Background: an optimization exercise with open tools, aiming at small area, a short achievable clock period and few clock cycles per item. Do not read the settings as production practice. At most, simulation tests tie the RTL to the original design; equivalence was not proved. Not every run is shown, and edits may drop behaviour that the tests do not exercise. Only the layout flow was run in runs 2 to 12; the RTL was not checked for function there. Power and IR drop assume default switching activity.

File: design/flow/design.v
`timescale 1ns / 1ps
module s_axi_lite #(
    parameter S_AXI_DATA_WIDTH  = 32,
    parameter S_AXI_ADDR_WIDTH  = 32,
    parameter S_AXI_MEM_DEPTH   = 8 
)
(
    input                               s_axi_clk,
    input                               s_axi_resetn,
    input                               s_axi_awvalid,
    input      [S_AXI_ADDR_WIDTH-1:0]   s_axi_awaddr,
    output                              s_axi_awready,
    input                               s_axi_wvalid,
    input      [S_AXI_DATA_WIDTH-1:0]   s_axi_wdata,
    input      [S_AXI_DATA_WIDTH/8-1:0] s_axi_wstrb,
    output                              s_axi_wready,
    input                               s_axi_bready,
    output      [1:0]                   s_axi_bresp,
    output                              s_axi_bvalid,
    input                               s_axi_arvalid,
    input      [S_AXI_ADDR_WIDTH-1:0]   s_axi_araddr,
    output                              s_axi_arready,
    input                               s_axi_rready,
    output     [S_AXI_DATA_WIDTH-1:0]   s_axi_rdata,
    output      [1:0]                   s_axi_rresp,
    output                              s_axi_rvalid
);
localparam AW_HS = 0, AW_WT = 1;  
localparam W_WT  = 0, W_HS  = 1;  
localparam B_WT  = 0, B_HS  = 1;  
localparam AR_HS = 0, AR_WT = 1;  
localparam R_WT  = 0, R_HS  = 1;  
reg [S_AXI_ADDR_WIDTH-1:0] awaddr;  
reg                        awready;  
reg                        awstate;  
reg                        wready;  
reg                        wstate;  
reg      [1:0]             bresp;  
reg                        bvalid;  
reg                        bstate;  
reg [S_AXI_ADDR_WIDTH-1:0] araddr;  
reg                        arready;  
reg                        arstate;  
reg [S_AXI_DATA_WIDTH-1:0] rdata;  
reg      [1:0]             rresp;  
reg                        rvalid;  
reg                        rstate;  
reg [S_AXI_DATA_WIDTH-1:0] slv_mem [0:S_AXI_MEM_DEPTH-1];  
integer i;
wire    aw_handshake = s_axi_awvalid & s_axi_awready;  
wire    w_handshake  = s_axi_wvalid  & s_axi_wready;   
wire    b_handshake  = s_axi_bready  & s_axi_bvalid;   
wire    ar_handshake = s_axi_arvalid & s_axi_arready;  
wire    r_handshake  = s_axi_rready  & s_axi_rvalid;   
wire    addr_err     = (awaddr >= S_AXI_MEM_DEPTH);  
wire    slv_err      = addr_err; 
wire    invalid_read = (s_axi_araddr>>2)>=S_AXI_MEM_DEPTH;
assign  s_axi_awready = awready;
assign  s_axi_wready  = wready;
assign  s_axi_bvalid  = bvalid;
assign  s_axi_bresp   = bresp;
assign  s_axi_arready = arready;
assign  s_axi_rdata   = rdata;
assign  s_axi_rresp   = rresp;
assign  s_axi_rvalid  = rvalid;
always @(posedge s_axi_clk) begin  
    if(!s_axi_resetn) begin
        awready <= 0; awstate <= AW_HS;
    end 
    else begin
        case(awstate) 
            AW_HS: begin
                if(aw_handshake) begin
                    awready <= 0;
                    awaddr  <= s_axi_awaddr >> 2;  
                    awstate <= AW_WT;
                end
                else awready <= 1;
            end
            AW_WT: begin
                if(b_handshake) begin
                    awready <= 1;
                    awstate <= AW_HS;
                end
                else awready <= 0;
            end
            default: awstate <= AW_HS;
        endcase 
    end
end
always @(posedge s_axi_clk) begin    
    if(!s_axi_resetn) begin
        wstate <= W_WT; wready <= 0;
        for(i = 0; i<S_AXI_MEM_DEPTH; i = i + 1) begin
            slv_mem[i] <= 0;
        end
    end
    else begin
        case(wstate)
            W_WT: begin
                if(aw_handshake) begin
                    wready <= 1;
                    wstate <= W_HS;
                end
                else wready <= 0;
            end
            W_HS: begin
                if(w_handshake) begin
                    wready <= 0;
                    wstate <= W_WT;
                    if(!addr_err) begin  
                        for(i = 0; i <S_AXI_DATA_WIDTH/8; i = i + 1) begin
                            if(s_axi_wstrb[i]) slv_mem[awaddr][8*i+:8] <= s_axi_wdata[8*i+:8];
                        end
                    end
                end
            end
            default: wstate <=W_WT;
        endcase
    end
end
always @(posedge s_axi_clk) begin    
    if(!s_axi_resetn) begin
        bstate <= B_WT; bvalid <= 0;
    end
    else begin
        case(bstate)
            B_WT: begin
                if(w_handshake) begin
                    bresp  <= slv_err ? 2'b10:2'b00;
                    bvalid <= 1;
                    bstate <= B_HS; 
                end
                else bvalid <= 0;
            end
            B_HS: begin
                if(b_handshake) begin
                    bstate <= B_WT;
                    bvalid <= 0;
                end
                else bvalid <= 1;
            end
            default : bstate <= B_WT;
        endcase
    end
end
always @(posedge s_axi_clk) begin           
    if(!s_axi_resetn) begin
        arstate <= AR_HS; arready <= 0;
    end
    else begin
        case (arstate)
            AR_HS: begin
                if(ar_handshake) begin
                    arready <= 0;
                    arstate <= AR_WT;
                    araddr  <= s_axi_araddr >> 2;
                end
                else arready <= 1;
            end 
            AR_WT: begin
                if(r_handshake) begin
                    arready <= 1;
                    arstate <= AR_HS;
                end
                else arready <= 0;
            end
            default: arstate <= AR_HS;
        endcase
    end
end
always @(posedge s_axi_clk) begin
    if(!s_axi_resetn) begin
        rstate <= R_WT; rvalid <= 0;
    end
    else begin
        case (rstate)
            R_WT: begin
                if(ar_handshake) begin
                    rvalid <= 1;
                    if(invalid_read) begin 
                        rresp <= 2'b10;
                        rdata <= 0;
                    end
                    else begin
                        rresp <= 2'b00;
                        rdata <= slv_mem[s_axi_araddr>>2];
                    end                                  
                    rstate <= R_HS;
                end
                else rvalid <= 0;
            end
            R_HS: begin
                if(r_handshake) begin
                    rvalid <= 0;
                    rstate <= R_WT;
                end
                else rvalid <= 1;
            end
            default: rstate <= R_WT; 
        endcase
    end
end
endmodule
`timescale 1ns / 1ps
module top_module#(
    parameter S_AXI_DATA_WIDTH  = 32,
    parameter S_AXI_ADDR_WIDTH  = 32,
    parameter S_AXI_MEM_DEPTH   = 8  
)(
    input                               s_axi_clk,
    input                               s_axi_resetn,
    input                               s_axi_awvalid,
    input      [S_AXI_ADDR_WIDTH-1:0]   s_axi_awaddr,
    output                              s_axi_awready,
    input                               s_axi_wvalid,
    input      [S_AXI_DATA_WIDTH-1:0]   s_axi_wdata,
    input      [S_AXI_DATA_WIDTH/8-1:0] s_axi_wstrb,
    output                              s_axi_wready,
    input                               s_axi_bready,
    output      [1:0]                   s_axi_bresp,
    output                              s_axi_bvalid,
    input                               s_axi_arvalid,
    input      [S_AXI_ADDR_WIDTH-1:0]   s_axi_araddr,
    output                              s_axi_arready,
    input                               s_axi_rready,
    output     [S_AXI_DATA_WIDTH-1:0]   s_axi_rdata,
    output      [1:0]                   s_axi_rresp,
    output                              s_axi_rvalid
    );
    s_axi_lite #(
    .S_AXI_ADDR_WIDTH(S_AXI_ADDR_WIDTH),
    .S_AXI_DATA_WIDTH(S_AXI_DATA_WIDTH),
    .S_AXI_MEM_DEPTH(S_AXI_MEM_DEPTH)
     )Slave(
    .s_axi_clk(s_axi_clk),
    .s_axi_resetn(s_axi_resetn),
    .s_axi_awvalid(s_axi_awvalid),
    .s_axi_awaddr(s_axi_awaddr),
    .s_axi_awready(s_axi_awready),
    .s_axi_wvalid(s_axi_wvalid),
    .s_axi_wdata(s_axi_wdata),
    .s_axi_wstrb(s_axi_wstrb),
    .s_axi_wready(s_axi_wready),
    .s_axi_bready(s_axi_bready),
    .s_axi_bvalid(s_axi_bvalid),
    .s_axi_bresp(s_axi_bresp),
    .s_axi_arvalid(s_axi_arvalid),
    .s_axi_arready(s_axi_arready),
    .s_axi_araddr(s_axi_araddr),
    .s_axi_rready(s_axi_rready),
    .s_axi_rvalid(s_axi_rvalid),
    .s_axi_rdata(s_axi_rdata),
    .s_axi_rresp(s_axi_rresp)
    );
endmodule
File: design/flow/run.sh
#!/bin/bash
# synth_recipe.tcl (not shown) runs the flow's synth.tcl, then flattens the netlist and writes it again
# the make line also repeats each setting of config.mk as NAME=value (left out here)
make -C /OpenROAD-flow-scripts/flow DESIGN_CONFIG=/design/flow/config.mk WORK_HOME=/design/flow/orfs CLKGATE_MAP_FILE= SYNTH_SCRIPT=/design/flow/synth_recipe.tcl finish
File: design/flow/config.mk
export PLATFORM = sky130hd
export DESIGN_NAME = top_module
export DESIGN_NICKNAME = top_module
export VERILOG_FILES = /design/flow/design.v
export SDC_FILE = /design/flow/constraint.sdc
export NUM_CORES = 4
export LEC_CHECK = 0
export CAP_MARGIN = 20
export CORE_MARGIN = 2
export CORE_UTILIZATION = 40
export SLEW_MARGIN = 20
File: design/flow/constraint.sdc
create_clock -name core_clock -period 4.0 [get_ports {s_axi_clk}]
set_input_delay 0.8000 -clock core_clock [delete_from_list [all_inputs] [get_ports {s_axi_clk}]]
set_output_delay 0.8000 -clock core_clock [all_outputs]
set_load 0.01 [all_outputs]
==> flow_summary.json, run 1 <==
{
  "status": "finished clean",
  "synth_warnings": 1,
  "synth_compound_area_frac": 0.0197,
  "worst_pin_slew_ns": 0.849,
  "post_route_cells_drive_above_1_share": 0.220,
  "required_ns": 4.23,
  "synthSimpleGateAreaFrac": 0.169,
  "largest_reg_flops": 256,
  "r2r_cells": 5,
  "power-top-group": "registers",
  "clk_share": 0.0640,
  "reg.largest.list": "Slave.slv_mem (256), Slave.rdata (32), Slave.awaddr (30)",
  "dp_hpwl_um": 23100,
  "grt_busiest_layer": "met2",
  "intPower_uw": 6110,
  "start_kind": "flip-flop",
  "met2_usage": 0.336,
  "cp_num_buf_inv": 2,
  "post_cts_resized": 0,
  "fillCellCount": 3089,
  "muxShareOfSynthArea": 0.119,
  "stdcell_count": 1630,
  "first_global_vias": 9717,
  "maxUsedRoutingLayer": "met4",
  "crit_end": "Slave.slv_mem[3][9]",
  "cts_tree": "yes",
  "met3_length_um": 1700,
  "path_cells": "nor4_4 > buf_4 > nand3_4 > o41ai_1 > buf_4",
  "cts_buffer_depth": 3,
  "m1WireLength_um": 14900,
  "synth-seq-area-share": 0.652,
  "drc_errors": 0,
  "startpoint": "Slave.awaddr[21]",
  "worst_ir_drop_vdd_v": 0.000366,
  "final-hold-violation-count": 0,
  "core_um2": 36700,
  "ios": 148,
  "hp-start": "Slave.wready",
  "ys_top_cells_by_count": "320 x edfxtp_1, 245 x nor3_1, 64 x mux4_2",
  "p_comb_uw": 507,
  "max_clock_freq_ghz": 0.350,
  "netSwitchingPower_uw": 1610,
  "cap_violations": 0,
  "clk_pin_slew_worst_paths_ns": 0.05,
  "grt_max_degree": 89,
  "grt.met1_usage": 0.237,
  "synthAdderAreaFrac": 0,
  "synthFlopType": "edfxtp_1",
  "ys_ff_latch": 328,
  "initial_core_util": 0.408,
  "layout_setup_ws_ns": 1.14,
  "port_buffers": 141,
  "n_all_buffers": 220,
  "design.seq.count": 328,
  "drt-pass1-iter-count": 8,
  "cts_setup_buffers": 0,
  "nClkBuffers": 53,
  "synth_top_area_cell": "edfxtp_1",
  "multi_input_area_share": 0.254,
  "hold_path_end": "Slave.wready",
  "dpl_cell_area_um2": 17000,
  "holdWs_ns": 0.542,
  "seqPwrFrac": 0.512,
  "dominant_cells": "sequential cells",
  "power_density_nw_per_um2": 424,
  "crit_cells": 5,
  "bufAreaShareNonClock": 0.113,
  "multi_input_gates": 543,
  "worstReg2RegEnd": "Slave.slv_mem[3][9]",
  "p_sw_frac": 0.209,
  "cts-root-buf": "clkbuf_16",
  "fin_setup_tns_ns": 0,
  "antenna_found_initial": 0,
  "r2r_start": "Slave.awaddr[21]",
  "ant_nets": 0,
  "met2RoutedLength_um": 18800,
  "overflow": 0,
  "cpMaxStageDelayCell": "nor4_4",
  "period_needed_ns": 2.86,
  "synth.distinct_cells": 37,
  "slowest_delay_ns": 0.69,
  "die_x_um": 197,
  "synth_top_area_share": 0.642,
  "row_count": 70,
  "endpoint_kind": "flip-flop",
  "tap_cells": 468,
  "use_met3": 0.0304,
  "multi_input_area_um2": 4620,
  "worstHoldPathType": "reg2reg",
  "finalInstanceArea_um2": 18200,
  "holdBufCountCts": 0,
  "finalSetupViolCount": 0,
  "drv_slew": 0,
  "synth_xor_area_frac": 0,
  "top_register": "Slave.slv_mem",
  "rrSetupSlack_ns": 1.14,
  "drt-initial-drc-count": 722,
  "grt_pass1_wl_um": 55700,
  "syn_to_final_growth_pct": 21.6,
  "die_area_um2": 39000,
  "path_delay_family": "simple AND/OR/NAND/NOR gates",
  "synth_area_leaders": "edfxtp_1 64%, mux4_2 9.6%, nor3_1 8.2%",
  "routed_via_density": 5.63,
  "diodes": 0,
  "avgRoutedWirePerCell_um": 22.1,
  "placed_cells": 1563,
  "ys_async_sr_fraction": 0,
  "nNonClkInverters": 4,
  "numCtsBuffers": 38,
  "die-height_um": 197,
  "grt_usage": 0.188,
  "synthCells": 977,
  "layout_common_cells": "320 x edfxtp_1, 245 x nor3_1, 138 x clkdlybuf4s50_1, 75 x buf_4, 64 x mux4_2",
  "period_share": 0.714,
  "synth_edf_count": 320,
  "slew_headroom": 0.430,
  "yosysMostFrequentCell": "edfxtp_1",
  "holdPathStages": 1,
  "crit_fanout": 17,
  "cp_common_cell": "buf_4",
  "syn_avg_cell_area_um2": 15.3,
  "clock_sink_count": 328,
  "p_total_uw": 7720,
  "cp.arrival_ns": 3.08,
  "netlist_area_um2": 15000,
  "path_class": "reg2reg",
  "synth_top_family_by_area": "simple AND/OR/NAND/NOR gates",
  "dp_slack_ns": 0.857,
  "p_leak_uw": 0.00561,
  "grt_setup_unrepaired": "no",
  "gp_congestion": 0.771,
  "htree_levels": 2,
  "nNetsFinal": 1242,
  "pwr-share-comb": 0.066,
  "mostFrequentLayoutCell": "edfxtp_1"
}
Testbench counts for the RTL of run 1, summed over its fixed seeds: cycles 39,304, ops 24,000.
Run 1, floorplan with the power grid:
Bar = 50 um. Pins as bars on the die edge. Tap cells in gray.
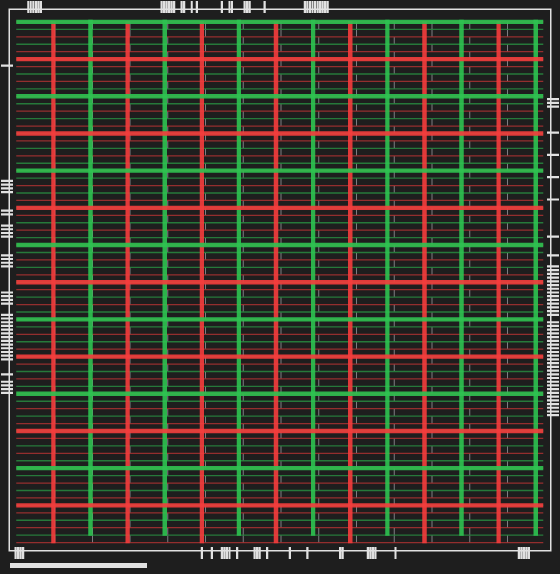
legend:
  VDD:
    color: green
  VSS:
    color: red
met4 straps: 14
signal pins: 148
rows: 70

Run 1, signal wires on met2:
Bar = 50 um.
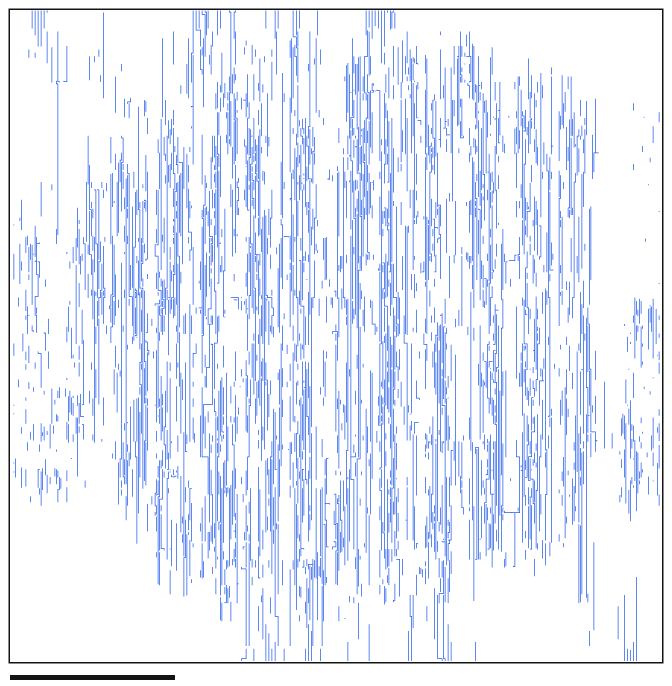
wire length on this layer: 18,800 um
main direction: vertical
longest straight run: 92.5 um
nets with wire on the layer: 1,079
vias: 9,175
final wirelength: 36,100 um

Run 1, clock distribution:
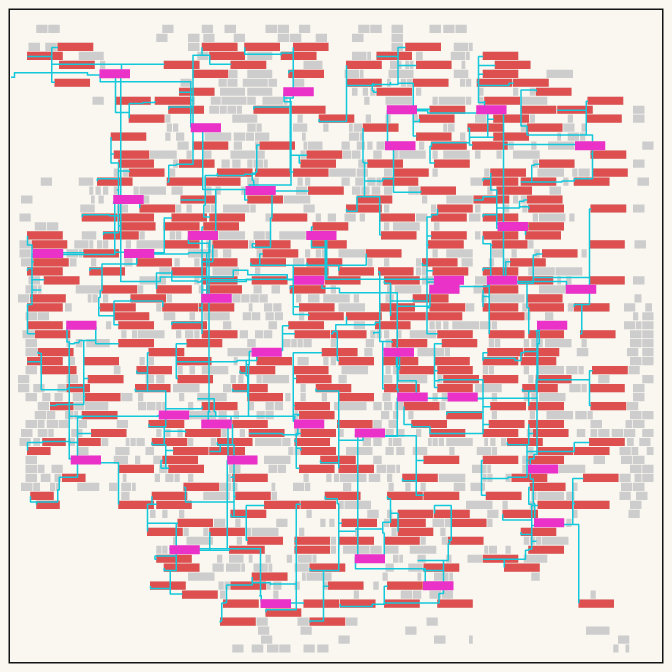
legend:
  flip-flops:
    color: red
    count: 328
  clock wires:
    color: cyan
    length: 4,080 um
  clock drivers:
    color: magenta
    count: 38
flops lie: widely spread
routed clock nets: 39
worst skew pair latency: 0.52 ns
clock skew: 0.00927 ns
Clk power: 3260 uW
clock network fraction of total power: 0.422

Run 1, sequential cells grouped by signal name:
Other sequential cells in the stronger gray, the rest of the logic in the fainter gray.
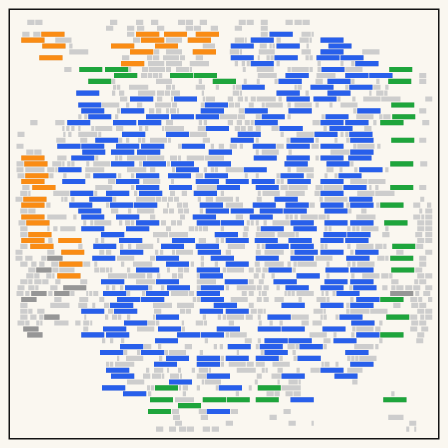
legend:
  Slave.slv_mem:
    color: blue
    placed_flops: 256
  Slave.rdata:
    color: green
    placed_flops: 32
    where: widely spread
  Slave.awaddr:
    color: orange
    placed_flops: 30
not colored: 10
Storage cell area: 9770 um2
Seq. pwr: 3950 uW
fin util: 0.496
register share of the cell area: 0.536

## Run 2: files that changed since run 1, shown whole
==> design/flow/design.v <==
`timescale 1ns / 1ps
module s_axi_lite #(
    parameter S_AXI_DATA_WIDTH  = 32,
    parameter S_AXI_ADDR_WIDTH  = 32,
    parameter S_AXI_MEM_DEPTH   = 8
)
(
    input                               s_axi_clk,
    input                               s_axi_resetn,
    input                               s_axi_awvalid,
    input      [S_AXI_ADDR_WIDTH-1:0]   s_axi_awaddr,
    output                              s_axi_awready,
    input                               s_axi_wvalid,
    input      [S_AXI_DATA_WIDTH-1:0]   s_axi_wdata,
    input      [S_AXI_DATA_WIDTH/8-1:0] s_axi_wstrb,
    output                              s_axi_wready,
    input                               s_axi_bready,
    output      [1:0]                   s_axi_bresp,
    output                              s_axi_bvalid,
    input                               s_axi_arvalid,
    input      [S_AXI_ADDR_WIDTH-1:0]   s_axi_araddr,
    output                              s_axi_arready,
    input                               s_axi_rready,
    output     [S_AXI_DATA_WIDTH-1:0]   s_axi_rdata,
    output      [1:0]                   s_axi_rresp,
    output                              s_axi_rvalid
);
reg                        bvalid;
reg                        berr;
reg                        rvalid;
reg                        rerr;
reg [S_AXI_DATA_WIDTH-1:0] rdata;
reg [S_AXI_DATA_WIDTH-1:0] slv_mem [0:S_AXI_MEM_DEPTH-1];
integer i, j;
wire b_free  = ~bvalid | s_axi_bready;
wire r_free  = ~rvalid | s_axi_rready;
wire wr      = s_axi_awvalid & s_axi_wvalid & b_free;
wire rd      = s_axi_arvalid & r_free;
wire aw_err  = (s_axi_awaddr >> 2) >= S_AXI_MEM_DEPTH;
wire ar_err  = (s_axi_araddr >> 2) >= S_AXI_MEM_DEPTH;
wire [$clog2(S_AXI_MEM_DEPTH)-1:0] aw_idx = s_axi_awaddr[2 +: $clog2(S_AXI_MEM_DEPTH)];
wire [$clog2(S_AXI_MEM_DEPTH)-1:0] ar_idx = s_axi_araddr[2 +: $clog2(S_AXI_MEM_DEPTH)];
assign s_axi_awready = s_axi_wvalid  & b_free;
assign s_axi_wready  = s_axi_awvalid & b_free;
assign s_axi_bvalid  = bvalid;
assign s_axi_bresp   = {berr, 1'b0};
assign s_axi_arready = r_free;
assign s_axi_rvalid  = rvalid;
assign s_axi_rdata   = rdata;
assign s_axi_rresp   = {rerr, 1'b0};
always @(posedge s_axi_clk) begin
    if (!s_axi_resetn) begin
        bvalid <= 1'b0;
    end else if (wr) begin
        bvalid <= 1'b1;
        berr   <= aw_err;
    end else if (s_axi_bready) begin
        bvalid <= 1'b0;
    end
end
always @(posedge s_axi_clk) begin
    if (!s_axi_resetn) begin
        rvalid <= 1'b0;
    end else if (rd) begin
        rvalid <= 1'b1;
        rerr   <= ar_err;
        rdata  <= ar_err ? {S_AXI_DATA_WIDTH{1'b0}} : slv_mem[ar_idx];
    end else if (s_axi_rready) begin
        rvalid <= 1'b0;
    end
end
always @(posedge s_axi_clk) begin
    for (i = 0; i < S_AXI_MEM_DEPTH; i = i + 1)
        for (j = 0; j < S_AXI_DATA_WIDTH/8; j = j + 1)
            if (!s_axi_resetn)
                slv_mem[i][8*j +: 8] <= 8'd0;
            else if (wr && !aw_err && aw_idx == i && s_axi_wstrb[j])
                slv_mem[i][8*j +: 8] <= s_axi_wdata[8*j +: 8];
end
endmodule
`timescale 1ns / 1ps
module top_module#(
    parameter S_AXI_DATA_WIDTH  = 32,
    parameter S_AXI_ADDR_WIDTH  = 32,
    parameter S_AXI_MEM_DEPTH   = 8  
)(
    input                               s_axi_clk,
    input                               s_axi_resetn,
    input                               s_axi_awvalid,
    input      [S_AXI_ADDR_WIDTH-1:0]   s_axi_awaddr,
    output                              s_axi_awready,
    input                               s_axi_wvalid,
    input      [S_AXI_DATA_WIDTH-1:0]   s_axi_wdata,
    input      [S_AXI_DATA_WIDTH/8-1:0] s_axi_wstrb,
    output                              s_axi_wready,
    input                               s_axi_bready,
    output      [1:0]                   s_axi_bresp,
    output                              s_axi_bvalid,
    input                               s_axi_arvalid,
    input      [S_AXI_ADDR_WIDTH-1:0]   s_axi_araddr,
    output                              s_axi_arready,
    input                               s_axi_rready,
    output     [S_AXI_DATA_WIDTH-1:0]   s_axi_rdata,
    output      [1:0]                   s_axi_rresp,
    output                              s_axi_rvalid
    );
    s_axi_lite #(
    .S_AXI_ADDR_WIDTH(S_AXI_ADDR_WIDTH),
    .S_AXI_DATA_WIDTH(S_AXI_DATA_WIDTH),
    .S_AXI_MEM_DEPTH(S_AXI_MEM_DEPTH)
     )Slave(
    .s_axi_clk(s_axi_clk),
    .s_axi_resetn(s_axi_resetn),
    .s_axi_awvalid(s_axi_awvalid),
    .s_axi_awaddr(s_axi_awaddr),
    .s_axi_awready(s_axi_awready),
    .s_axi_wvalid(s_axi_wvalid),
    .s_axi_wdata(s_axi_wdata),
    .s_axi_wstrb(s_axi_wstrb),
    .s_axi_wready(s_axi_wready),
    .s_axi_bready(s_axi_bready),
    .s_axi_bvalid(s_axi_bvalid),
    .s_axi_bresp(s_axi_bresp),
    .s_axi_arvalid(s_axi_arvalid),
    .s_axi_arready(s_axi_arready),
    .s_axi_araddr(s_axi_araddr),
    .s_axi_rready(s_axi_rready),
    .s_axi_rvalid(s_axi_rvalid),
    .s_axi_rdata(s_axi_rdata),
    .s_axi_rresp(s_axi_rresp)
    );
endmodule
==> run 2 against run 1 <==
Against the previous run:
- maximum frequency down 0.40%
- clock skew grew 0.0062 ns
- critical path depth shrank 1
- wire length down 2.0%
- core utilization increased by 0.83 points
- clock-buffer cell count down 14
- sequential power shrank 25%
- sequential share of layout area fell by 16 points
- first-iteration DRC count rose by 1.2%
- via count up 8.5%
- final cell count grew 18%
- largest power group is now the clock network
==> flow_summary.json, run 2 <==
{
  "cts-root-buf": "clkbuf_16",
  "max_clock_freq_ghz": 0.349,
  "status": "finished clean",
  "netlist_area_um2": 13400,
  "mostFrequentLayoutCell": "nand2_1",
  "p_sw_frac": 0.226,
  "crit_cells": 4,
  "clk_pin_slew_worst_paths_ns": 0.06,
  "die-height_um": 187,
  "ios": 148,
  "post_cts_resized": 0,
  "multi_input_area_share": 0.404,
  "numCtsBuffers": 31,
  "multi_input_gates": 905,
  "crit_fanout": 4,
  "drc_errors": 0,
  "slowest_delay_ns": 0.55,
  "grt_setup_unrepaired": "no",
  "m1WireLength_um": 16400,
  "dp_hpwl_um": 21900,
  "intPower_uw": 5000,
  "placed_cells": 1870,
  "largest_reg_flops": 256,
  "tap_cells": 442,
  "maxUsedRoutingLayer": "met4",
  "gp_congestion": 0.761,
  "crit_end": "s_axi_wready",
  "fillCellCount": 3021,
  "grt_max_degree": 132,
  "n_all_buffers": 197,
  "grt.met1_usage": 0.267,
  "worst_pin_slew_ns": 1.04,
  "worst_ir_drop_vdd_v": 0.000338,
  "post_route_cells_drive_above_1_share": 0.109,
  "worstReg2RegEnd": "Slave.slv_mem[0][21]",
  "ys_async_sr_fraction": 0,
  "worstHoldPathType": "reg2reg",
  "cpMaxStageDelayCell": "clkdlybuf4s50_1",
  "period_needed_ns": 2.87,
  "required_ns": 3.20,
  "seq_share": 0.375,
  "cts_setup_buffers": 0,
  "cp_common_cell": "clkdlybuf4s50_1",
  "endpoint_kind": "output pin",
  "finalSetupViolCount": 0,
  "layout_setup_ws_ns": 1.13,
  "synth-seq-area-share": 0.462,
  "finClkSkew_ns": 0.0154,
  "met2RoutedLength_um": 17000,
  "start_kind": "input pin",
  "holdWs_ns": 0.452,
  "nNonClkInverters": 34,
  "diodes": 0,
  "power-top-group": "the clock network",
  "power_clock_uw": 3040,
  "power_density_nw_per_um2": 392,
  "synthAdderAreaFrac": 0,
  "syn_avg_cell_area_um2": 10.2,
  "startpoint": "s_axi_bready",
  "ant_nets": 0,
  "reg.largest.list": "Slave.slv_mem (256), Slave.rdata (32)",
  "cp_num_buf_inv": 2,
  "bufAreaShareNonClock": 0.114,
  "ys_ff_latch": 292,
  "synth_area_leaders": "dfxtp_1 39%, mux2i_1 23%, nand2_1 8.6%",
  "netSwitchingPower_uw": 1460,
  "regArea_um2": 6190,
  "ys_top_cells_by_count": "307 x nand2_1, 303 x mux2i_1, 258 x dfxtp_1",
  "seqPwrFrac": 0.461,
  "clk_share": 0.0659,
  "synthSimpleGateAreaFrac": 0.191,
  "overflow": 0,
  "synthFlopType": "dfxtp_1",
  "drv_slew": 0,
  "r2r_start": "Slave.bvalid",
  "multi_input_area_um2": 6670,
  "hp-start": "Slave.slv_mem[5][4]",
  "grt_busiest_layer": "met2",
  "routed_via_density": 5.16,
  "synth_top_area_share": 0.386,
  "cts_buffer_depth": 3,
  "path_cells": "clkdlybuf4s50_1 > nand2b_1 > and2_1 > clkdlybuf4s50_1",
  "clock_sink_count": 292,
  "synth_edf_count": 34,
  "holdPathStages": 2,
  "clkLatencyLatePin_ns": 0.56,
  "cp.arrival_ns": 2.07,
  "port_buffers": 141,
  "cap_violations": 0,
  "grt_usage": 0.199,
  "synth_top_family_by_area": "multiplexers",
  "drt-initial-drc-count": 731,
  "layout_common_cells": "306 x nand2_1, 303 x mux2i_1, 258 x dfxtp_1, 137 x clkdlybuf4s50_1, 53 x buf_4",
  "dpl_cell_area_um2": 15400,
  "finalInstanceArea_um2": 16500,
  "p_leak_uw": 0.00582,
  "synth_compound_area_frac": 0.0616,
  "final_core_util": 0.505,
  "synth_top_area_cell": "dfxtp_1",
  "first_global_vias": 9894,
  "row_count": 66,
  "period_share": 0.717,
  "dp_slack_ns": 0.597,
  "holdBufCountCts": 0,
  "antenna_found_initial": 0,
  "use_met3": 0.0281,
  "syn_to_final_growth_pct": 23.3,
  "synth_warnings": 2,
  "p_seq_uw": 2980,
  "die_x_um": 187,
  "top_register": "Slave.slv_mem",
  "rrSetupSlack_ns": 1.83,
  "yosysMostFrequentCell": "nand2_1",
  "htree_levels": 1,
  "muxShareOfSynthArea": 0.244,
  "synth.distinct_cells": 38,
  "cts_tree": "yes",
  "fin_setup_tns_ns": 0,
  "nNetsFinal": 1568,
  "pwr-share-clk": 0.471,
  "synthCells": 1318,
  "p_comb_uw": 440,
  "drt-pass1-iter-count": 5,
  "synth_xor_area_frac": 0,
  "die_area_um2": 34900,
  "avgRoutedWirePerCell_um": 18.3,
  "slew_headroom": 0.305,
  "path_class": "in2out",
  "design.seq.count": 292
}
Run 2, signal wires on met2:
Bar = 50 um.
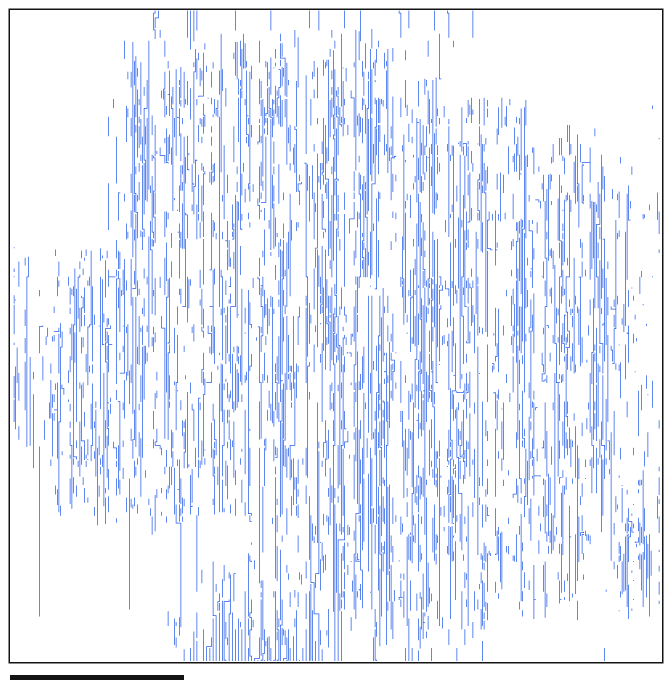
main direction: vertical
wire length on this layer: 17,000 um
share of all routed wire: 48%
longest straight run: 70.7 um
nets with wire on the layer: 1,275
final wirelength: 35,300 um
vias: 9,955
grt met2 use: 0.345

Run 2, cell placement:
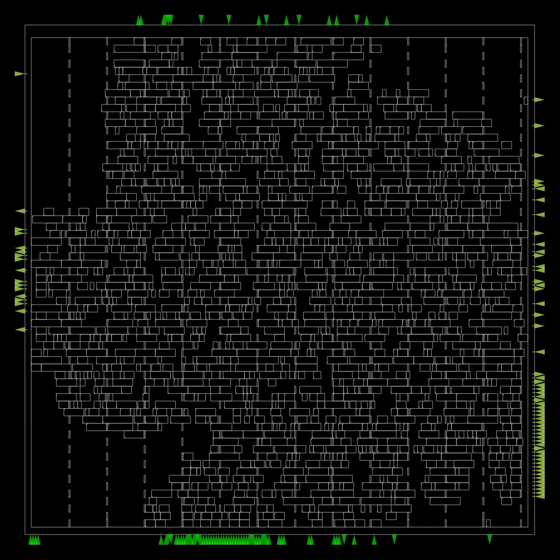
Layout Cells excl Fill: 1,928
core area: 32,700 um2

Run 2, floorplan with the power grid:
Bar = 50 um. Pins as bars on the die edge. Tap cells in gray.
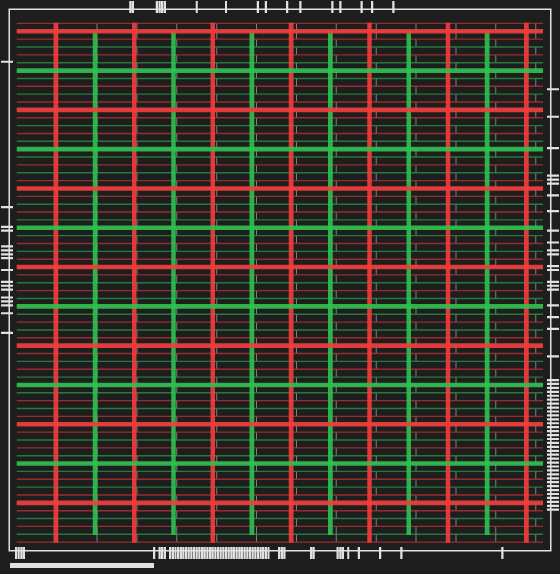
legend:
  VDD:
    color: green
  VSS:
    color: red
tap cells: 442
met4 straps: 13

==> inputs of run 3 (changes only) <==
--- a/design/flow/design.v
+++ b/design/flow/design.v
@@ -70,11 +70,16 @@
     end
 end
+wire [S_AXI_DATA_WIDTH-1:0] wd = s_axi_wdata & {S_AXI_DATA_WIDTH{s_axi_resetn}};
+reg  [S_AXI_DATA_WIDTH/8-1:0] ben [0:S_AXI_MEM_DEPTH-1];
+always @(*) begin
+    for (i = 0; i < S_AXI_MEM_DEPTH; i = i + 1)
+        for (j = 0; j < S_AXI_DATA_WIDTH/8; j = j + 1)
+            ben[i][j] = ~s_axi_resetn | (wr & ~aw_err & (aw_idx == i) & s_axi_wstrb[j]);
+end
 always @(posedge s_axi_clk) begin
     for (i = 0; i < S_AXI_MEM_DEPTH; i = i + 1)
         for (j = 0; j < S_AXI_DATA_WIDTH/8; j = j + 1)
-            if (!s_axi_resetn)
-                slv_mem[i][8*j +: 8] <= 8'd0;
-            else if (wr && !aw_err && aw_idx == i && s_axi_wstrb[j])
-                slv_mem[i][8*j +: 8] <= s_axi_wdata[8*j +: 8];
+            if (ben[i][j])
+                slv_mem[i][8*j +: 8] <= wd[8*j +: 8];
 end
 endmodule
==> run 3 against run 2 <==
Against the previous run:
- clock skew increased by 0.00073 ns
- still clean
- worst hold slack better by 0.089 ns
- largest cell class is now sequential cells
- area after synthesis decreased by 11%
- critical path type unchanged
- final cell count decreased by 29%
- die area fell by 11%
- register-to-register slack improved by 0.18 ns
==> flow_summary.json, run 3 <==
{
  "cts-root-buf": "clkbuf_16",
  "cts_tree": "yes",
  "drt-pass1-iter-count": 5,
  "path_delay_family": "buffers and inverters",
  "netlist_area_um2": 11900,
  "m1WireLength_um": 11000,
  "cts_setup_buffers": 0,
  "drt-initial-drc-count": 494,
  "path_class": "in2out",
  "ant_nets": 0,
  "gp_congestion": 0.717,
  "bufAreaShareNonClock": 0.117,
  "overflow": 0,
  "pwr-share-comb": 0.080,
  "worstReg2RegEnd": "Slave.slv_mem[6][14]",
  "hold_path_end": "Slave.rvalid",
  "synth_xor_area_frac": 0,
  "cp.arrival_ns": 2.08,
  "nNonClkInverters": 33,
  "die-height_um": 176,
  "crit_cells": 4,
  "required_ns": 3.20,
  "cp_num_buf_inv": 2,
  "grt_usage": 0.167,
  "use_met3": 0.0284,
  "layout_common_cells": "290 x edfxtp_1, 137 x clkdlybuf4s50_1, 64 x a221oi_1, 45 x buf_4, 44 x o21ai_0",
  "endpoint_kind": "output pin",
  "stdcell_count": 1362,
  "synth_area_leaders": "edfxtp_1 73%, a221oi_1 4.7%, mux2i_1 2.7%",
  "synth.distinct_cells": 32,
  "post_route_cells_drive_above_1_share": 0.104,
  "period_share": 0.720,
  "antenna_found_initial": 1,
  "finalSetupViolCount": 0,
  "synth_top_area_share": 0.734,
  "final_core_util": 0.504,
  "ys_async_sr_fraction": 0,
  "nClkBuffers": 36,
  "r2r_cells": 5,
  "grt_pass1_wl_um": 39900,
  "rrSetupSlack_ns": 2.01,
  "p_leak_uw": 0.00514,
  "power-top-group": "registers",
  "layout_setup_ws_ns": 1.12,
  "met2RoutedLength_um": 12500,
  "startpoint": "s_axi_bready",
  "routed_via_density": 5.25,
  "start_kind": "input pin",
  "worst_ir_drop_vdd_v": 0.000248,
  "intPower_uw": 5610,
  "grt.met1_usage": 0.217,
  "yosysMostFrequentCell": "edfxtp_1",
  "cp_common_cell": "clkdlybuf4s50_1",
  "synthSimpleGateAreaFrac": 0.100,
  "reg.largest.list": "Slave.slv_mem (256), Slave.rdata (32)",
  "seqPwrFrac": 0.517,
  "maxUsedRoutingLayer": "met5",
  "fillCellCount": 2496,
  "synthAdderAreaFrac": 0,
  "p_sw_frac": 0.210,
  "syn_avg_cell_area_um2": 14.9,
  "fin_setup_tns_ns": 0,
  "met2_usage": 0.287,
  "clk_pin_slew_worst_paths_ns": 0.06,
  "worstHoldPathType": "reg2reg",
  "holdWs_ns": 0.541,
  "vias": 7156,
  "n_all_buffers": 185,
  "htree_levels": 1,
  "p_total_uw": 7100,
  "ys_top_cells_by_count": "290 x edfxtp_1, 64 x a221oi_1, 44 x o21ai_0",
  "slowest_delay_ns": 0.54,
  "hp-start": "Slave.rvalid",
  "placed_cells": 1309,
  "clk_share": 0.0688,
  "muxShareOfSynthArea": 0.0270,
  "mostFrequentLayoutCell": "edfxtp_1",
  "regArea_um2": 8750,
  "cpMaxStageDelayCell": "clkdlybuf4s50_1",
  "netSwitchingPower_uw": 1490,
  "post_cts_resized": 0,
  "syn_to_final_growth_pct": 24.9,
  "row_count": 63,
  "met3_length_um": 1800,
  "synth-seq-area-share": 0.737,
  "grt_max_degree": 69,
  "dp_hpwl_um": 15900,
  "synthCells": 796,
  "period_needed_ns": 2.88,
  "diodes": 0,
  "multi_input_area_share": 0.182,
  "crit_end": "s_axi_awready",
  "die_x_um": 176,
  "final-hold-violation-count": 0,
  "synth_edf_count": 290,
  "dp_slack_ns": 0.695,
  "finalInstanceArea_um2": 14800,
  "multi_input_area_um2": 2700,
  "port_buffers": 141,
  "synthFlopType": "edfxtp_1",
  "holdPathStages": 2,
  "top_register": "Slave.slv_mem",
  "p_comb_uw": 568,
  "nNetsFinal": 1058,
  "numCtsBuffers": 30,
  "avgRoutedWirePerCell_um": 19.0,
  "p_seq_uw": 3670,
  "cap_violations": 0,
  "status": "finished clean",
  "first_global_vias": 7226,
  "multi_input_gates": 409,
  "synth_warnings": 3,
  "holdBufCountCts": 0,
  "initial_core_util": 0.404,
  "ys_ff_latch": 292,
  "routed_wl_um": 25900,
  "synth_top_family_by_area": "simple AND/OR/NAND/NOR gates",
  "max_clock_freq_ghz": 0.347,
  "cts_buffer_depth": 3,
  "worst_pin_slew_ns": 0.856,
  "crit_fanout": 4,
  "clkLatencyLatePin_ns": 0.55,
  "r2r_start": "Slave.bvalid",
  "path_cells": "clkdlybuf4s50_1 > nand2b_1 > and2_1 > clkdlybuf4s50_1",
  "dominant_cells": "sequential cells",
  "pwr-share-clk": 0.403,
  "synth_compound_area_frac": 0.0991,
  "grt_busiest_layer": "met2",
  "power_clock_uw": 2860,
  "clock_sink_count": 292,
  "grt_setup_unrepaired": "no",
  "dpl_cell_area_um2": 13800,
  "finClkSkew_ns": 0.0162,
  "drc_errors": 0,
  "drv_slew": 0,
  "tap_cells": 390,
  "core_um2": 29400,
  "power_density_nw_per_um2": 479
}
Run 3, cell placement:
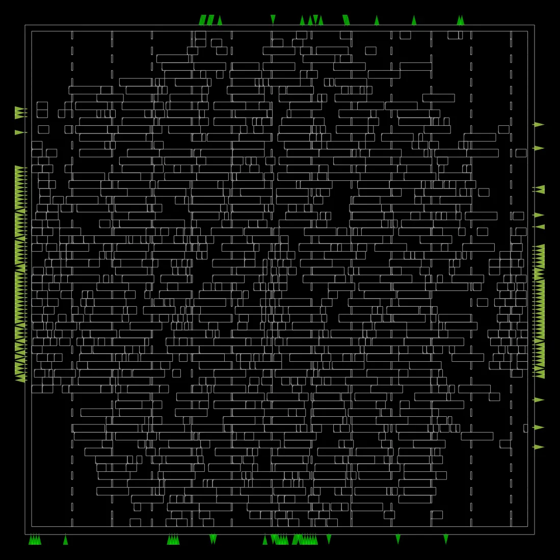
register share of the cell area: 0.590
sequential cells: 292

Run 3, sequential cells grouped by signal name:
Other sequential cells in the stronger gray, the rest of the logic in the fainter gray.
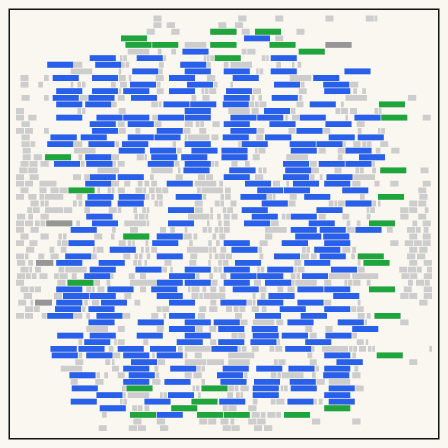
legend:
  Slave.rdata:
    color: green
    placed_flops: 32
  Slave.slv_mem:
    color: blue
    placed_flops: 256
not colored: 4

Run 3, clock distribution:
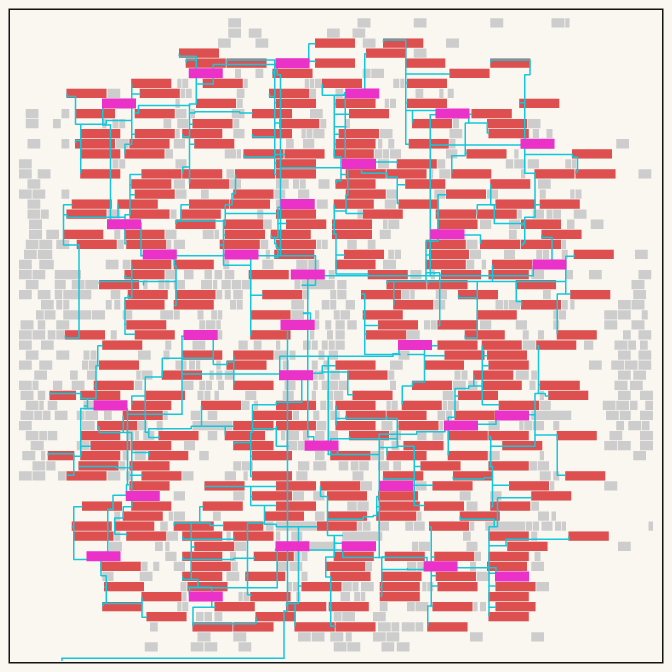
legend:
  clock wires:
    color: cyan
    length: 3,270 um
  clock drivers:
    color: magenta
    count: 30
  flip-flops:
    color: red
    count: 292
routed clock nets: 31

==> inputs of run 4 (changes only) <==
--- a/design/flow/config.mk
+++ b/design/flow/config.mk
@@ -9,3 +9,4 @@
 export CORE_MARGIN = 2
 export CORE_UTILIZATION = 40
+export CTS_BUF_LIST = sky130_fd_sc_hd__clkbuf_4
 export SLEW_MARGIN = 20
==> run 4 against run 3 <==
Against the previous run:
- clock skew up 0.026 ns
- area after synthesis did not move
- register-to-register slack about the same
- combinational power barely moved
- critical path type unchanged
- final area fell by 1.1%
- flip-flop and latch count unchanged
==> flow_summary.json, run 4 <==
{
  "muxShareOfSynthArea": 0.0270,
  "numCtsBuffers": 73,
  "ys_ff_latch": 292,
  "worstReg2RegEnd": "Slave.slv_mem[6][15]",
  "largest_reg_flops": 256,
  "required_ns": 3.20,
  "crit_cells": 4,
  "drt-pass1-iter-count": 5,
  "maxUsedRoutingLayer": "met5",
  "row_count": 63,
  "routed_via_density": 5.17,
  "ys_top_cells_by_count": "290 x edfxtp_1, 64 x a221oi_1, 44 x o21ai_0",
  "startpoint": "s_axi_bready",
  "dp_slack_ns": 0.695,
  "drt-initial-drc-count": 387,
  "post_route_cells_drive_above_1_share": 0.157,
  "grt_max_degree": 69,
  "routed_wl_um": 26100,
  "path_cells": "clkdlybuf4s50_1 > nand2b_1 > and2_1 > clkdlybuf4s50_1",
  "finalInstanceArea_um2": 14700,
  "met2_usage": 0.289,
  "cp.arrival_ns": 2.08,
  "p_total_uw": 6530,
  "met3_length_um": 1740,
  "ant_nets": 0,
  "synth_top_family_by_area": "simple AND/OR/NAND/NOR gates",
  "grt_setup_unrepaired": "no",
  "netSwitchingPower_uw": 1470,
  "ys_async_sr_fraction": 0,
  "multi_input_area_um2": 2700,
  "synth_area_leaders": "edfxtp_1 73%, a221oi_1 4.7%, mux2i_1 2.7%",
  "met2RoutedLength_um": 12800,
  "p_leak_uw": 0.00517,
  "nNonClkInverters": 33,
  "start_kind": "input pin",
  "cts_buffer_depth": 3,
  "synth_top_area_cell": "edfxtp_1",
  "clk_pin_slew_worst_paths_ns": 0.07,
  "final-hold-violation-count": 0,
  "ios": 148,
  "cap_violations": 0,
  "worst_pin_slew_ns": 0.836,
  "holdPathStages": 2,
  "antenna_found_initial": 2,
  "nNetsFinal": 1101,
  "syn_avg_cell_area_um2": 14.9,
  "synth_top_area_share": 0.734,
  "holdWs_ns": 0.542,
  "intPower_uw": 5060,
  "synth-seq-area-share": 0.737,
  "drc_errors": 0,
  "cts_tree": "yes",
  "max_clock_freq_ghz": 0.347,
  "cp_common_cell": "clkdlybuf4s50_1",
  "yosysMostFrequentCell": "edfxtp_1",
  "p_sw_frac": 0.225,
  "gp_congestion": 0.717,
  "cts_setup_buffers": 0,
  "overflow": 0,
  "hp-start": "Slave.rvalid",
  "tap_cells": 390,
  "p_seq_uw": 3670,
  "multi_input_gates": 409,
  "status": "finished clean",
  "vias": 7419,
  "synthCells": 796,
  "stdcell_count": 1435,
  "holdBufCountCts": 0,
  "synth.distinct_cells": 32,
  "first_global_vias": 7534,
  "avgRoutedWirePerCell_um": 18.2,
  "design.seq.count": 292,
  "initial_core_util": 0.404,
  "slew_headroom": 0.440,
  "grt_usage": 0.171,
  "path_delay_family": "buffers and inverters",
  "n_all_buffers": 185,
  "r2r_start": "Slave.bvalid",
  "syn_to_final_growth_pct": 23.6,
  "rrSetupSlack_ns": 2.00,
  "endpoint_kind": "output pin",
  "use_met3": 0.0420,
  "clk_share": 0.0586,
  "cp_num_buf_inv": 2,
  "dominant_cells": "sequential cells",
  "crit_fanout": 4,
  "crit_end": "s_axi_awready",
  "grt.met1_usage": 0.212,
  "port_buffers": 141,
  "grt_pass1_wl_um": 40300,
  "pwr-share-comb": 0.087,
  "fillCellCount": 2574,
  "r2r_cells": 5,
  "power_density_nw_per_um2": 445,
  "synth_compound_area_frac": 0.0991,
  "clock_sink_count": 292,
  "period_needed_ns": 2.88
}
Run 4, sequential cells grouped by signal name:
Other sequential cells in the stronger gray, the rest of the logic in the fainter gray.
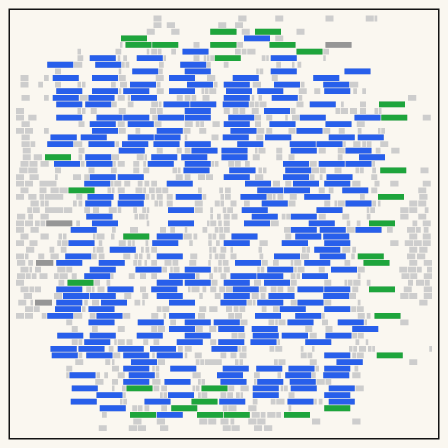
legend:
  Slave.slv_mem:
    color: blue
    placed_flops: 256
  Slave.rdata:
    color: green
    placed_flops: 32
not colored: 4
fin util: 0.499
Storage cell area: 8750 um2
register share of the cell area: 0.597

Run 4, floorplan with the power grid:
Bar = 50 um. Pins as bars on the die edge. Tap cells in gray.
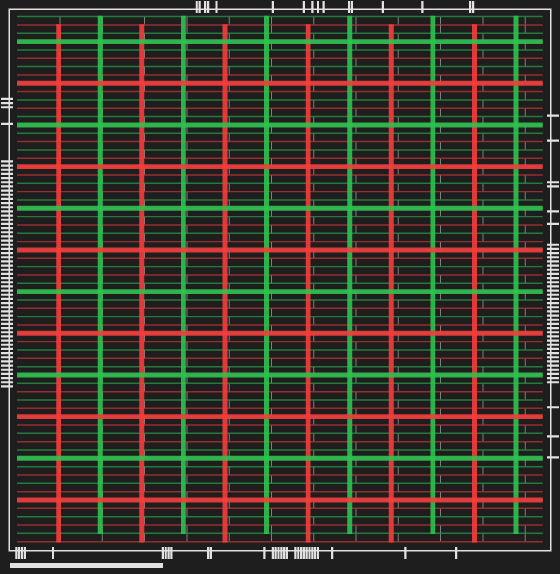
legend:
  VDD:
    color: green
  VSS:
    color: red
met1 rails: 64
met4 straps: 12
tap cells: 390

Run 4, clock distribution:
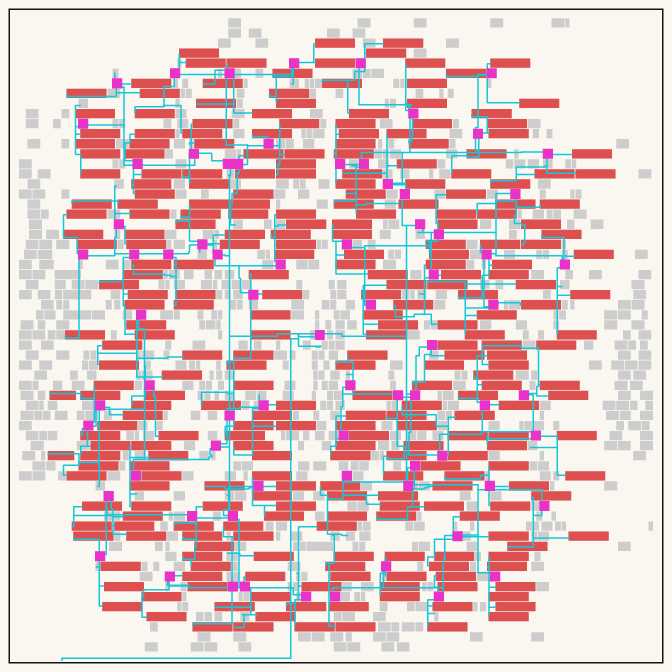
legend:
  clock wires:
    color: cyan
    length: 3,540 um
  clock drivers:
    color: magenta
    count: 73
  flip-flops:
    color: red
    count: 292
routed clock nets: 74
clock skew: 0.0418 ns
worst skew pair latency: 0.65 ns
clock network fraction of total power: 0.351
Clk power: 2290 uW

==> inputs of run 5 (changes only) <==
--- a/design/flow/config.mk
+++ b/design/flow/config.mk
@@ -9,4 +9,4 @@
 export CORE_MARGIN = 2
 export CORE_UTILIZATION = 40
-export CTS_BUF_LIST = sky130_fd_sc_hd__clkbuf_4
+export SETUP_SLACK_MARGIN = 1.8
 export SLEW_MARGIN = 20
==> run 5 against run 4 <==
Against the previous run:
- register-to-register slack better by 0.27 ns
- clock-buffer cell count down 65
- clock skew down 0.024 ns
- non-clock buffer count grew 11
- sequential power about the same
- flip-flop and latch count did not move
- global-route usage increased by 0.53 points
- first-iteration DRC count increased by 26%
- sequential share of layout area down 4.2 points
- critical path type is now in2reg
- largest cell class unchanged
==> flow_summary.json, run 5 <==
{
  "htree_levels": 1,
  "power_clock_uw": 2990,
  "grt_setup_unrepaired": "yes",
  "cp.arrival_ns": 2.48,
  "period_share": 0.555,
  "path_class": "in2reg",
  "ios": 148,
  "multi_input_area_share": 0.198,
  "p_leak_uw": 0.00559,
  "diodes": 0,
  "met2RoutedLength_um": 13400,
  "synth_edf_count": 290,
  "cts_buffer_depth": 3,
  "regArea_um2": 8750,
  "pwr-share-clk": 0.409,
  "period_needed_ns": 2.22,
  "muxShareOfSynthArea": 0.0270,
  "layout_common_cells": "290 x edfxtp_1, 74 x clkdlybuf4s50_1, 64 x a221oi_1, 52 x dlygate4sd2_1, 37 x nand3_1",
  "layout_setup_ws_ns": 1.78,
  "fin_setup_tns_ns": 0,
  "die_x_um": 176,
  "pwr-share-comb": 0.088,
  "design.seq.count": 292,
  "cts_setup_buffers": 36,
  "ys_async_sr_fraction": 0,
  "dp_slack_ns": 0.800,
  "max_clock_freq_ghz": 0.451,
  "synth_warnings": 3,
  "p_comb_uw": 645,
  "worst_pin_slew_ns": 0.958,
  "crit_fanout": 8,
  "placed_cells": 1282,
  "rrSetupSlack_ns": 2.27,
  "dominant_cells": "sequential cells",
  "drt-initial-drc-count": 488,
  "hold_path_end": "Slave.bvalid",
  "worst_ir_drop_vdd_v": 0.000265,
  "reg.largest.list": "Slave.slv_mem (256), Slave.rdata (32)",
  "required_ns": 4.26,
  "synth_xor_area_frac": 0,
  "multi_input_gates": 409,
  "top_register": "Slave.slv_mem",
  "mostFrequentLayoutCell": "edfxtp_1",
  "hp-start": "Slave.bvalid",
  "gp_congestion": 0.690,
  "synthFlopType": "edfxtp_1",
  "met3_length_um": 1480,
  "use_met3": 0.0317,
  "synthAdderAreaFrac": 0,
  "yosysMostFrequentCell": "edfxtp_1",
  "post_cts_resized": 102,
  "holdBufCountCts": 0,
  "routed_via_density": 5.30,
  "p_seq_uw": 3670,
  "p_sw_frac": 0.212,
  "crit_cells": 5,
  "path_cells": "clkdlybuf4s50_1 > nor2b_2 > nand2_1 > o21ai_4 > buf_12",
  "intPower_uw": 5750,
  "worstReg2RegEnd": "Slave.slv_mem[2][8]",
  "ys_top_cells_by_count": "290 x edfxtp_1, 64 x a221oi_1, 44 x o21ai_0",
  "port_buffers": 141,
  "p_total_uw": 7300,
  "avgRoutedWirePerCell_um": 19.9,
  "drt-pass1-iter-count": 4,
  "nNonClkInverters": 33,
  "finalInstanceArea_um2": 15800,
  "startpoint": "s_axi_awaddr[4]",
  "die_area_um2": 31100,
  "grt.met1_usage": 0.233,
  "power-top-group": "registers",
  "r2r_start": "Slave.bvalid",
  "die-height_um": 176,
  "clkLatencyLatePin_ns": 0.56,
  "synthSimpleGateAreaFrac": 0.100,
  "ant_nets": 0,
  "crit_end": "Slave.slv_mem[6][8]",
  "first_global_vias": 7275,
  "synth_compound_area_frac": 0.0991,
  "numCtsBuffers": 30,
  "drc_errors": 0,
  "syn_avg_cell_area_um2": 14.9,
  "final_core_util": 0.537,
  "r2r_cells": 6,
  "overflow": 0,
  "tap_cells": 390,
  "synth.distinct_cells": 32,
  "slew_headroom": 0.362,
  "bufAreaShareNonClock": 0.140,
  "netlist_area_um2": 11900,
  "cap_violations": 0,
  "largest_reg_flops": 256,
  "synth_top_family_by_area": "simple AND/OR/NAND/NOR gates",
  "initial_core_util": 0.404,
  "grt_max_degree": 99,
  "m1WireLength_um": 11900,
  "status": "finished clean",
  "worstHoldPathType": "reg2reg",
  "cts-root-buf": "clkbuf_16",
  "ys_ff_latch": 292,
  "finClkSkew_ns": 0.0178,
  "path_delay_family": "buffers and inverters",
  "nNetsFinal": 1069,
  "core_um2": 29400,
  "drv_slew": 0,
  "slowest_delay_ns": 0.73,
  "multi_input_area_um2": 3130,
  "antenna_found_initial": 1,
  "grt_usage": 0.177,
  "n_all_buffers": 196,
  "maxUsedRoutingLayer": "met5",
  "clock_sink_count": 292,
  "post_route_cells_drive_above_1_share": 0.170,
  "cpMaxStageDelayCell": "clkdlybuf4s50_1",
  "finalSetupViolCount": 0,
  "nClkBuffers": 38,
  "vias": 7294,
  "final-hold-violation-count": 0,
  "grt_pass1_wl_um": 41600,
  "power_density_nw_per_um2": 463,
  "holdWs_ns": 0.526,
  "start_kind": "input pin",
  "endpoint_kind": "flip-flop",
  "synth_area_leaders": "edfxtp_1 73%, a221oi_1 4.7%, mux2i_1 2.7%",
  "dpl_cell_area_um2": 13900,
  "clk_pin_slew_worst_paths_ns": 0.06,
  "met2_usage": 0.299,
  "clk_share": 0.0684,
  "cp_num_buf_inv": 2,
  "synth_top_area_share": 0.734,
  "routed_wl_um": 27400,
  "dp_hpwl_um": 15500,
  "netSwitchingPower_uw": 1550,
  "syn_to_final_growth_pct": 33.0,
  "synth_top_area_cell": "edfxtp_1",
  "seqPwrFrac": 0.503,
  "synth-seq-area-share": 0.737,
  "grt_busiest_layer": "met2",
  "cts_tree": "yes",
  "synthCells": 796,
  "holdPathStages": 2
}
Run 5, floorplan with the power grid:
Bar = 50 um. Pins as bars on the die edge. Tap cells in gray.
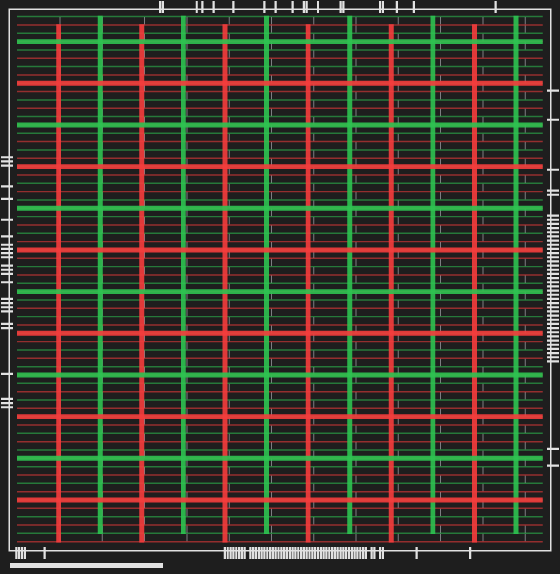
legend:
  VSS:
    color: red
  VDD:
    color: green
met1 rails: 64
rows: 63
met5 straps: 12
signal pins: 148

Run 5, sequential cells grouped by signal name:
Other sequential cells in the stronger gray, the rest of the logic in the fainter gray.
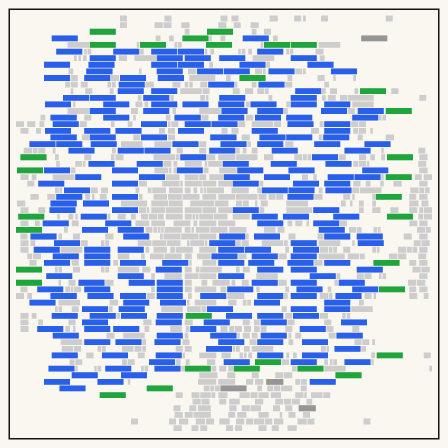
legend:
  Slave.rdata:
    color: green
    placed_flops: 32
    where: widely spread
  Slave.slv_mem:
    color: blue
    placed_flops: 256
    where: widely spread
not colored: 4

Run 5, cell placement:
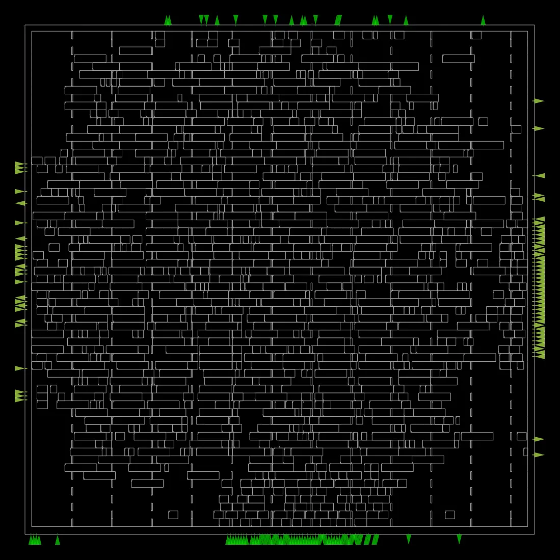
register share of the cell area: 0.554
fillers: 2,356
Layout Cells excl Fill: 1,376
Rows: 63

==> inputs of run 6 (changes only) <==
==> design/flow/flow/run.sh (new file) <==
#!/bin/bash
set -euo pipefail
export BUFFER_PORTS_ARGS="-buffer_cell sky130_fd_sc_hd__buf_1"
bash standard.sh > standard.log 2>&1
==> design/flow/standard.sh (new file) <==
#!/bin/bash
# synth_recipe.tcl (not shown) runs the flow's synth.tcl, then flattens the netlist and writes it again
# the make line also repeats each setting of config.mk as NAME=value (left out here)
make -C /OpenROAD-flow-scripts/flow DESIGN_CONFIG=/design/flow/config.mk WORK_HOME=/design/flow/orfs CLKGATE_MAP_FILE= SYNTH_SCRIPT=/design/flow/synth_recipe.tcl "${@:-finish}"
--- a/design/flow/config.mk
+++ b/design/flow/config.mk
@@ -9,4 +9,3 @@
 export CORE_MARGIN = 2
 export CORE_UTILIZATION = 40
-export SETUP_SLACK_MARGIN = 1.8
 export SLEW_MARGIN = 20
removed: design/flow/run.sh
==> run 6 against run 5 <==
Against the previous run:
- flip-flop and latch count unchanged
- clock-buffer cell count decreased by 2
- sequential power barely moved
- register-to-register slack lost 0.34 ns
- wire length fell by 5.4%
- critical path type unchanged
==> flow_summary.json, run 6 <==
{
  "maxUsedRoutingLayer": "met5",
  "cpMaxStageDelayCell": "o21ai_1",
  "ant_nets": 0,
  "grt_usage": 0.166,
  "max_clock_freq_ghz": 0.408,
  "diodes": 0,
  "mostFrequentLayoutCell": "edfxtp_1",
  "period_share": 0.613,
  "antenna_found_initial": 3,
  "rrSetupSlack_ns": 1.93,
  "status": "finished clean",
  "bufAreaShareNonClock": 0.0627,
  "endpoint_kind": "flip-flop",
  "cp_num_buf_inv": 2,
  "final-hold-violation-count": 0,
  "drv_slew": 0,
  "fin_setup_tns_ns": 0,
  "placed_cells": 1307,
  "required_ns": 4.25,
  "layout_common_cells": "290 x edfxtp_1, 137 x buf_1, 64 x a221oi_1, 44 x o21ai_0, 41 x buf_4",
  "ys_top_cells_by_count": "290 x edfxtp_1, 64 x a221oi_1, 44 x o21ai_0",
  "clk_pin_slew_worst_paths_ns": 0.06,
  "avgRoutedWirePerCell_um": 19.0,
  "holdPathStages": 3,
  "path_class": "in2reg",
  "r2r_start": "Slave.bvalid",
  "nClkBuffers": 36,
  "met2_usage": 0.285,
  "vias": 7035,
  "yosysMostFrequentCell": "edfxtp_1",
  "grt_max_degree": 105,
  "synth_xor_area_frac": 0,
  "routed_via_density": 5.17,
  "met2RoutedLength_um": 12700,
  "synth_area_leaders": "edfxtp_1 73%, a221oi_1 4.7%, mux2i_1 2.7%",
  "multi_input_area_share": 0.195,
  "die_area_um2": 31100,
  "synth_edf_count": 290,
  "post_route_cells_drive_above_1_share": 0.0969,
  "first_global_vias": 6928,
  "layout_setup_ws_ns": 1.55,
  "path_cells": "buf_1 > nor4_1 > and4_1 > nand4_4 > o21ai_1 > buf_4",
  "drt-initial-drc-count": 376,
  "finalSetupViolCount": 0,
  "power_density_nw_per_um2": 486,
  "grt.met1_usage": 0.218,
  "finalInstanceArea_um2": 13800,
  "top_register": "Slave.slv_mem",
  "synth_top_family_by_area": "simple AND/OR/NAND/NOR gates",
  "p_total_uw": 6720,
  "nNetsFinal": 1056,
  "overflow": 0,
  "drc_errors": 0,
  "worst_pin_slew_ns": 1.05,
  "pwr-share-comb": 0.071,
  "cap_violations": 0,
  "synthCells": 796,
  "muxShareOfSynthArea": 0.0270,
  "gp_congestion": 0.744,
  "synth_warnings": 3,
  "cp.arrival_ns": 2.71,
  "met3_length_um": 1430,
  "regArea_um2": 8750,
  "multi_input_gates": 409,
  "clock_sink_count": 292,
  "power-top-group": "registers",
  "tap_cells": 390,
  "die-height_um": 176,
  "cts_buffer_depth": 3,
  "worst_ir_drop_vdd_v": 0.000276,
  "multi_input_area_um2": 2700,
  "path_delay_family": "simple AND/OR/NAND/NOR gates",
  "cts_setup_buffers": 0,
  "die_x_um": 176,
  "p_sw_frac": 0.218,
  "grt_setup_unrepaired": "no",
  "initial_core_util": 0.404,
  "dp_slack_ns": 0.975
}
Run 6, cell placement:
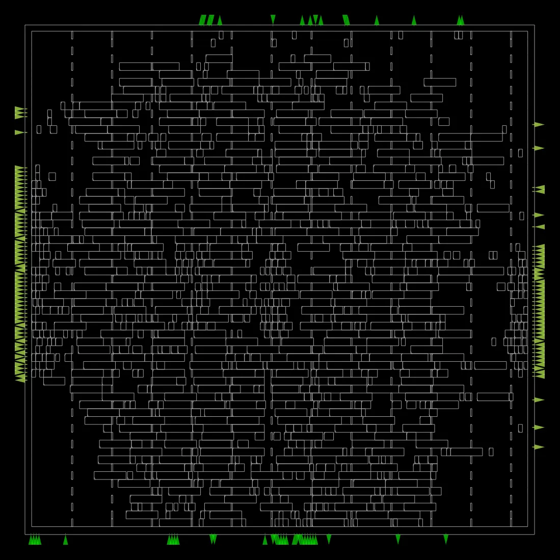
fillers: 2,597
core area: 29,400 um2
Layout Cells excl Fill: 1,360
register share of the cell area: 0.632
fin util: 0.471

Run 6, sequential cells grouped by signal name:
Other sequential cells in the stronger gray, the rest of the logic in the fainter gray.
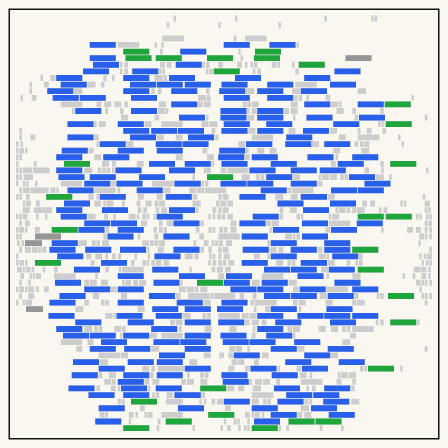
legend:
  Slave.rdata:
    color: green
    placed_flops: 32
    where: widely spread
  Slave.slv_mem:
    color: blue
    placed_flops: 256
not colored: 4

Run 6, clock distribution:
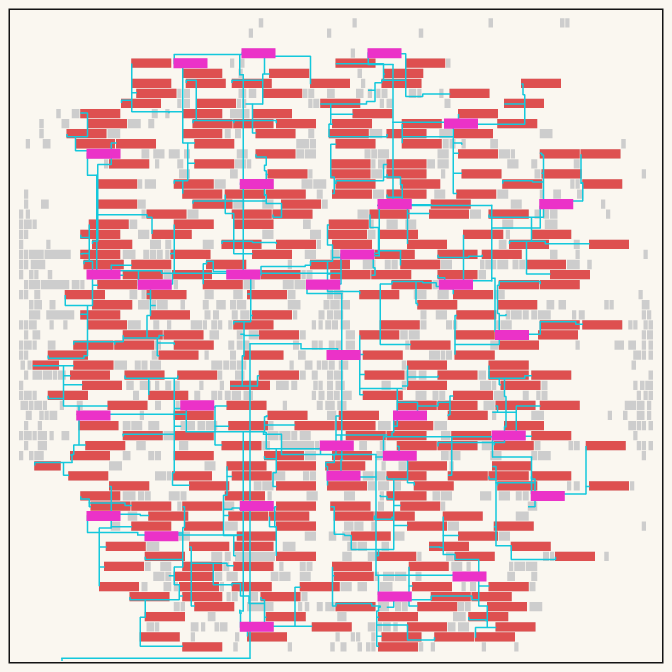
legend:
  flip-flops:
    color: red
    count: 292
  clock wires:
    color: cyan
    length: 3,280 um
  clock drivers:
    color: magenta
    count: 30
flops lie: widely spread
routed clock nets: 31
clock skew: 0.00535 ns
Clk power: 2570 uW
worst skew pair latency: 0.54 ns
clock network fraction of total power: 0.383

==> inputs of run 7 (changes only) <==
==> design/flow/flow/run.sh (replaced) <==
#!/bin/bash
set -euo pipefail
export BUFFER_PORTS_ARGS="-buffer_cell sky130_fd_sc_hd__buf_1"
export CTS_ARGS="-sink_clustering_enable -repair_clock_nets -sink_clustering_size 20 -sink_clustering_max_diameter 60 -buf_list sky130_fd_sc_hd__clkbuf_8 -dont_use_dummy_load"
bash standard.sh > standard.log 2>&1
--- a/design/flow/config.mk
+++ b/design/flow/config.mk
@@ -9,3 +9,4 @@
 export CORE_MARGIN = 2
 export CORE_UTILIZATION = 40
+export SETUP_SLACK_MARGIN = 2.2
 export SLEW_MARGIN = 20
==> run 7 against run 6 <==
Against the previous run:
- still clean on timing, DRC and antenna
- clock power down 43%
- final area rose by 10%
- highest routed layer is now met4
- area after synthesis unchanged
- global-route usage rose by 1.9 points
- critical path depth is 1 higher
- worst hold slack got worse by 0.036 ns
- flip-flop and latch count is the same
- setup slack improved by 0.40 ns
- power fell by 13%
- sequential share of layout area is 5.7 points lower
- core utilization grew 4.7 points
- die area did not move
==> flow_summary.json, run 7 <==
{
  "final-hold-violation-count": 0,
  "clk_pin_slew_worst_paths_ns": 0.10,
  "crit_cells": 7,
  "ys_async_sr_fraction": 0,
  "synth_warnings": 3,
  "initial_core_util": 0.404,
  "nNonClkInverters": 33,
  "met2_usage": 0.309,
  "drc_errors": 0,
  "cts_buffer_depth": 3,
  "required_ns": 4.29,
  "drv_slew": 0,
  "diodes": 1,
  "synth_xor_area_frac": 0,
  "slowest_delay_ns": 0.56,
  "grt.met1_usage": 0.253,
  "holdBufCountCts": 0,
  "fillCellCount": 2384,
  "p_comb_uw": 705,
  "status": "finished clean",
  "m1WireLength_um": 13300,
  "syn_avg_cell_area_um2": 14.9,
  "grt_busiest_layer": "met2",
  "met2RoutedLength_um": 15100,
  "clock_sink_count": 292,
  "grt_pass1_wl_um": 43400,
  "synthAdderAreaFrac": 0,
  "worst_ir_drop_vdd_v": 0.000220,
  "synthFlopType": "edfxtp_1",
  "worst_pin_slew_ns": 0.577,
  "grt_usage": 0.185,
  "p_seq_uw": 3670,
  "placed_cells": 1274,
  "synth_top_family_by_area": "simple AND/OR/NAND/NOR gates",
  "met3_length_um": 1860,
  "nClkBuffers": 24,
  "routed_via_density": 5.51,
  "bufAreaShareNonClock": 0.129,
  "dpl_cell_area_um2": 13400,
  "worstHoldPathType": "in2reg",
  "rrSetupSlack_ns": 2.10,
  "period_share": 0.514,
  "drt-pass1-iter-count": 5,
  "port_buffers": 141,
  "grt_setup_unrepaired": "yes",
  "netSwitchingPower_uw": 1390,
  "synth-seq-area-share": 0.737,
  "reg.largest.list": "Slave.slv_mem (256), Slave.rdata (32)",
  "power-top-group": "registers",
  "multi_input_area_um2": 3560,
  "core_um2": 29400,
  "yosysMostFrequentCell": "edfxtp_1",
  "r2r_start": "Slave.bvalid",
  "maxUsedRoutingLayer": "met4",
  "power_density_nw_per_um2": 383,
  "synth_top_area_cell": "edfxtp_1",
  "synth_area_leaders": "edfxtp_1 73%, a221oi_1 4.7%, mux2i_1 2.7%",
  "tap_cells": 390,
  "layout_setup_ws_ns": 1.94,
  "vias": 7537,
  "max_clock_freq_ghz": 0.487,
  "cap_violations": 0,
  "multi_input_gates": 409,
  "endpoint_kind": "flip-flop",
  "use_met3": 0.0265,
  "post_route_cells_drive_above_1_share": 0.278,
  "syn_to_final_growth_pct": 28.3
}
Run 7, clock distribution:
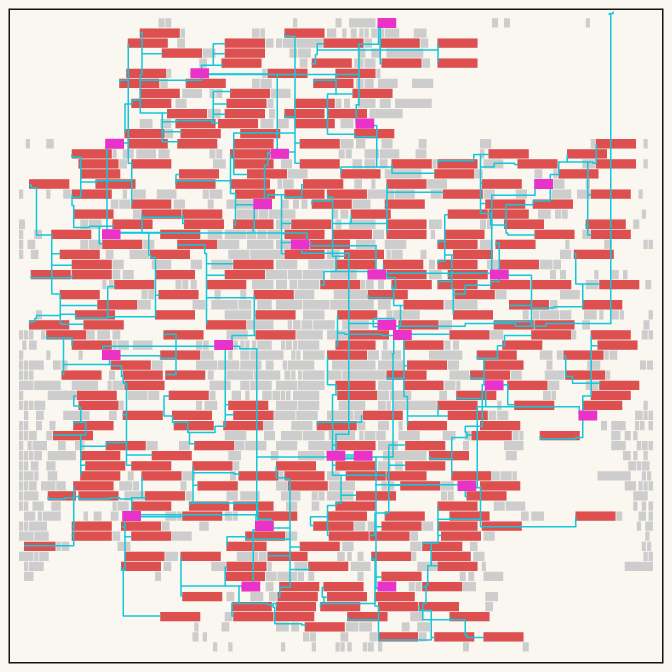
legend:
  clock wires:
    color: cyan
    length: 3,340 um
  clock drivers:
    color: magenta
    count: 24
  flip-flops:
    color: red
    count: 292
flops lie: widely spread
routed clock nets: 25
worst skew pair latency: 0.58 ns
clock skew: 0.0545 ns
Clk power: 1460 uW
clock network fraction of total power: 0.250

Run 7, signal wires on met2:
Bar = 50 um.
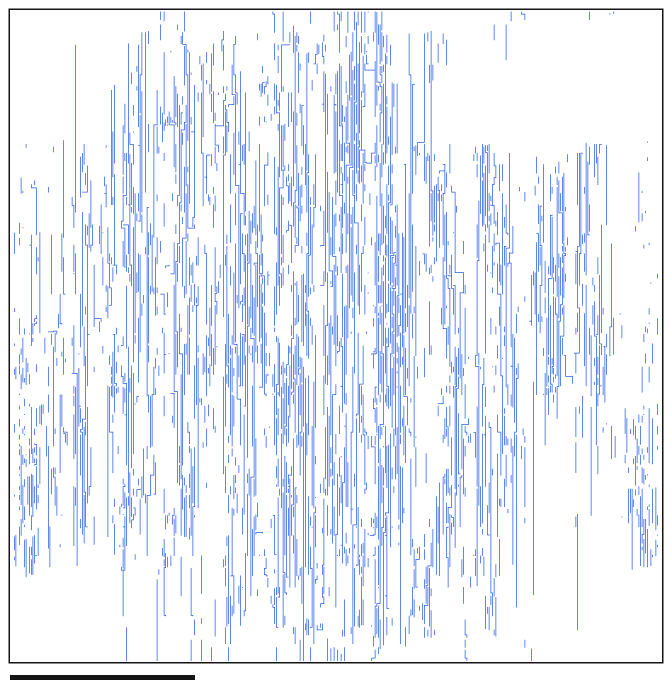
main direction: vertical
share of all routed wire: 49%
longest straight run: 64.5 um
nets with wire on the layer: 877
wire length on this layer: 15,100 um

Run 7, sequential cells grouped by signal name:
Other sequential cells in the stronger gray, the rest of the logic in the fainter gray.
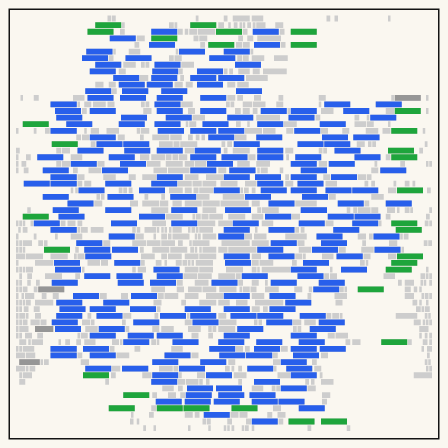
legend:
  Slave.rdata:
    color: green
    placed_flops: 32
    where: widely spread
  Slave.slv_mem:
    color: blue
    placed_flops: 256
Storage cell area: 8750 um2
register share of the cell area: 0.575
fin util: 0.518

==> inputs of run 8 (changes only) <==
--- a/design/flow/config.mk
+++ b/design/flow/config.mk
@@ -9,4 +9,4 @@
 export CORE_MARGIN = 2
 export CORE_UTILIZATION = 40
-export SETUP_SLACK_MARGIN = 2.2
+export SETUP_SLACK_MARGIN = 1.8
 export SLEW_MARGIN = 20
==> run 8 against run 7 <==
Against the previous run:
- still clean on timing, DRC and antenna
- wire length is 16% lower
- area after synthesis stayed put
- sequential share of layout area is 6.6 points higher
- first-iteration DRC count is 20% lower
- critical path type is now in2out
- largest cell class unchanged
==> flow_summary.json, run 8 <==
{
  "power_density_nw_per_um2": 408,
  "dp_slack_ns": 0.826,
  "port_buffers": 141,
  "fin_setup_tns_ns": 0,
  "design.seq.count": 292,
  "synthCells": 796,
  "grt_busiest_layer": "met2",
  "synth_xor_area_frac": 0,
  "core_um2": 29400,
  "p_sw_frac": 0.229,
  "first_global_vias": 6807,
  "nNonClkInverters": 33,
  "path_class": "in2out",
  "syn_avg_cell_area_um2": 14.9,
  "cts_buffer_depth": 3,
  "holdPathStages": 3,
  "routed_via_density": 5.34,
  "grt_max_degree": 121,
  "htree_levels": 1,
  "worst_pin_slew_ns": 0.896,
  "die-height_um": 176,
  "cp_common_cell": "buf_1",
  "worstHoldPathType": "in2reg",
  "ys_top_cells_by_count": "290 x edfxtp_1, 64 x a221oi_1, 44 x o21ai_0",
  "synth_warnings": 3,
  "met3_length_um": 1750,
  "netSwitchingPower_uw": 1280,
  "power-top-group": "registers",
  "antenna_found_initial": 6,
  "largest_reg_flops": 256,
  "hold_path_end": "Slave.rvalid",
  "diodes": 2,
  "p_total_uw": 5570,
  "vias": 7039,
  "gp_congestion": 0.694,
  "path_cells": "buf_1 > nand2b_1 > and2_1 > buf_1",
  "hp-start": "s_axi_arvalid",
  "holdBufCountCts": 0,
  "ios": 148,
  "cap_violations": 0,
  "seqPwrFrac": 0.658,
  "cpMaxStageDelayCell": "nand2b_1",
  "max_clock_freq_ghz": 0.468,
  "routed_wl_um": 26200,
  "synth.distinct_cells": 32,
  "mostFrequentLayoutCell": "edfxtp_1",
  "synth_top_area_share": 0.734,
  "period_share": 0.534,
  "initial_core_util": 0.404,
  "syn_to_final_growth_pct": 15.0,
  "dpl_cell_area_um2": 13000,
  "overflow": 0,
  "slew_headroom": 0.403,
  "endpoint_kind": "output pin",
  "synth-seq-area-share": 0.737,
  "clock_sink_count": 292,
  "n_all_buffers": 170,
  "m1WireLength_um": 11200,
  "status": "finished clean",
  "synthSimpleGateAreaFrac": 0.100,
  "dominant_cells": "sequential cells",
  "crit_fanout": 4,
  "nClkBuffers": 22,
  "grt_usage": 0.167,
  "met2_usage": 0.275,
  "maxUsedRoutingLayer": "met5",
  "nNetsFinal": 1035,
  "synth_top_family_by_area": "simple AND/OR/NAND/NOR gates",
  "synthFlopType": "edfxtp_1",
  "finalSetupViolCount": 0,
  "drt-initial-drc-count": 469,
  "regArea_um2": 8750,
  "startpoint": "s_axi_bready",
  "clk_pin_slew_worst_paths_ns": 0.11,
  "synth_top_area_cell": "edfxtp_1",
  "required_ns": 3.20,
  "synth_edf_count": 290,
  "ant_nets": 0,
  "cts_setup_buffers": 14,
  "row_count": 63,
  "met2RoutedLength_um": 12800,
  "ys_async_sr_fraction": 0,
  "layout_setup_ws_ns": 1.86,
  "r2r_start": "Slave.bvalid",
  "ys_ff_latch": 292,
  "drv_slew": 0,
  "yosysMostFrequentCell": "edfxtp_1",
  "drc_errors": 0,
  "cp_num_buf_inv": 2,
  "p_leak_uw": 0.00449,
  "synth_compound_area_frac": 0.0991,
  "multi_input_area_share": 0.225,
  "synthAdderAreaFrac": 0,
  "r2r_cells": 5,
  "rrSetupSlack_ns": 2.18,
  "use_met3": 0.0304,
  "holdWs_ns": 0.470,
  "pwr-share-clk": 0.250,
  "die_area_um2": 31100,
  "multi_input_gates": 409,
  "muxShareOfSynthArea": 0.0270,
  "cts_tree": "yes",
  "pwr-share-comb": 0.093,
  "p_seq_uw": 3660,
  "period_needed_ns": 2.14,
  "multi_input_area_um2": 3070,
  "numCtsBuffers": 22,
  "grt_setup_unrepaired": "no",
  "die_x_um": 176,
  "post_route_cells_drive_above_1_share": 0.103,
  "post_cts_resized": 12,
  "start_kind": "input pin",
  "path_delay_family": "simple AND/OR/NAND/NOR gates",
  "cp.arrival_ns": 1.34,
  "placed_cells": 1279,
  "synth_area_leaders": "edfxtp_1 73%, a221oi_1 4.7%, mux2i_1 2.7%",
  "crit_end": "s_axi_wready",
  "slowest_delay_ns": 0.17,
  "clk_share": 0.0222,
  "final-hold-violation-count": 0,
  "cts-root-buf": "clkbuf_8",
  "worstReg2RegEnd": "Slave.slv_mem[0][25]",
  "grt.met1_usage": 0.231,
  "grt_pass1_wl_um": 39500,
  "worst_ir_drop_vdd_v": 0.000264,
  "finalInstanceArea_um2": 13600,
  "drt-pass1-iter-count": 5,
  "dp_hpwl_um": 15200,
  "avgRoutedWirePerCell_um": 19.9,
  "layout_common_cells": "290 x edfxtp_1, 137 x buf_1, 64 x a221oi_1, 37 x nand3_1, 35 x and2_1",
  "intPower_uw": 4290,
  "p_comb_uw": 516,
  "top_register": "Slave.slv_mem",
  "netlist_area_um2": 11900,
  "crit_cells": 4,
  "bufAreaShareNonClock": 0.0669,
  "reg.largest.list": "Slave.slv_mem (256), Slave.rdata (32)"
}
Run 8, sequential cells grouped by signal name:
Other sequential cells in the stronger gray, the rest of the logic in the fainter gray.
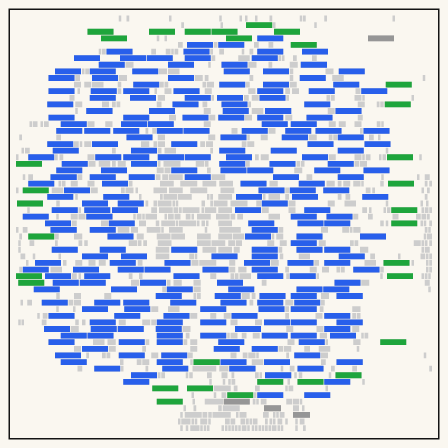
legend:
  Slave.rdata:
    color: green
    placed_flops: 32
    where: widely spread
  Slave.slv_mem:
    color: blue
    placed_flops: 256
    where: widely spread

Run 8, clock distribution:
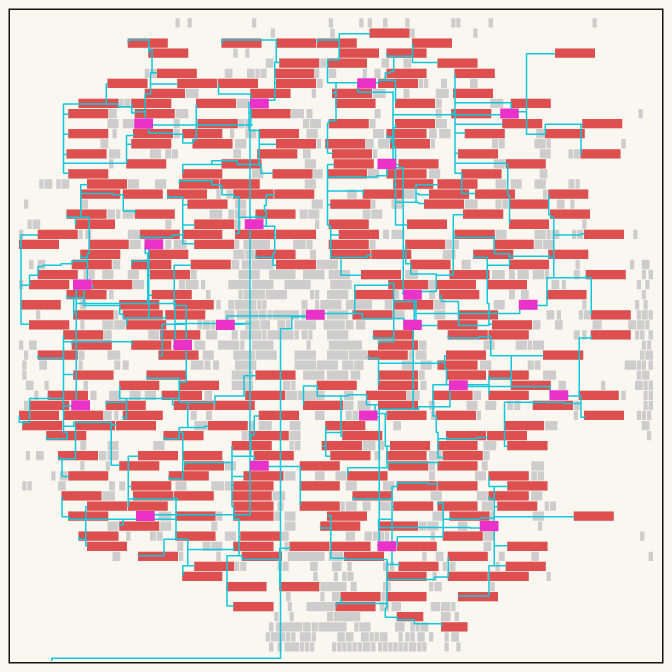
legend:
  flip-flops:
    color: red
    count: 292
  clock wires:
    color: cyan
    length: 3,270 um
  clock drivers:
    color: magenta
    count: 22
flops lie: widely spread
clock skew: 0.0476 ns
worst skew pair latency: 0.55 ns
Clk power: 1390 uW

Run 8, cell placement:
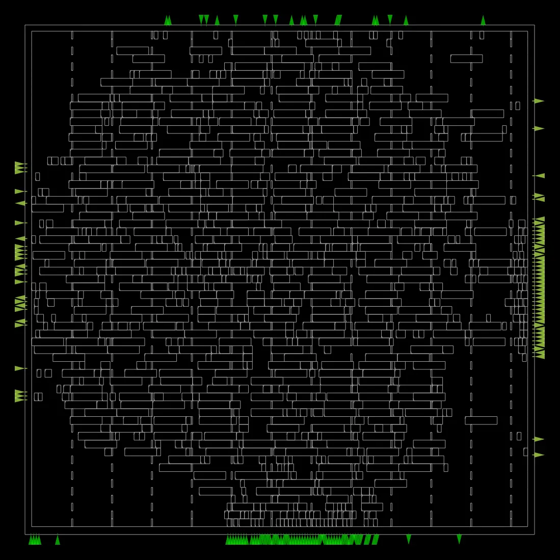
register share of the cell area: 0.641
fillers: 2,568
fin util: 0.464
Layout Cells excl Fill: 1,318
# Taps: 390

==> inputs of run 9 (changes only) <==
--- a/design/flow/config.mk
+++ b/design/flow/config.mk
@@ -6,4 +6,5 @@
 export NUM_CORES = 4
 export LEC_CHECK = 0
+export ABC_AREA = 1
 export CAP_MARGIN = 20
 export CORE_MARGIN = 2
==> run 9 against run 8 <==
Against the previous run:
- critical endpoint is now s_axi_awready
- maximum frequency fell by 1.4%
- still clean
- final area is 1.3% higher
- area after synthesis up 5.6%
- first-iteration DRC count increased by 29%
- synthesized cell count increased by 43%
==> flow_summary.json, run 9 <==
{
  "numCtsBuffers": 22,
  "fillCellCount": 2914,
  "yosysMostFrequentCell": "edfxtp_1",
  "top_register": "Slave.slv_mem",
  "ios": 148,
  "synth_xor_area_frac": 0,
  "p_sw_frac": 0.231,
  "cts_setup_buffers": 0,
  "power_clock_uw": 1370,
  "cts_tree": "yes",
  "pwr-share-clk": 0.249,
  "tap_cells": 396,
  "mostFrequentLayoutCell": "edfxtp_1",
  "path_cells": "buf_1 > inv_1 > nor2_1 > clkbuf_2",
  "die_area_um2": 32800,
  "r2r_cells": 6,
  "synth_top_area_share": 0.695,
  "cts_buffer_depth": 3,
  "multi_input_area_um2": 2900,
  "r2r_start": "Slave.bvalid",
  "start_kind": "input pin",
  "clkLatencyLatePin_ns": 0.55,
  "path_delay_family": "buffers and inverters",
  "multi_input_area_share": 0.210,
  "endpoint_kind": "output pin",
  "period_needed_ns": 2.17,
  "holdPathStages": 3,
  "m1WireLength_um": 12300,
  "synthSimpleGateAreaFrac": 0.197,
  "syn_avg_cell_area_um2": 11.0,
  "power-top-group": "registers",
  "ys_async_sr_fraction": 0,
  "n_all_buffers": 162,
  "synth_area_leaders": "edfxtp_1 70%, nand2_1 8.0%, inv_1 5.2%",
  "nClkBuffers": 22,
  "clk_pin_slew_worst_paths_ns": 0.12,
  "ant_nets": 0,
  "maxUsedRoutingLayer": "met5",
  "regArea_um2": 8750,
  "drc_errors": 0,
  "vias": 8050,
  "status": "finished clean",
  "met2RoutedLength_um": 13400,
  "cap_violations": 0,
  "nNonClkInverters": 174,
  "slew_headroom": 0.360,
  "grt_max_degree": 65,
  "overflow": 0,
  "reg.largest.list": "Slave.slv_mem (256), Slave.rdata (32)",
  "first_global_vias": 7788,
  "multi_input_gates": 618,
  "worstHoldPathType": "in2reg",
  "htree_levels": 1,
  "initial_core_util": 0.407,
  "grt_pass1_wl_um": 43500,
  "dp_hpwl_um": 17700,
  "nNetsFinal": 1377,
  "slowest_delay_ns": 0.24,
  "startpoint": "s_axi_wvalid",
  "synth_edf_count": 290,
  "worst_pin_slew_ns": 0.958,
  "bufAreaShareNonClock": 0.0518,
  "finClkSkew_ns": 0.0654,
  "period_share": 0.541,
  "pwr-share-comb": 0.087,
  "met2_usage": 0.296,
  "largest_reg_flops": 256,
  "required_ns": 3.20,
  "crit_end": "s_axi_awready",
  "synth-seq-area-share": 0.698,
  "dp_slack_ns": 1.06,
  "cpMaxStageDelayCell": "inv_1",
  "power_density_nw_per_um2": 399,
  "hold_path_end": "Slave.rvalid",
  "crit_cells": 4,
  "grt.met1_usage": 0.225,
  "netSwitchingPower_uw": 1270,
  "synth_compound_area_frac": 0.0288,
  "finalInstanceArea_um2": 13800,
  "die_x_um": 181,
  "synthFlopType": "edfxtp_1",
  "worst_ir_drop_vdd_v": 0.000250,
  "holdBufCountCts": 0,
  "seqPwrFrac": 0.664,
  "synth.distinct_cells": 28,
  "drt-pass1-iter-count": 5,
  "port_buffers": 141,
  "synth_top_family_by_area": "simple AND/OR/NAND/NOR gates",
  "muxShareOfSynthArea": 0,
  "crit_fanout": 4,
  "p_seq_uw": 3660,
  "synthAdderAreaFrac": 0,
  "routed_wl_um": 28300,
  "fin_setup_tns_ns": 0,
  "core_um2": 30700,
  "avgRoutedWirePerCell_um": 17.0,
  "design.seq.count": 292,
  "final-hold-violation-count": 0,
  "grt_setup_unrepaired": "yes",
  "p_comb_uw": 480,
  "p_total_uw": 5520,
  "cp_num_buf_inv": 3,
  "antenna_found_initial": 5,
  "cp.arrival_ns": 1.37,
  "routed_via_density": 4.83,
  "hp-start": "s_axi_arvalid",
  "holdWs_ns": 0.560,
  "placed_cells": 1638,
  "layout_common_cells": "290 x edfxtp_1, 265 x nand2_1, 171 x inv_1, 138 x buf_1, 97 x nor2_1",
  "post_cts_resized": 3,
  "syn_to_final_growth_pct": 10.3,
  "gp_congestion": 0.740,
  "grt_busiest_layer": "met2",
  "intPower_uw": 4240,
  "synth_top_area_cell": "edfxtp_1",
  "use_met3": 0.0333,
  "ys_ff_latch": 292,
  "dominant_cells": "sequential cells",
  "grt_usage": 0.173,
  "drt-initial-drc-count": 603,
  "synth_warnings": 3,
  "met3_length_um": 1950,
  "diodes": 4,
  "synthCells": 1140,
  "dpl_cell_area_um2": 13400,
  "clock_sink_count": 292,
  "ys_top_cells_by_count": "290 x edfxtp_1, 266 x nand2_1, 172 x inv_1",
  "post_route_cells_drive_above_1_share": 0.0938,
  "path_class": "in2out",
  "max_clock_freq_ghz": 0.462,
  "p_leak_uw": 0.00544,
  "netlist_area_um2": 12500,
  "finalSetupViolCount": 0,
  "clk_share": 0.0219,
  "drv_slew": 0,
  "cts-root-buf": "clkbuf_8",
  "worstReg2RegEnd": "Slave.slv_mem[4][24]",
  "rrSetupSlack_ns": 1.96
}
Run 9, sequential cells grouped by signal name:
Other sequential cells in the stronger gray, the rest of the logic in the fainter gray.
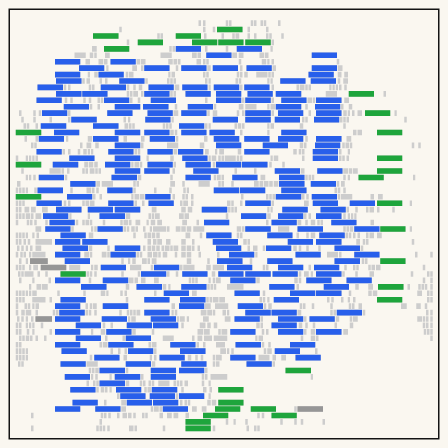
legend:
  Slave.rdata:
    color: green
    placed_flops: 32
    where: widely spread
  Slave.slv_mem:
    color: blue
    placed_flops: 256
not colored: 4
fin util: 0.450
register share of the cell area: 0.633

Run 9, floorplan with the power grid:
Bar = 50 um. Pins as bars on the die edge. Tap cells in gray.
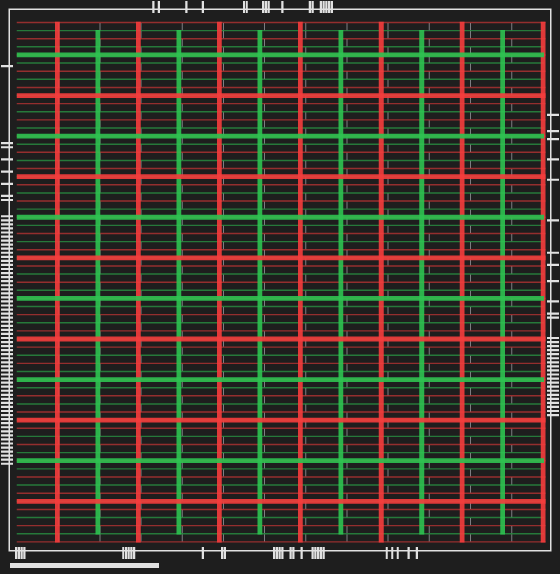
legend:
  VDD:
    color: green
  VSS:
    color: red
rows: 64
met1 rails: 65
signal pins: 148
met4 straps: 13
tap cells: 396

Run 9, cell placement:
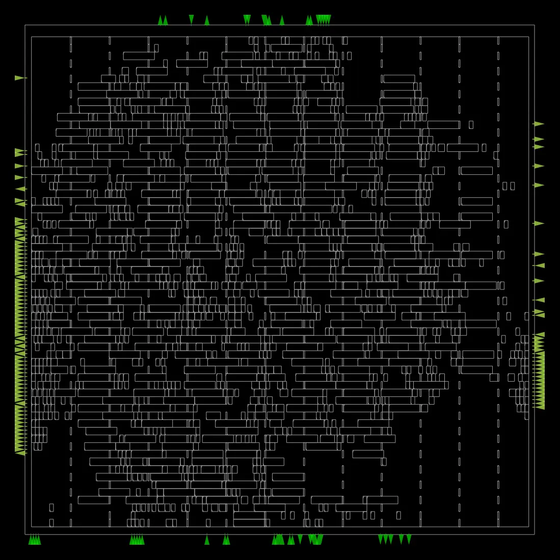
Rows: 64
Layout Cells excl Fill: 1,668

==> inputs of run 10 (changes only) <==
--- a/design/flow/config.mk
+++ b/design/flow/config.mk
@@ -6,8 +6,7 @@
 export NUM_CORES = 4
 export LEC_CHECK = 0
-export ABC_AREA = 1
 export CAP_MARGIN = 20
 export CORE_MARGIN = 2
 export CORE_UTILIZATION = 40
-export SETUP_SLACK_MARGIN = 1.8
+export SETUP_SLACK_MARGIN = 2.0
 export SLEW_MARGIN = 20
==> run 10 against run 9 <==
Against the previous run:
- clock-buffer cell count up 3
- core utilization up 4.1 points
- final area up 4.3%
- combinational power up 24%
- maximum frequency up 3.7%
- critical path depth up 3
- non-clock buffer count up 50
- register-to-register slack better by 0.20 ns
- global-route usage down 0.58 points
- largest power group unchanged
==> flow_summary.json, run 10 <==
{
  "ant_nets": 0,
  "antenna_found_initial": 1,
  "ys_top_cells_by_count": "290 x edfxtp_1, 64 x a221oi_1, 44 x o21ai_0",
  "core_um2": 29400,
  "dominant_cells": "sequential cells",
  "use_met3": 0.0263,
  "diodes": 1,
  "numCtsBuffers": 25,
  "synth_area_leaders": "edfxtp_1 73%, a221oi_1 4.7%, mux2i_1 2.7%",
  "cap_violations": 0,
  "clk_pin_slew_worst_paths_ns": 0.10,
  "maxUsedRoutingLayer": "met4",
  "max_clock_freq_ghz": 0.479,
  "synth_top_family_by_area": "simple AND/OR/NAND/NOR gates",
  "synth-seq-area-share": 0.737,
  "die_x_um": 176,
  "synth_top_area_cell": "edfxtp_1",
  "synth_edf_count": 290,
  "cts-root-buf": "clkbuf_8",
  "met2_usage": 0.294,
  "vias": 7131,
  "slowest_delay_ns": 0.56,
  "clk_share": 0.0239,
  "grt_setup_unrepaired": "yes",
  "m1WireLength_um": 11300,
  "fin_setup_tns_ns": 0,
  "p_leak_uw": 0.00487,
  "port_buffers": 141,
  "multi_input_area_share": 0.223,
  "first_global_vias": 7072,
  "path_class": "in2reg",
  "stdcell_count": 1362,
  "synthSimpleGateAreaFrac": 0.100,
  "crit_fanout": 8,
  "grt_max_degree": 67,
  "synthAdderAreaFrac": 0,
  "drc_errors": 0,
  "p_total_uw": 5720,
  "synth_xor_area_frac": 0,
  "hp-start": "s_axi_arvalid",
  "holdPathStages": 3,
  "bufAreaShareNonClock": 0.104,
  "power_density_nw_per_um2": 397,
  "post_route_cells_drive_above_1_share": 0.176,
  "status": "finished clean",
  "die_area_um2": 31100,
  "multi_input_gates": 409,
  "finalInstanceArea_um2": 14400,
  "period_share": 0.522,
  "clkLatencyLatePin_ns": 0.57,
  "cts_tree": "yes",
  "largest_reg_flops": 256,
  "dp_hpwl_um": 14900,
  "synthCells": 796,
  "nNetsFinal": 1080,
  "dpl_cell_area_um2": 13100,
  "top_register": "Slave.slv_mem",
  "multi_input_area_um2": 3220,
  "layout_setup_ws_ns": 1.91,
  "n_all_buffers": 212,
  "worst_ir_drop_vdd_v": 0.000198,
  "ys_async_sr_fraction": 0,
  "power-top-group": "registers",
  "fillCellCount": 2510,
  "p_comb_uw": 597,
  "cpMaxStageDelayCell": "or4_4",
  "r2r_cells": 7,
  "met2RoutedLength_um": 13000,
  "final_core_util": 0.490,
  "ys_ff_latch": 292,
  "drt-pass1-iter-count": 4,
  "die-height_um": 176,
  "grt.met1_usage": 0.217,
  "worstReg2RegEnd": "Slave.slv_mem[1][9]",
  "avgRoutedWirePerCell_um": 19.3,
  "overflow": 0,
  "path_cells": "buf_1 > or4_4 > nor2_8 > nand4_4 > buf_12 > o21ai_4 > buf_6",
  "final-hold-violation-count": 0,
  "crit_end": "Slave.slv_mem[1][9]",
  "clock_sink_count": 292
}
Run 10, floorplan with the power grid:
Bar = 50 um. Pins as bars on the die edge. Tap cells in gray.
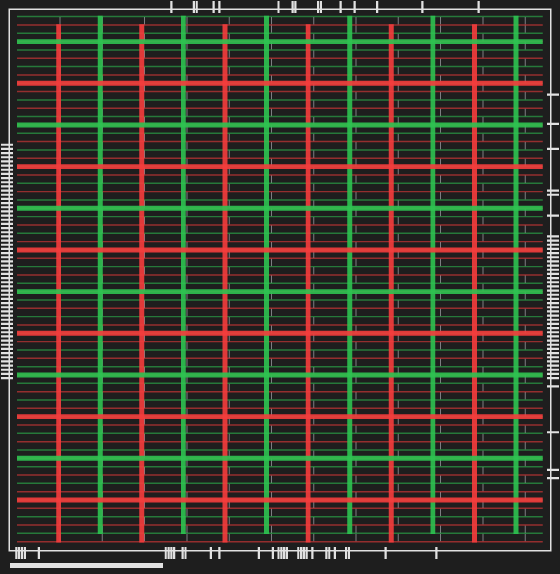
legend:
  VSS:
    color: red
  VDD:
    color: green
met4 straps: 12
signal pins: 148

Run 10, sequential cells grouped by signal name:
Other sequential cells in the stronger gray, the rest of the logic in the fainter gray.
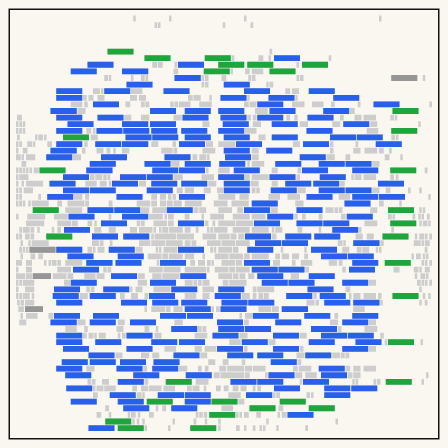
legend:
  Slave.rdata:
    color: green
    placed_flops: 32
    where: widely spread
  Slave.slv_mem:
    color: blue
    placed_flops: 256
not colored: 4
Seq. pwr: 3660 uW
Storage cell area: 8750 um2
register share of the cell area: 0.607

Run 10, clock distribution:
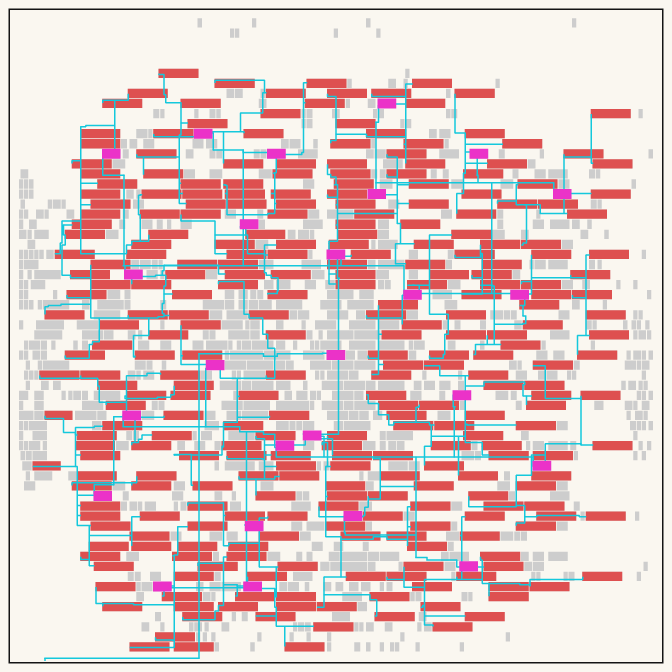
legend:
  flip-flops:
    color: red
    count: 292
  clock drivers:
    color: magenta
    count: 25
  clock wires:
    color: cyan
    length: 3,280 um
flops lie: widely spread
routed clock nets: 26

==> inputs of run 11 (changes only) <==
--- a/design/flow/config.mk
+++ b/design/flow/config.mk
@@ -8,5 +8,5 @@
 export CAP_MARGIN = 20
 export CORE_MARGIN = 2
-export CORE_UTILIZATION = 40
-export SETUP_SLACK_MARGIN = 2.0
+export CORE_UTILIZATION = 60
+export SETUP_SLACK_MARGIN = 1.8
 export SLEW_MARGIN = 20
==> run 11 against run 10 <==
Against the previous run:
- still clean on timing, DRC and antenna
- critical path depth fell by 1
- die area fell by 33%
- global-route usage rose by 7.5 points
- clock-buffer cell count fell by 7
- area after synthesis did not move
- largest power group unchanged
==> flow_summary.json, run 11 <==
{
  "status": "finished clean",
  "routed_via_density": 6.05,
  "port_buffers": 141,
  "hold_path_end": "Slave.rvalid",
  "nNetsFinal": 1025,
  "antenna_found_initial": 1,
  "synth_compound_area_frac": 0.0991,
  "yosysMostFrequentCell": "edfxtp_1",
  "holdWs_ns": 0.528,
  "crit_fanout": 16,
  "nClkBuffers": 18,
  "post_route_cells_drive_above_1_share": 0.0939,
  "path_delay_family": "simple AND/OR/NAND/NOR gates",
  "multi_input_gates": 409,
  "m1WireLength_um": 10400,
  "holdPathStages": 3,
  "synth_edf_count": 290,
  "grt_pass1_wl_um": 37700,
  "p_total_uw": 5410,
  "initial_core_util": 0.610,
  "synth_top_area_share": 0.734,
  "design.seq.count": 292,
  "holdBufCountCts": 0,
  "muxShareOfSynthArea": 0.0270,
  "die_area_um2": 20900,
  "crit_end": "Slave.slv_mem[2][27]",
  "grt_busiest_layer": "met2",
  "use_met3": 0.0331,
  "ys_top_cells_by_count": "290 x edfxtp_1, 64 x a221oi_1, 44 x o21ai_0",
  "ant_nets": 0,
  "row_count": 51,
  "met2_usage": 0.437,
  "rrSetupSlack_ns": 2.20,
  "p_comb_uw": 497,
  "fillCellCount": 1359,
  "mostFrequentLayoutCell": "edfxtp_1",
  "finalSetupViolCount": 0,
  "finalInstanceArea_um2": 13300,
  "pwr-share-clk": 0.230,
  "p_leak_uw": 0.00440,
  "drt-initial-drc-count": 603,
  "seq_share": 0.658,
  "intPower_uw": 4200,
  "worstReg2RegEnd": "Slave.slv_mem[2][27]",
  "r2r_start": "Slave.bvalid",
  "multi_input_area_um2": 3070,
  "met2RoutedLength_um": 12800,
  "htree_levels": 1,
  "multi_input_area_share": 0.231,
  "layout_setup_ws_ns": 1.85,
  "cp_num_buf_inv": 2,
  "largest_reg_flops": 256,
  "cts_setup_buffers": 11,
  "placed_cells": 1152,
  "synthAdderAreaFrac": 0,
  "endpoint_kind": "flip-flop",
  "max_clock_freq_ghz": 0.464,
  "reg.largest.list": "Slave.slv_mem (256), Slave.rdata (32)",
  "cpMaxStageDelayCell": "or4_4",
  "finClkSkew_ns": 0.0377,
  "post_cts_resized": 18,
  "seqPwrFrac": 0.678,
  "synthCells": 796,
  "hp-start": "s_axi_arvalid",
  "worst_pin_slew_ns": 0.883,
  "synth_area_leaders": "edfxtp_1 73%, a221oi_1 4.7%, mux2i_1 2.7%",
  "ys_ff_latch": 292,
  "power-top-group": "registers",
  "dp_hpwl_um": 14600,
  "nNonClkInverters": 33,
  "period_needed_ns": 2.15,
  "cts_buffer_depth": 3,
  "slowest_delay_ns": 0.56,
  "cap_violations": 0,
  "synth.distinct_cells": 32,
  "crit_cells": 6,
  "maxUsedRoutingLayer": "met5",
  "routed_wl_um": 25000,
  "worst_ir_drop_vdd_v": 0.000318,
  "synthSimpleGateAreaFrac": 0.100,
  "start_kind": "input pin",
  "met3_length_um": 1450,
  "cp.arrival_ns": 2.35,
  "core_um2": 19500
}
Run 11, signal wires on met2:
Bar = 50 um.
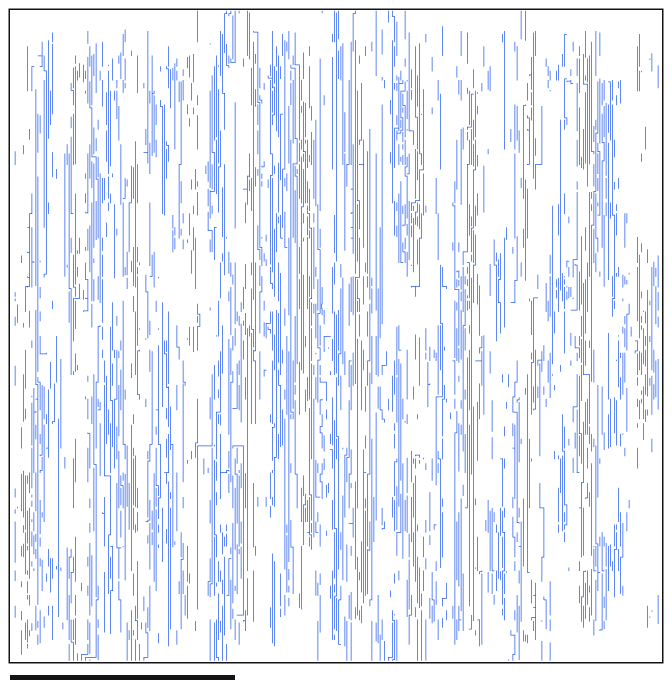
share of all routed wire: 51%
wire length on this layer: 12,800 um
nets with wire on the layer: 849
longest straight run: 60.3 um
main direction: vertical

Run 11, sequential cells grouped by signal name:
Other sequential cells in the stronger gray, the rest of the logic in the fainter gray.
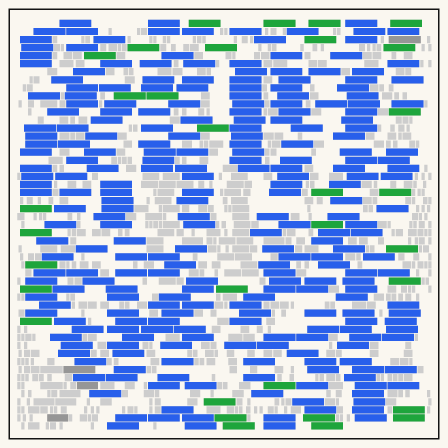
legend:
  Slave.rdata:
    color: green
    placed_flops: 32
    where: widely spread
  Slave.slv_mem:
    color: blue
    placed_flops: 256
    where: widely spread
Seq. pwr: 3670 uW
Storage cell area: 8750 um2

Run 11, clock distribution:
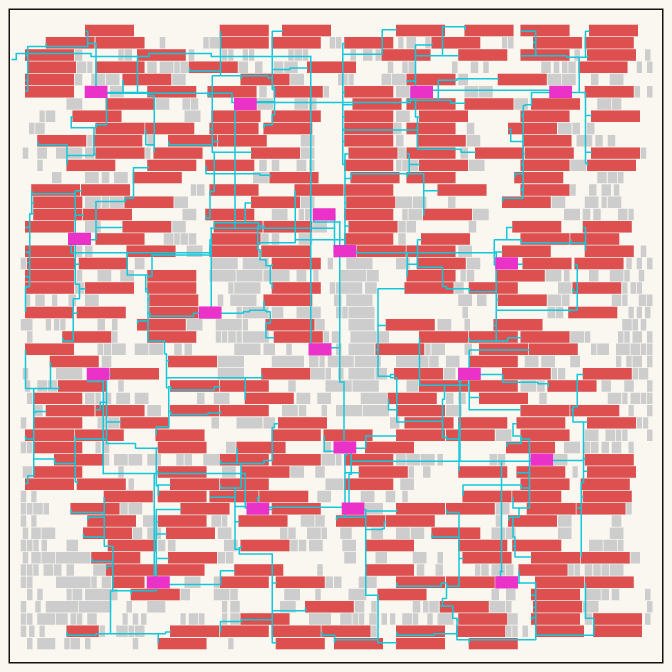
legend:
  flip-flops:
    color: red
    count: 292
  clock drivers:
    color: magenta
    count: 18
  clock wires:
    color: cyan
    length: 2,770 um
flops lie: widely spread

==> inputs of run 12 (changes only) <==
==> design/flow/flow/run.sh (replaced) <==
#!/bin/bash
set -euo pipefail
export BUFFER_PORTS_ARGS="-buffer_cell sky130_fd_sc_hd__buf_1"

bash standard.sh > standard.log 2>&1
--- a/design/flow/config.mk
+++ b/design/flow/config.mk
@@ -6,7 +6,7 @@
 export NUM_CORES = 4
 export LEC_CHECK = 0
-export CAP_MARGIN = 20
+export CAP_MARGIN = 0
 export CORE_MARGIN = 2
-export CORE_UTILIZATION = 60
+export CORE_UTILIZATION = 40
 export SETUP_SLACK_MARGIN = 1.8
-export SLEW_MARGIN = 20
+export SLEW_MARGIN = 0
==> run 12 against run 11 <==
Against the previous run:
- clock power is 110% higher
- final area is 7.4% higher
- wire length is 5.9% higher
==> flow_summary.json, run 12 <==
{
  "gp_congestion": 0.694,
  "routed_via_density": 5.29,
  "routed_wl_um": 26500,
  "power-top-group": "registers",
  "synth_top_area_cell": "edfxtp_1",
  "synthSimpleGateAreaFrac": 0.100,
  "drc_errors": 0,
  "grt_pass1_wl_um": 40300,
  "final-hold-violation-count": 0,
  "holdWs_ns": 0.493,
  "nClkBuffers": 34,
  "first_global_vias": 6991,
  "path_cells": "buf_1 > nand2b_1 > and2_1 > buf_1",
  "status": "finished clean",
  "finClkSkew_ns": 0.0104,
  "ys_async_sr_fraction": 0,
  "crit_cells": 4,
  "max_clock_freq_ghz": 0.468,
  "seq_share": 0.612,
  "clk_share": 0.0635,
  "nNonClkInverters": 33,
  "required_ns": 3.20,
  "synth_area_leaders": "edfxtp_1 73%, a221oi_1 4.7%, mux2i_1 2.7%",
  "largest_reg_flops": 256,
  "seqPwrFrac": 0.538,
  "ant_nets": 0,
  "synth_top_area_share": 0.734,
  "grt_usage": 0.170,
  "dp_slack_ns": 0.826,
  "holdBufCountCts": 0,
  "met3_length_um": 1380,
  "fin_setup_tns_ns": 0,
  "dpl_cell_area_um2": 13000,
  "row_count": 63,
  "die-height_um": 176,
  "drv_slew": 0,
  "cp.arrival_ns": 1.34,
  "finalInstanceArea_um2": 14300,
  "muxShareOfSynthArea": 0.0270,
  "die_area_um2": 31100,
  "dominant_cells": "sequential cells",
  "cts_tree": "yes",
  "slew_headroom": 0.405,
  "clkLatencyLatePin_ns": 0.55,
  "avgRoutedWirePerCell_um": 19.6,
  "synthFlopType": "edfxtp_1",
  "die_x_um": 176,
  "slowest_delay_ns": 0.17,
  "reg.largest.list": "Slave.slv_mem (256), Slave.rdata (32)",
  "grt_busiest_layer": "met2",
  "worst_ir_drop_vdd_v": 0.000244,
  "hold_path_end": "Slave.rvalid",
  "placed_cells": 1279,
  "start_kind": "input pin",
  "period_needed_ns": 2.14,
  "pwr-share-clk": 0.385,
  "post_route_cells_drive_above_1_share": 0.121,
  "cts_setup_buffers": 17,
  "n_all_buffers": 173,
  "synth.distinct_cells": 32,
  "multi_input_area_share": 0.215,
  "path_delay_family": "simple AND/OR/NAND/NOR gates",
  "met2_usage": 0.283,
  "overflow": 0,
  "netlist_area_um2": 11900,
  "grt_setup_unrepaired": "no",
  "cts_buffer_depth": 3,
  "regArea_um2": 8750,
  "worstHoldPathType": "in2reg",
  "nNetsFinal": 1045,
  "hp-start": "s_axi_arvalid",
  "grt.met1_usage": 0.232,
  "cts-root-buf": "clkbuf_16",
  "synth_xor_area_frac": 0,
  "period_share": 0.534,
  "crit_end": "s_axi_wready",
  "use_met3": 0.0310,
  "path_class": "in2out",
  "post_cts_resized": 13,
  "synthAdderAreaFrac": 0,
  "m1WireLength_um": 11900,
  "dp_hpwl_um": 15200,
  "fillCellCount": 2509,
  "finalSetupViolCount": 0,
  "clk_pin_slew_worst_paths_ns": 0.06,
  "power_clock_uw": 2620,
  "intPower_uw": 5320,
  "p_sw_frac": 0.219,
  "worstReg2RegEnd": "Slave.slv_mem[7][18]",
  "vias": 7156,
  "cap_violations": 0,
  "core_um2": 29400,
  "cpMaxStageDelayCell": "nand2b_1",
  "rrSetupSlack_ns": 2.23,
  "layout_common_cells": "290 x edfxtp_1, 137 x buf_1, 64 x a221oi_1, 37 x nand3_1, 35 x and2_1",
  "pwr-share-comb": 0.077,
  "synth_edf_count": 290,
  "cp_num_buf_inv": 2,
  "yosysMostFrequentCell": "edfxtp_1",
  "p_seq_uw": 3670,
  "multi_input_gates": 409,
  "synth-seq-area-share": 0.737,
  "p_leak_uw": 0.00480,
  "maxUsedRoutingLayer": "met5",
  "htree_levels": 1,
  "r2r_start": "Slave.bvalid",
  "drt-pass1-iter-count": 4,
  "synthCells": 796,
  "cp_common_cell": "buf_1",
  "startpoint": "s_axi_bready",
  "stdcell_count": 1353,
  "top_register": "Slave.slv_mem",
  "final_core_util": 0.486,
  "mostFrequentLayoutCell": "edfxtp_1",
  "bufAreaShareNonClock": 0.0665,
  "design.seq.count": 292,
  "synth_warnings": 3,
  "crit_fanout": 4,
  "drt-initial-drc-count": 492,
  "syn_to_final_growth_pct": 20.5,
  "ios": 148,
  "multi_input_area_um2": 3070,
  "power_density_nw_per_um2": 477,
  "syn_avg_cell_area_um2": 14.9,
  "numCtsBuffers": 29,
  "clock_sink_count": 292,
  "p_comb_uw": 522,
  "synth_top_family_by_area": "simple AND/OR/NAND/NOR gates",
  "initial_core_util": 0.404,
  "worst_pin_slew_ns": 0.893,
  "diodes": 3,
  "grt_max_degree": 121,
  "ys_top_cells_by_count": "290 x edfxtp_1, 64 x a221oi_1, 44 x o21ai_0",
  "antenna_found_initial": 6,
  "p_total_uw": 6810,
  "tap_cells": 390,
  "port_buffers": 141,
  "synth_compound_area_frac": 0.0991,
  "endpoint_kind": "output pin",
  "ys_ff_latch": 292,
  "netSwitchingPower_uw": 1490,
  "r2r_cells": 5,
  "met2RoutedLength_um": 12800,
  "holdPathStages": 3,
  "layout_setup_ws_ns": 1.86
}
Run 12, clock distribution:
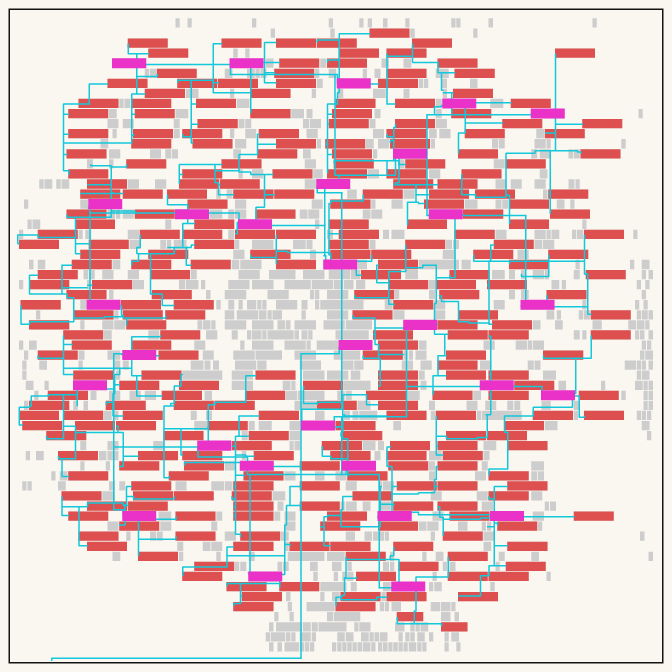
legend:
  clock drivers:
    color: magenta
    count: 29
  clock wires:
    color: cyan
    length: 3,390 um
  flip-flops:
    color: red
    count: 292
routed clock nets: 30

Run 12, signal wires on met2:
Bar = 50 um.
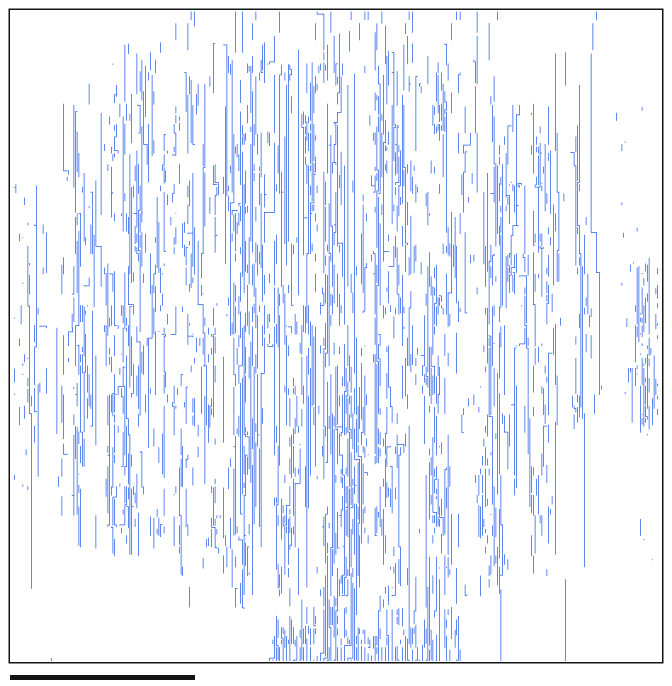
wire length on this layer: 12,800 um
longest straight run: 80.9 um
main direction: vertical
nets with wire on the layer: 829

Run 12, sequential cells grouped by signal name:
Other sequential cells in the stronger gray, the rest of the logic in the fainter gray.
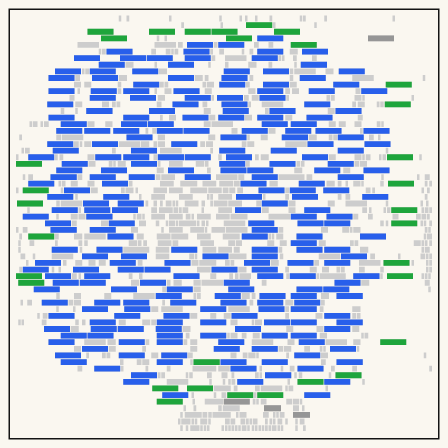
legend:
  Slave.rdata:
    color: green
    placed_flops: 32
    where: widely spread
  Slave.slv_mem:
    color: blue
    placed_flops: 256
    where: widely spread

==> inputs of run 13 (changes only) <==
--- a/design/flow/design.v
+++ b/design/flow/design.v
@@ -26,4 +26,8 @@
     output                              s_axi_rvalid
 );
+localparam IW = (S_AXI_MEM_DEPTH <= 2)  ? 1 : (S_AXI_MEM_DEPTH <= 4)   ? 2 :
+                (S_AXI_MEM_DEPTH <= 8)  ? 3 : (S_AXI_MEM_DEPTH <= 16)  ? 4 :
+                (S_AXI_MEM_DEPTH <= 32) ? 5 : (S_AXI_MEM_DEPTH <= 64)  ? 6 :
+                (S_AXI_MEM_DEPTH <= 128)? 7 : 8;
 reg                        bvalid;
 reg                        berr;
@@ -39,6 +43,6 @@
 wire aw_err  = (s_axi_awaddr >> 2) >= S_AXI_MEM_DEPTH;
 wire ar_err  = (s_axi_araddr >> 2) >= S_AXI_MEM_DEPTH;
-wire [$clog2(S_AXI_MEM_DEPTH)-1:0] aw_idx = s_axi_awaddr[2 +: $clog2(S_AXI_MEM_DEPTH)];
-wire [$clog2(S_AXI_MEM_DEPTH)-1:0] ar_idx = s_axi_araddr[2 +: $clog2(S_AXI_MEM_DEPTH)];
+wire [IW-1:0] aw_idx = s_axi_awaddr[2 +: IW];
+wire [IW-1:0] ar_idx = s_axi_araddr[2 +: IW];
 assign s_axi_awready = s_axi_wvalid  & b_free;
 assign s_axi_wready  = s_axi_awvalid & b_free;
==> design/flow/flow/run.sh (replaced) <==
#!/bin/bash
# Standard ORFS flow with two changes: the port buffers are buf_1 cells, and
# the clock tree uses clkbuf_8 cells on sink clusters without dummy loads.
set -euo pipefail
export BUFFER_PORTS_ARGS="-buffer_cell sky130_fd_sc_hd__buf_1"
export CTS_ARGS="-sink_clustering_enable -repair_clock_nets -sink_clustering_size 16 -sink_clustering_max_diameter 50 -buf_list sky130_fd_sc_hd__clkbuf_8 -dont_use_dummy_load"
bash standard.sh > standard.log 2>&1
--- a/design/flow/config.mk
+++ b/design/flow/config.mk
@@ -6,7 +6,8 @@
 export NUM_CORES = 4
 export LEC_CHECK = 0
-export CAP_MARGIN = 0
+export ABC_CLOCK_PERIOD_IN_PS = 10000
+export CAP_MARGIN = 20
 export CORE_MARGIN = 2
 export CORE_UTILIZATION = 40
 export SETUP_SLACK_MARGIN = 1.8
-export SLEW_MARGIN = 0
+export SLEW_MARGIN = 20
==> run 13 against run 12 <==
Against the previous run:
- wire length is 0.64% lower
- via count is 0.66% lower
- synthesized cell count stayed put
- setup slack worse by 0.031 ns
- sequential share of layout area is 2.3 points higher
- critical path type is now in2reg
- final area is 3.6% lower
- final cell count is 1.5% lower
- clock power is about 40% lower
- largest power group unchanged
- non-clock buffer count is 3 higher
- sequential power hardly changed
- area after synthesis stayed put
==> flow_summary.json, run 13 <==
{
  "period_share": 0.542,
  "syn_to_final_growth_pct": 16.1,
  "cp_num_buf_inv": 2,
  "grt_pass1_wl_um": 40100,
  "p_total_uw": 5740,
  "synth_xor_area_frac": 0,
  "power_density_nw_per_um2": 417,
  "worst_pin_slew_ns": 0.889,
  "post_route_cells_drive_above_1_share": 0.116,
  "dp_slack_ns": 0.826,
  "overflow": 0,
  "top_register": "Slave.slv_mem",
  "synth_edf_count": 290,
  "worst_ir_drop_vdd_v": 0.000219,
  "layout_setup_ws_ns": 1.83,
  "drt-initial-drc-count": 502,
  "cpMaxStageDelayCell": "nor2b_2",
  "grt.met1_usage": 0.231,
  "placed_cells": 1279,
  "avgRoutedWirePerCell_um": 19.7,
  "cap_violations": 0,
  "grt_usage": 0.169,
  "netSwitchingPower_uw": 1300,
  "r2r_start": "Slave.bvalid",
  "seq_share": 0.635,
  "core_um2": 29400,
  "synth_warnings": 3,
  "synthAdderAreaFrac": 0,
  "numCtsBuffers": 29,
  "grt_busiest_layer": "met2",
  "start_kind": "input pin",
  "finalInstanceArea_um2": 13800,
  "worstHoldPathType": "in2reg",
  "met3_length_um": 1460,
  "routed_via_density": 5.33,
  "m1WireLength_um": 11500,
  "endpoint_kind": "flip-flop",
  "routed_wl_um": 26300,
  "synth-seq-area-share": 0.737,
  "path_delay_family": "simple AND/OR/NAND/NOR gates",
  "largest_reg_flops": 256,
  "n_all_buffers": 176,
  "tap_cells": 390,
  "reg.largest.list": "Slave.slv_mem (256), Slave.rdata (32)",
  "max_clock_freq_ghz": 0.461,
  "antenna_found_initial": 5,
  "synthFlopType": "edfxtp_1",
  "rrSetupSlack_ns": 2.16,
  "grt_max_degree": 121,
  "ys_ff_latch": 292,
  "die_area_um2": 31100,
  "regArea_um2": 8750,
  "nClkBuffers": 29,
  "worstReg2RegEnd": "Slave.slv_mem[4][23]",
  "bufAreaShareNonClock": 0.0687,
  "clk_pin_slew_worst_paths_ns": 0.09,
  "use_met3": 0.0301,
  "crit_fanout": 13,
  "seqPwrFrac": 0.638,
  "cts_tree": "yes",
  "holdBufCountCts": 0,
  "dpl_cell_area_um2": 13000,
  "design.seq.count": 292,
  "crit_end": "Slave.rdata[2]",
  "grt_setup_unrepaired": "no",
  "hp-start": "s_axi_arvalid",
  "synth.distinct_cells": 32,
  "fin_setup_tns_ns": 0,
  "cp.arrival_ns": 2.52,
  "synth_compound_area_frac": 0.0991,
  "slew_headroom": 0.407,
  "drc_errors": 0,
  "holdWs_ns": 0.431,
  "met2RoutedLength_um": 12700,
  "power-top-group": "registers",
  "die_x_um": 176,
  "status": "finished clean",
  "clock_sink_count": 292,
  "met2_usage": 0.279,
  "syn_avg_cell_area_um2": 14.9,
  "gp_congestion": 0.694,
  "port_buffers": 141,
  "dp_hpwl_um": 15200,
  "path_cells": "clkbuf_4 > nor2b_2 > buf_4 > a22o_1 > a221oi_1 > nor3_1",
  "cts_buffer_depth": 3,
  "ys_top_cells_by_count": "290 x edfxtp_1, 64 x a221oi_1, 44 x o21ai_0",
  "cts-root-buf": "clkbuf_8",
  "die-height_um": 176,
  "nNetsFinal": 1048,
  "first_global_vias": 6958,
  "drv_slew": 0,
  "multi_input_gates": 409,
  "nNonClkInverters": 33,
  "synth_top_area_cell": "edfxtp_1",
  "p_seq_uw": 3660
}
Testbench counts for the RTL of run 13, summed over its fixed seeds: cycles 16,950, ops 24,000.
Run 13, clock distribution:
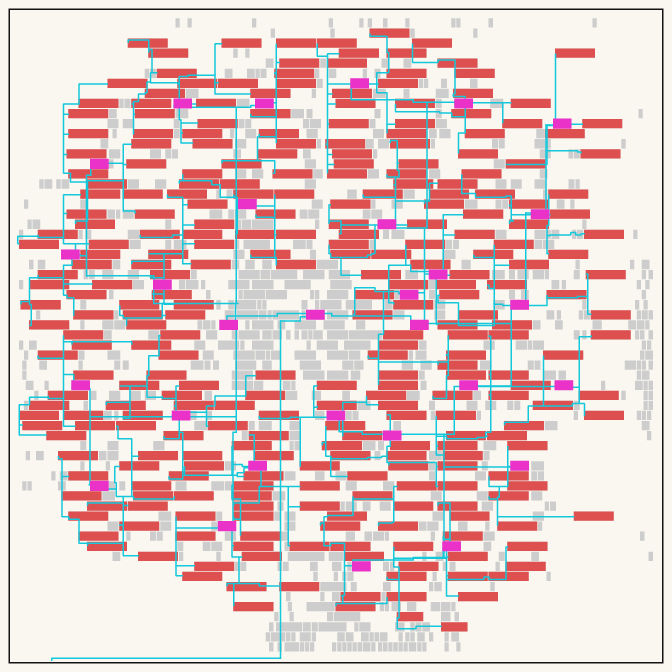
legend:
  clock drivers:
    color: magenta
    count: 29
  flip-flops:
    color: red
    count: 292
  clock wires:
    color: cyan
    length: 3,300 um
flops lie: widely spread
routed clock nets: 30
clock skew: 0.0662 ns
worst skew pair latency: 0.59 ns
clock network fraction of total power: 0.272
Clk power: 1560 uW

Run 13, sequential cells grouped by signal name:
Other sequential cells in the stronger gray, the rest of the logic in the fainter gray.
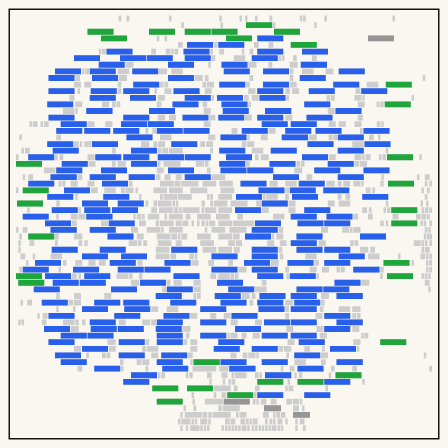
legend:
  Slave.slv_mem:
    color: blue
    placed_flops: 256
    where: widely spread
  Slave.rdata:
    color: green
    placed_flops: 32
    where: widely spread

Run 13, cell placement:
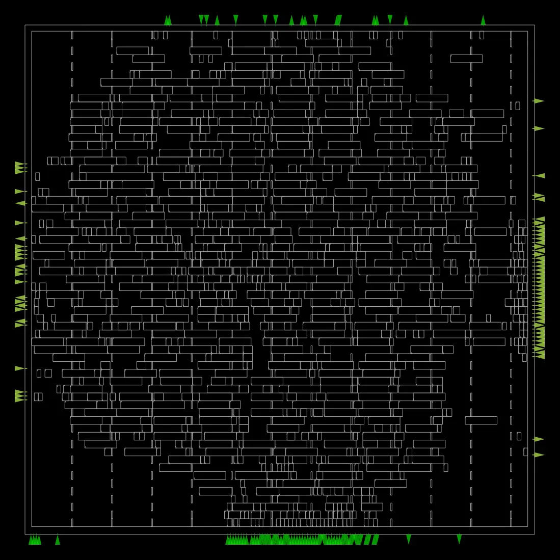
Layout Cells excl Fill: 1,333
fillers: 2,577
fin util: 0.469
Rows: 63


## Gallery

Signal wires on met2.
Bar = 50 um.
panel A
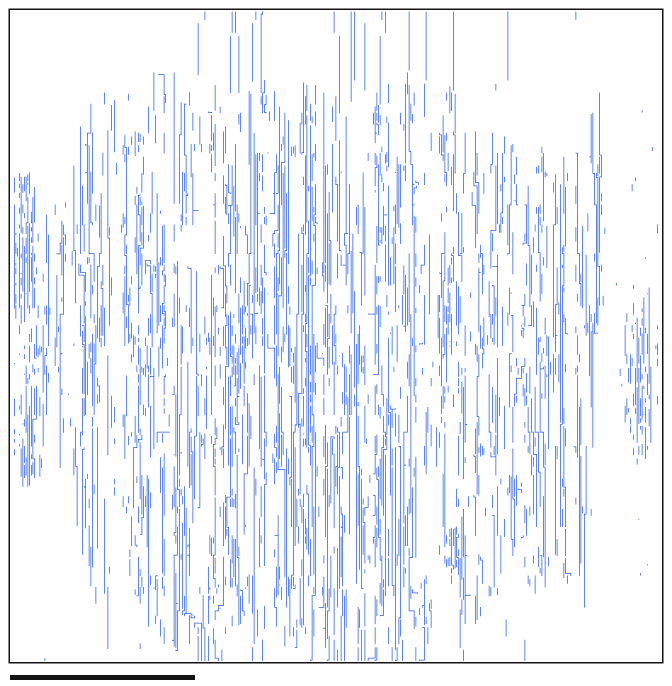
panel B
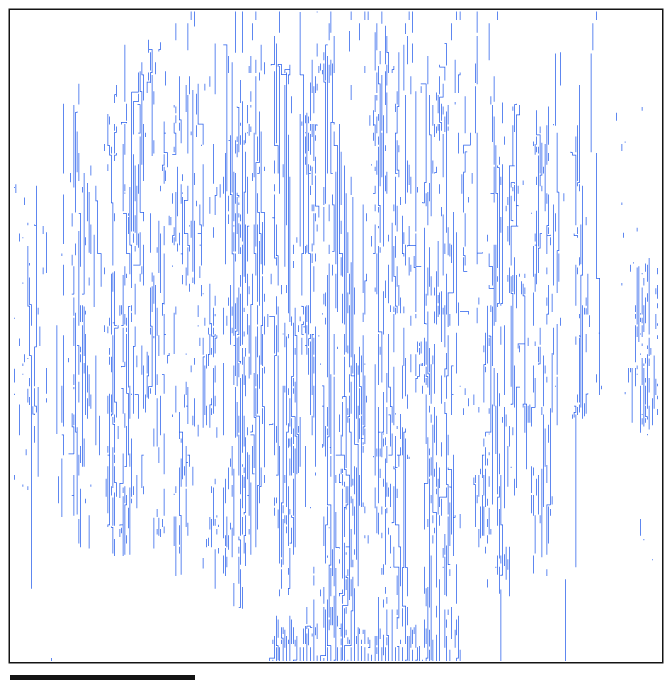
panel C
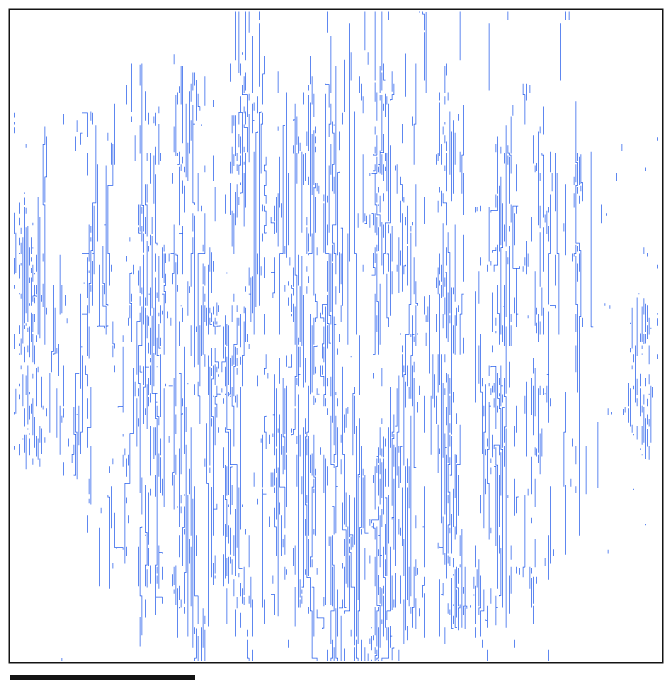
panel D
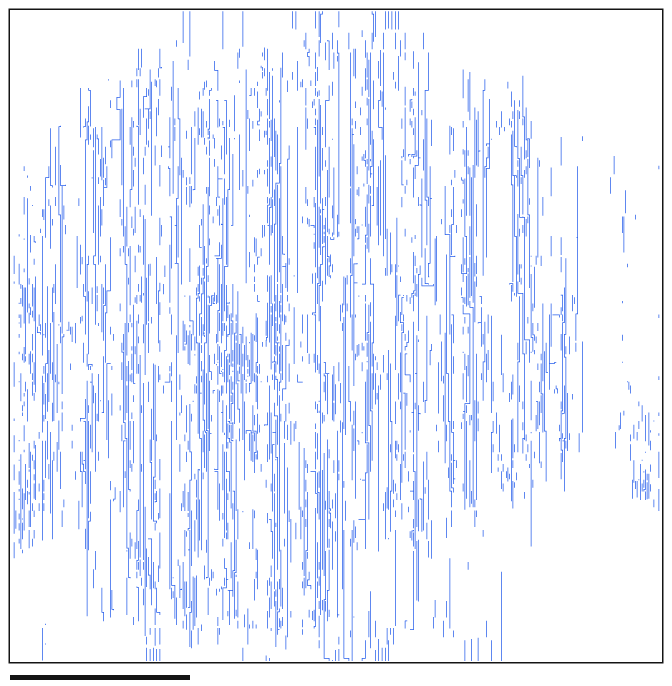
panel D: run 9
panel C: run 6
panel B: run 13
panel A: run 10

Key to panel D:
longest straight run: 85.7 um
wire length on this layer: 13,400 um
nets with wire on the layer: 964
share of all routed wire: 47%
main direction: vertical


==> gallery <==
Clock distribution.
Plate I
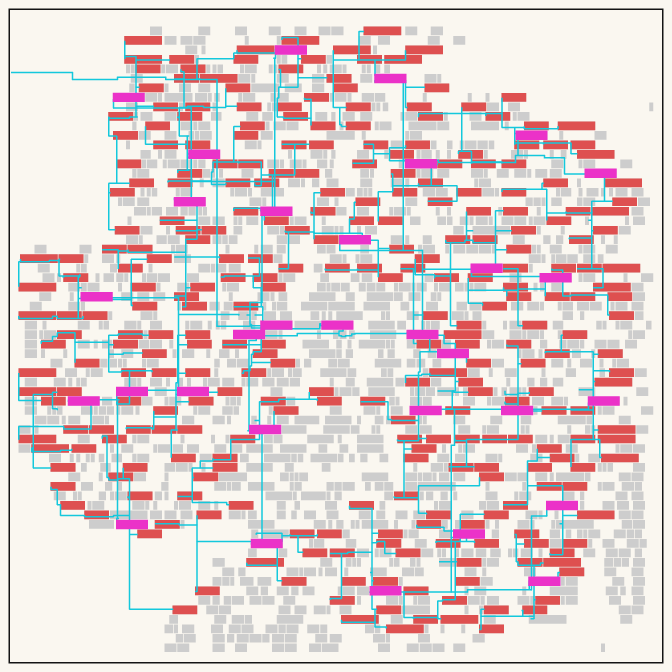
Plate II
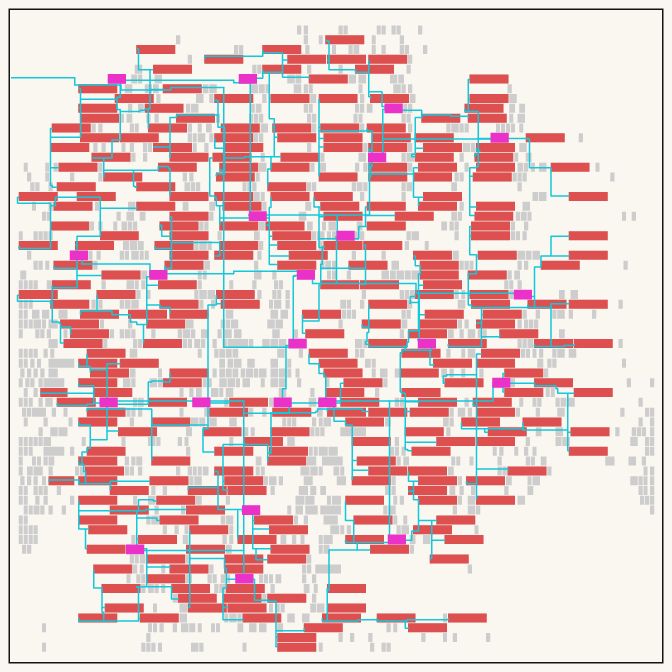
Plate III
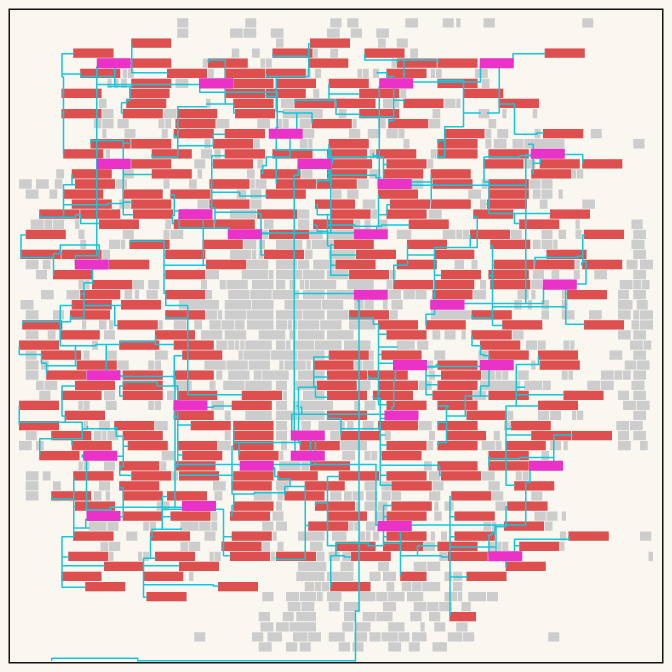
Plate III comes from run 5.
Plate I comes from run 2.
Plate II comes from run 9.

Key to Plate II:
legend:
  clock wires:
    color: cyan
    length: 3,140 um
  flip-flops:
    color: red
    count: 292
  clock drivers:
    color: magenta
    count: 22
flops lie: widely spread

Re-timed with assumed drivers on the ports (clkbuf_16 on the clock, buf_2 on other inputs), run 13 has 1.826 ns of setup slack against 1.833 ns with ideal ports, and 1.229 ns once port delays also move by the mid clock arrival of 0.609 ns.
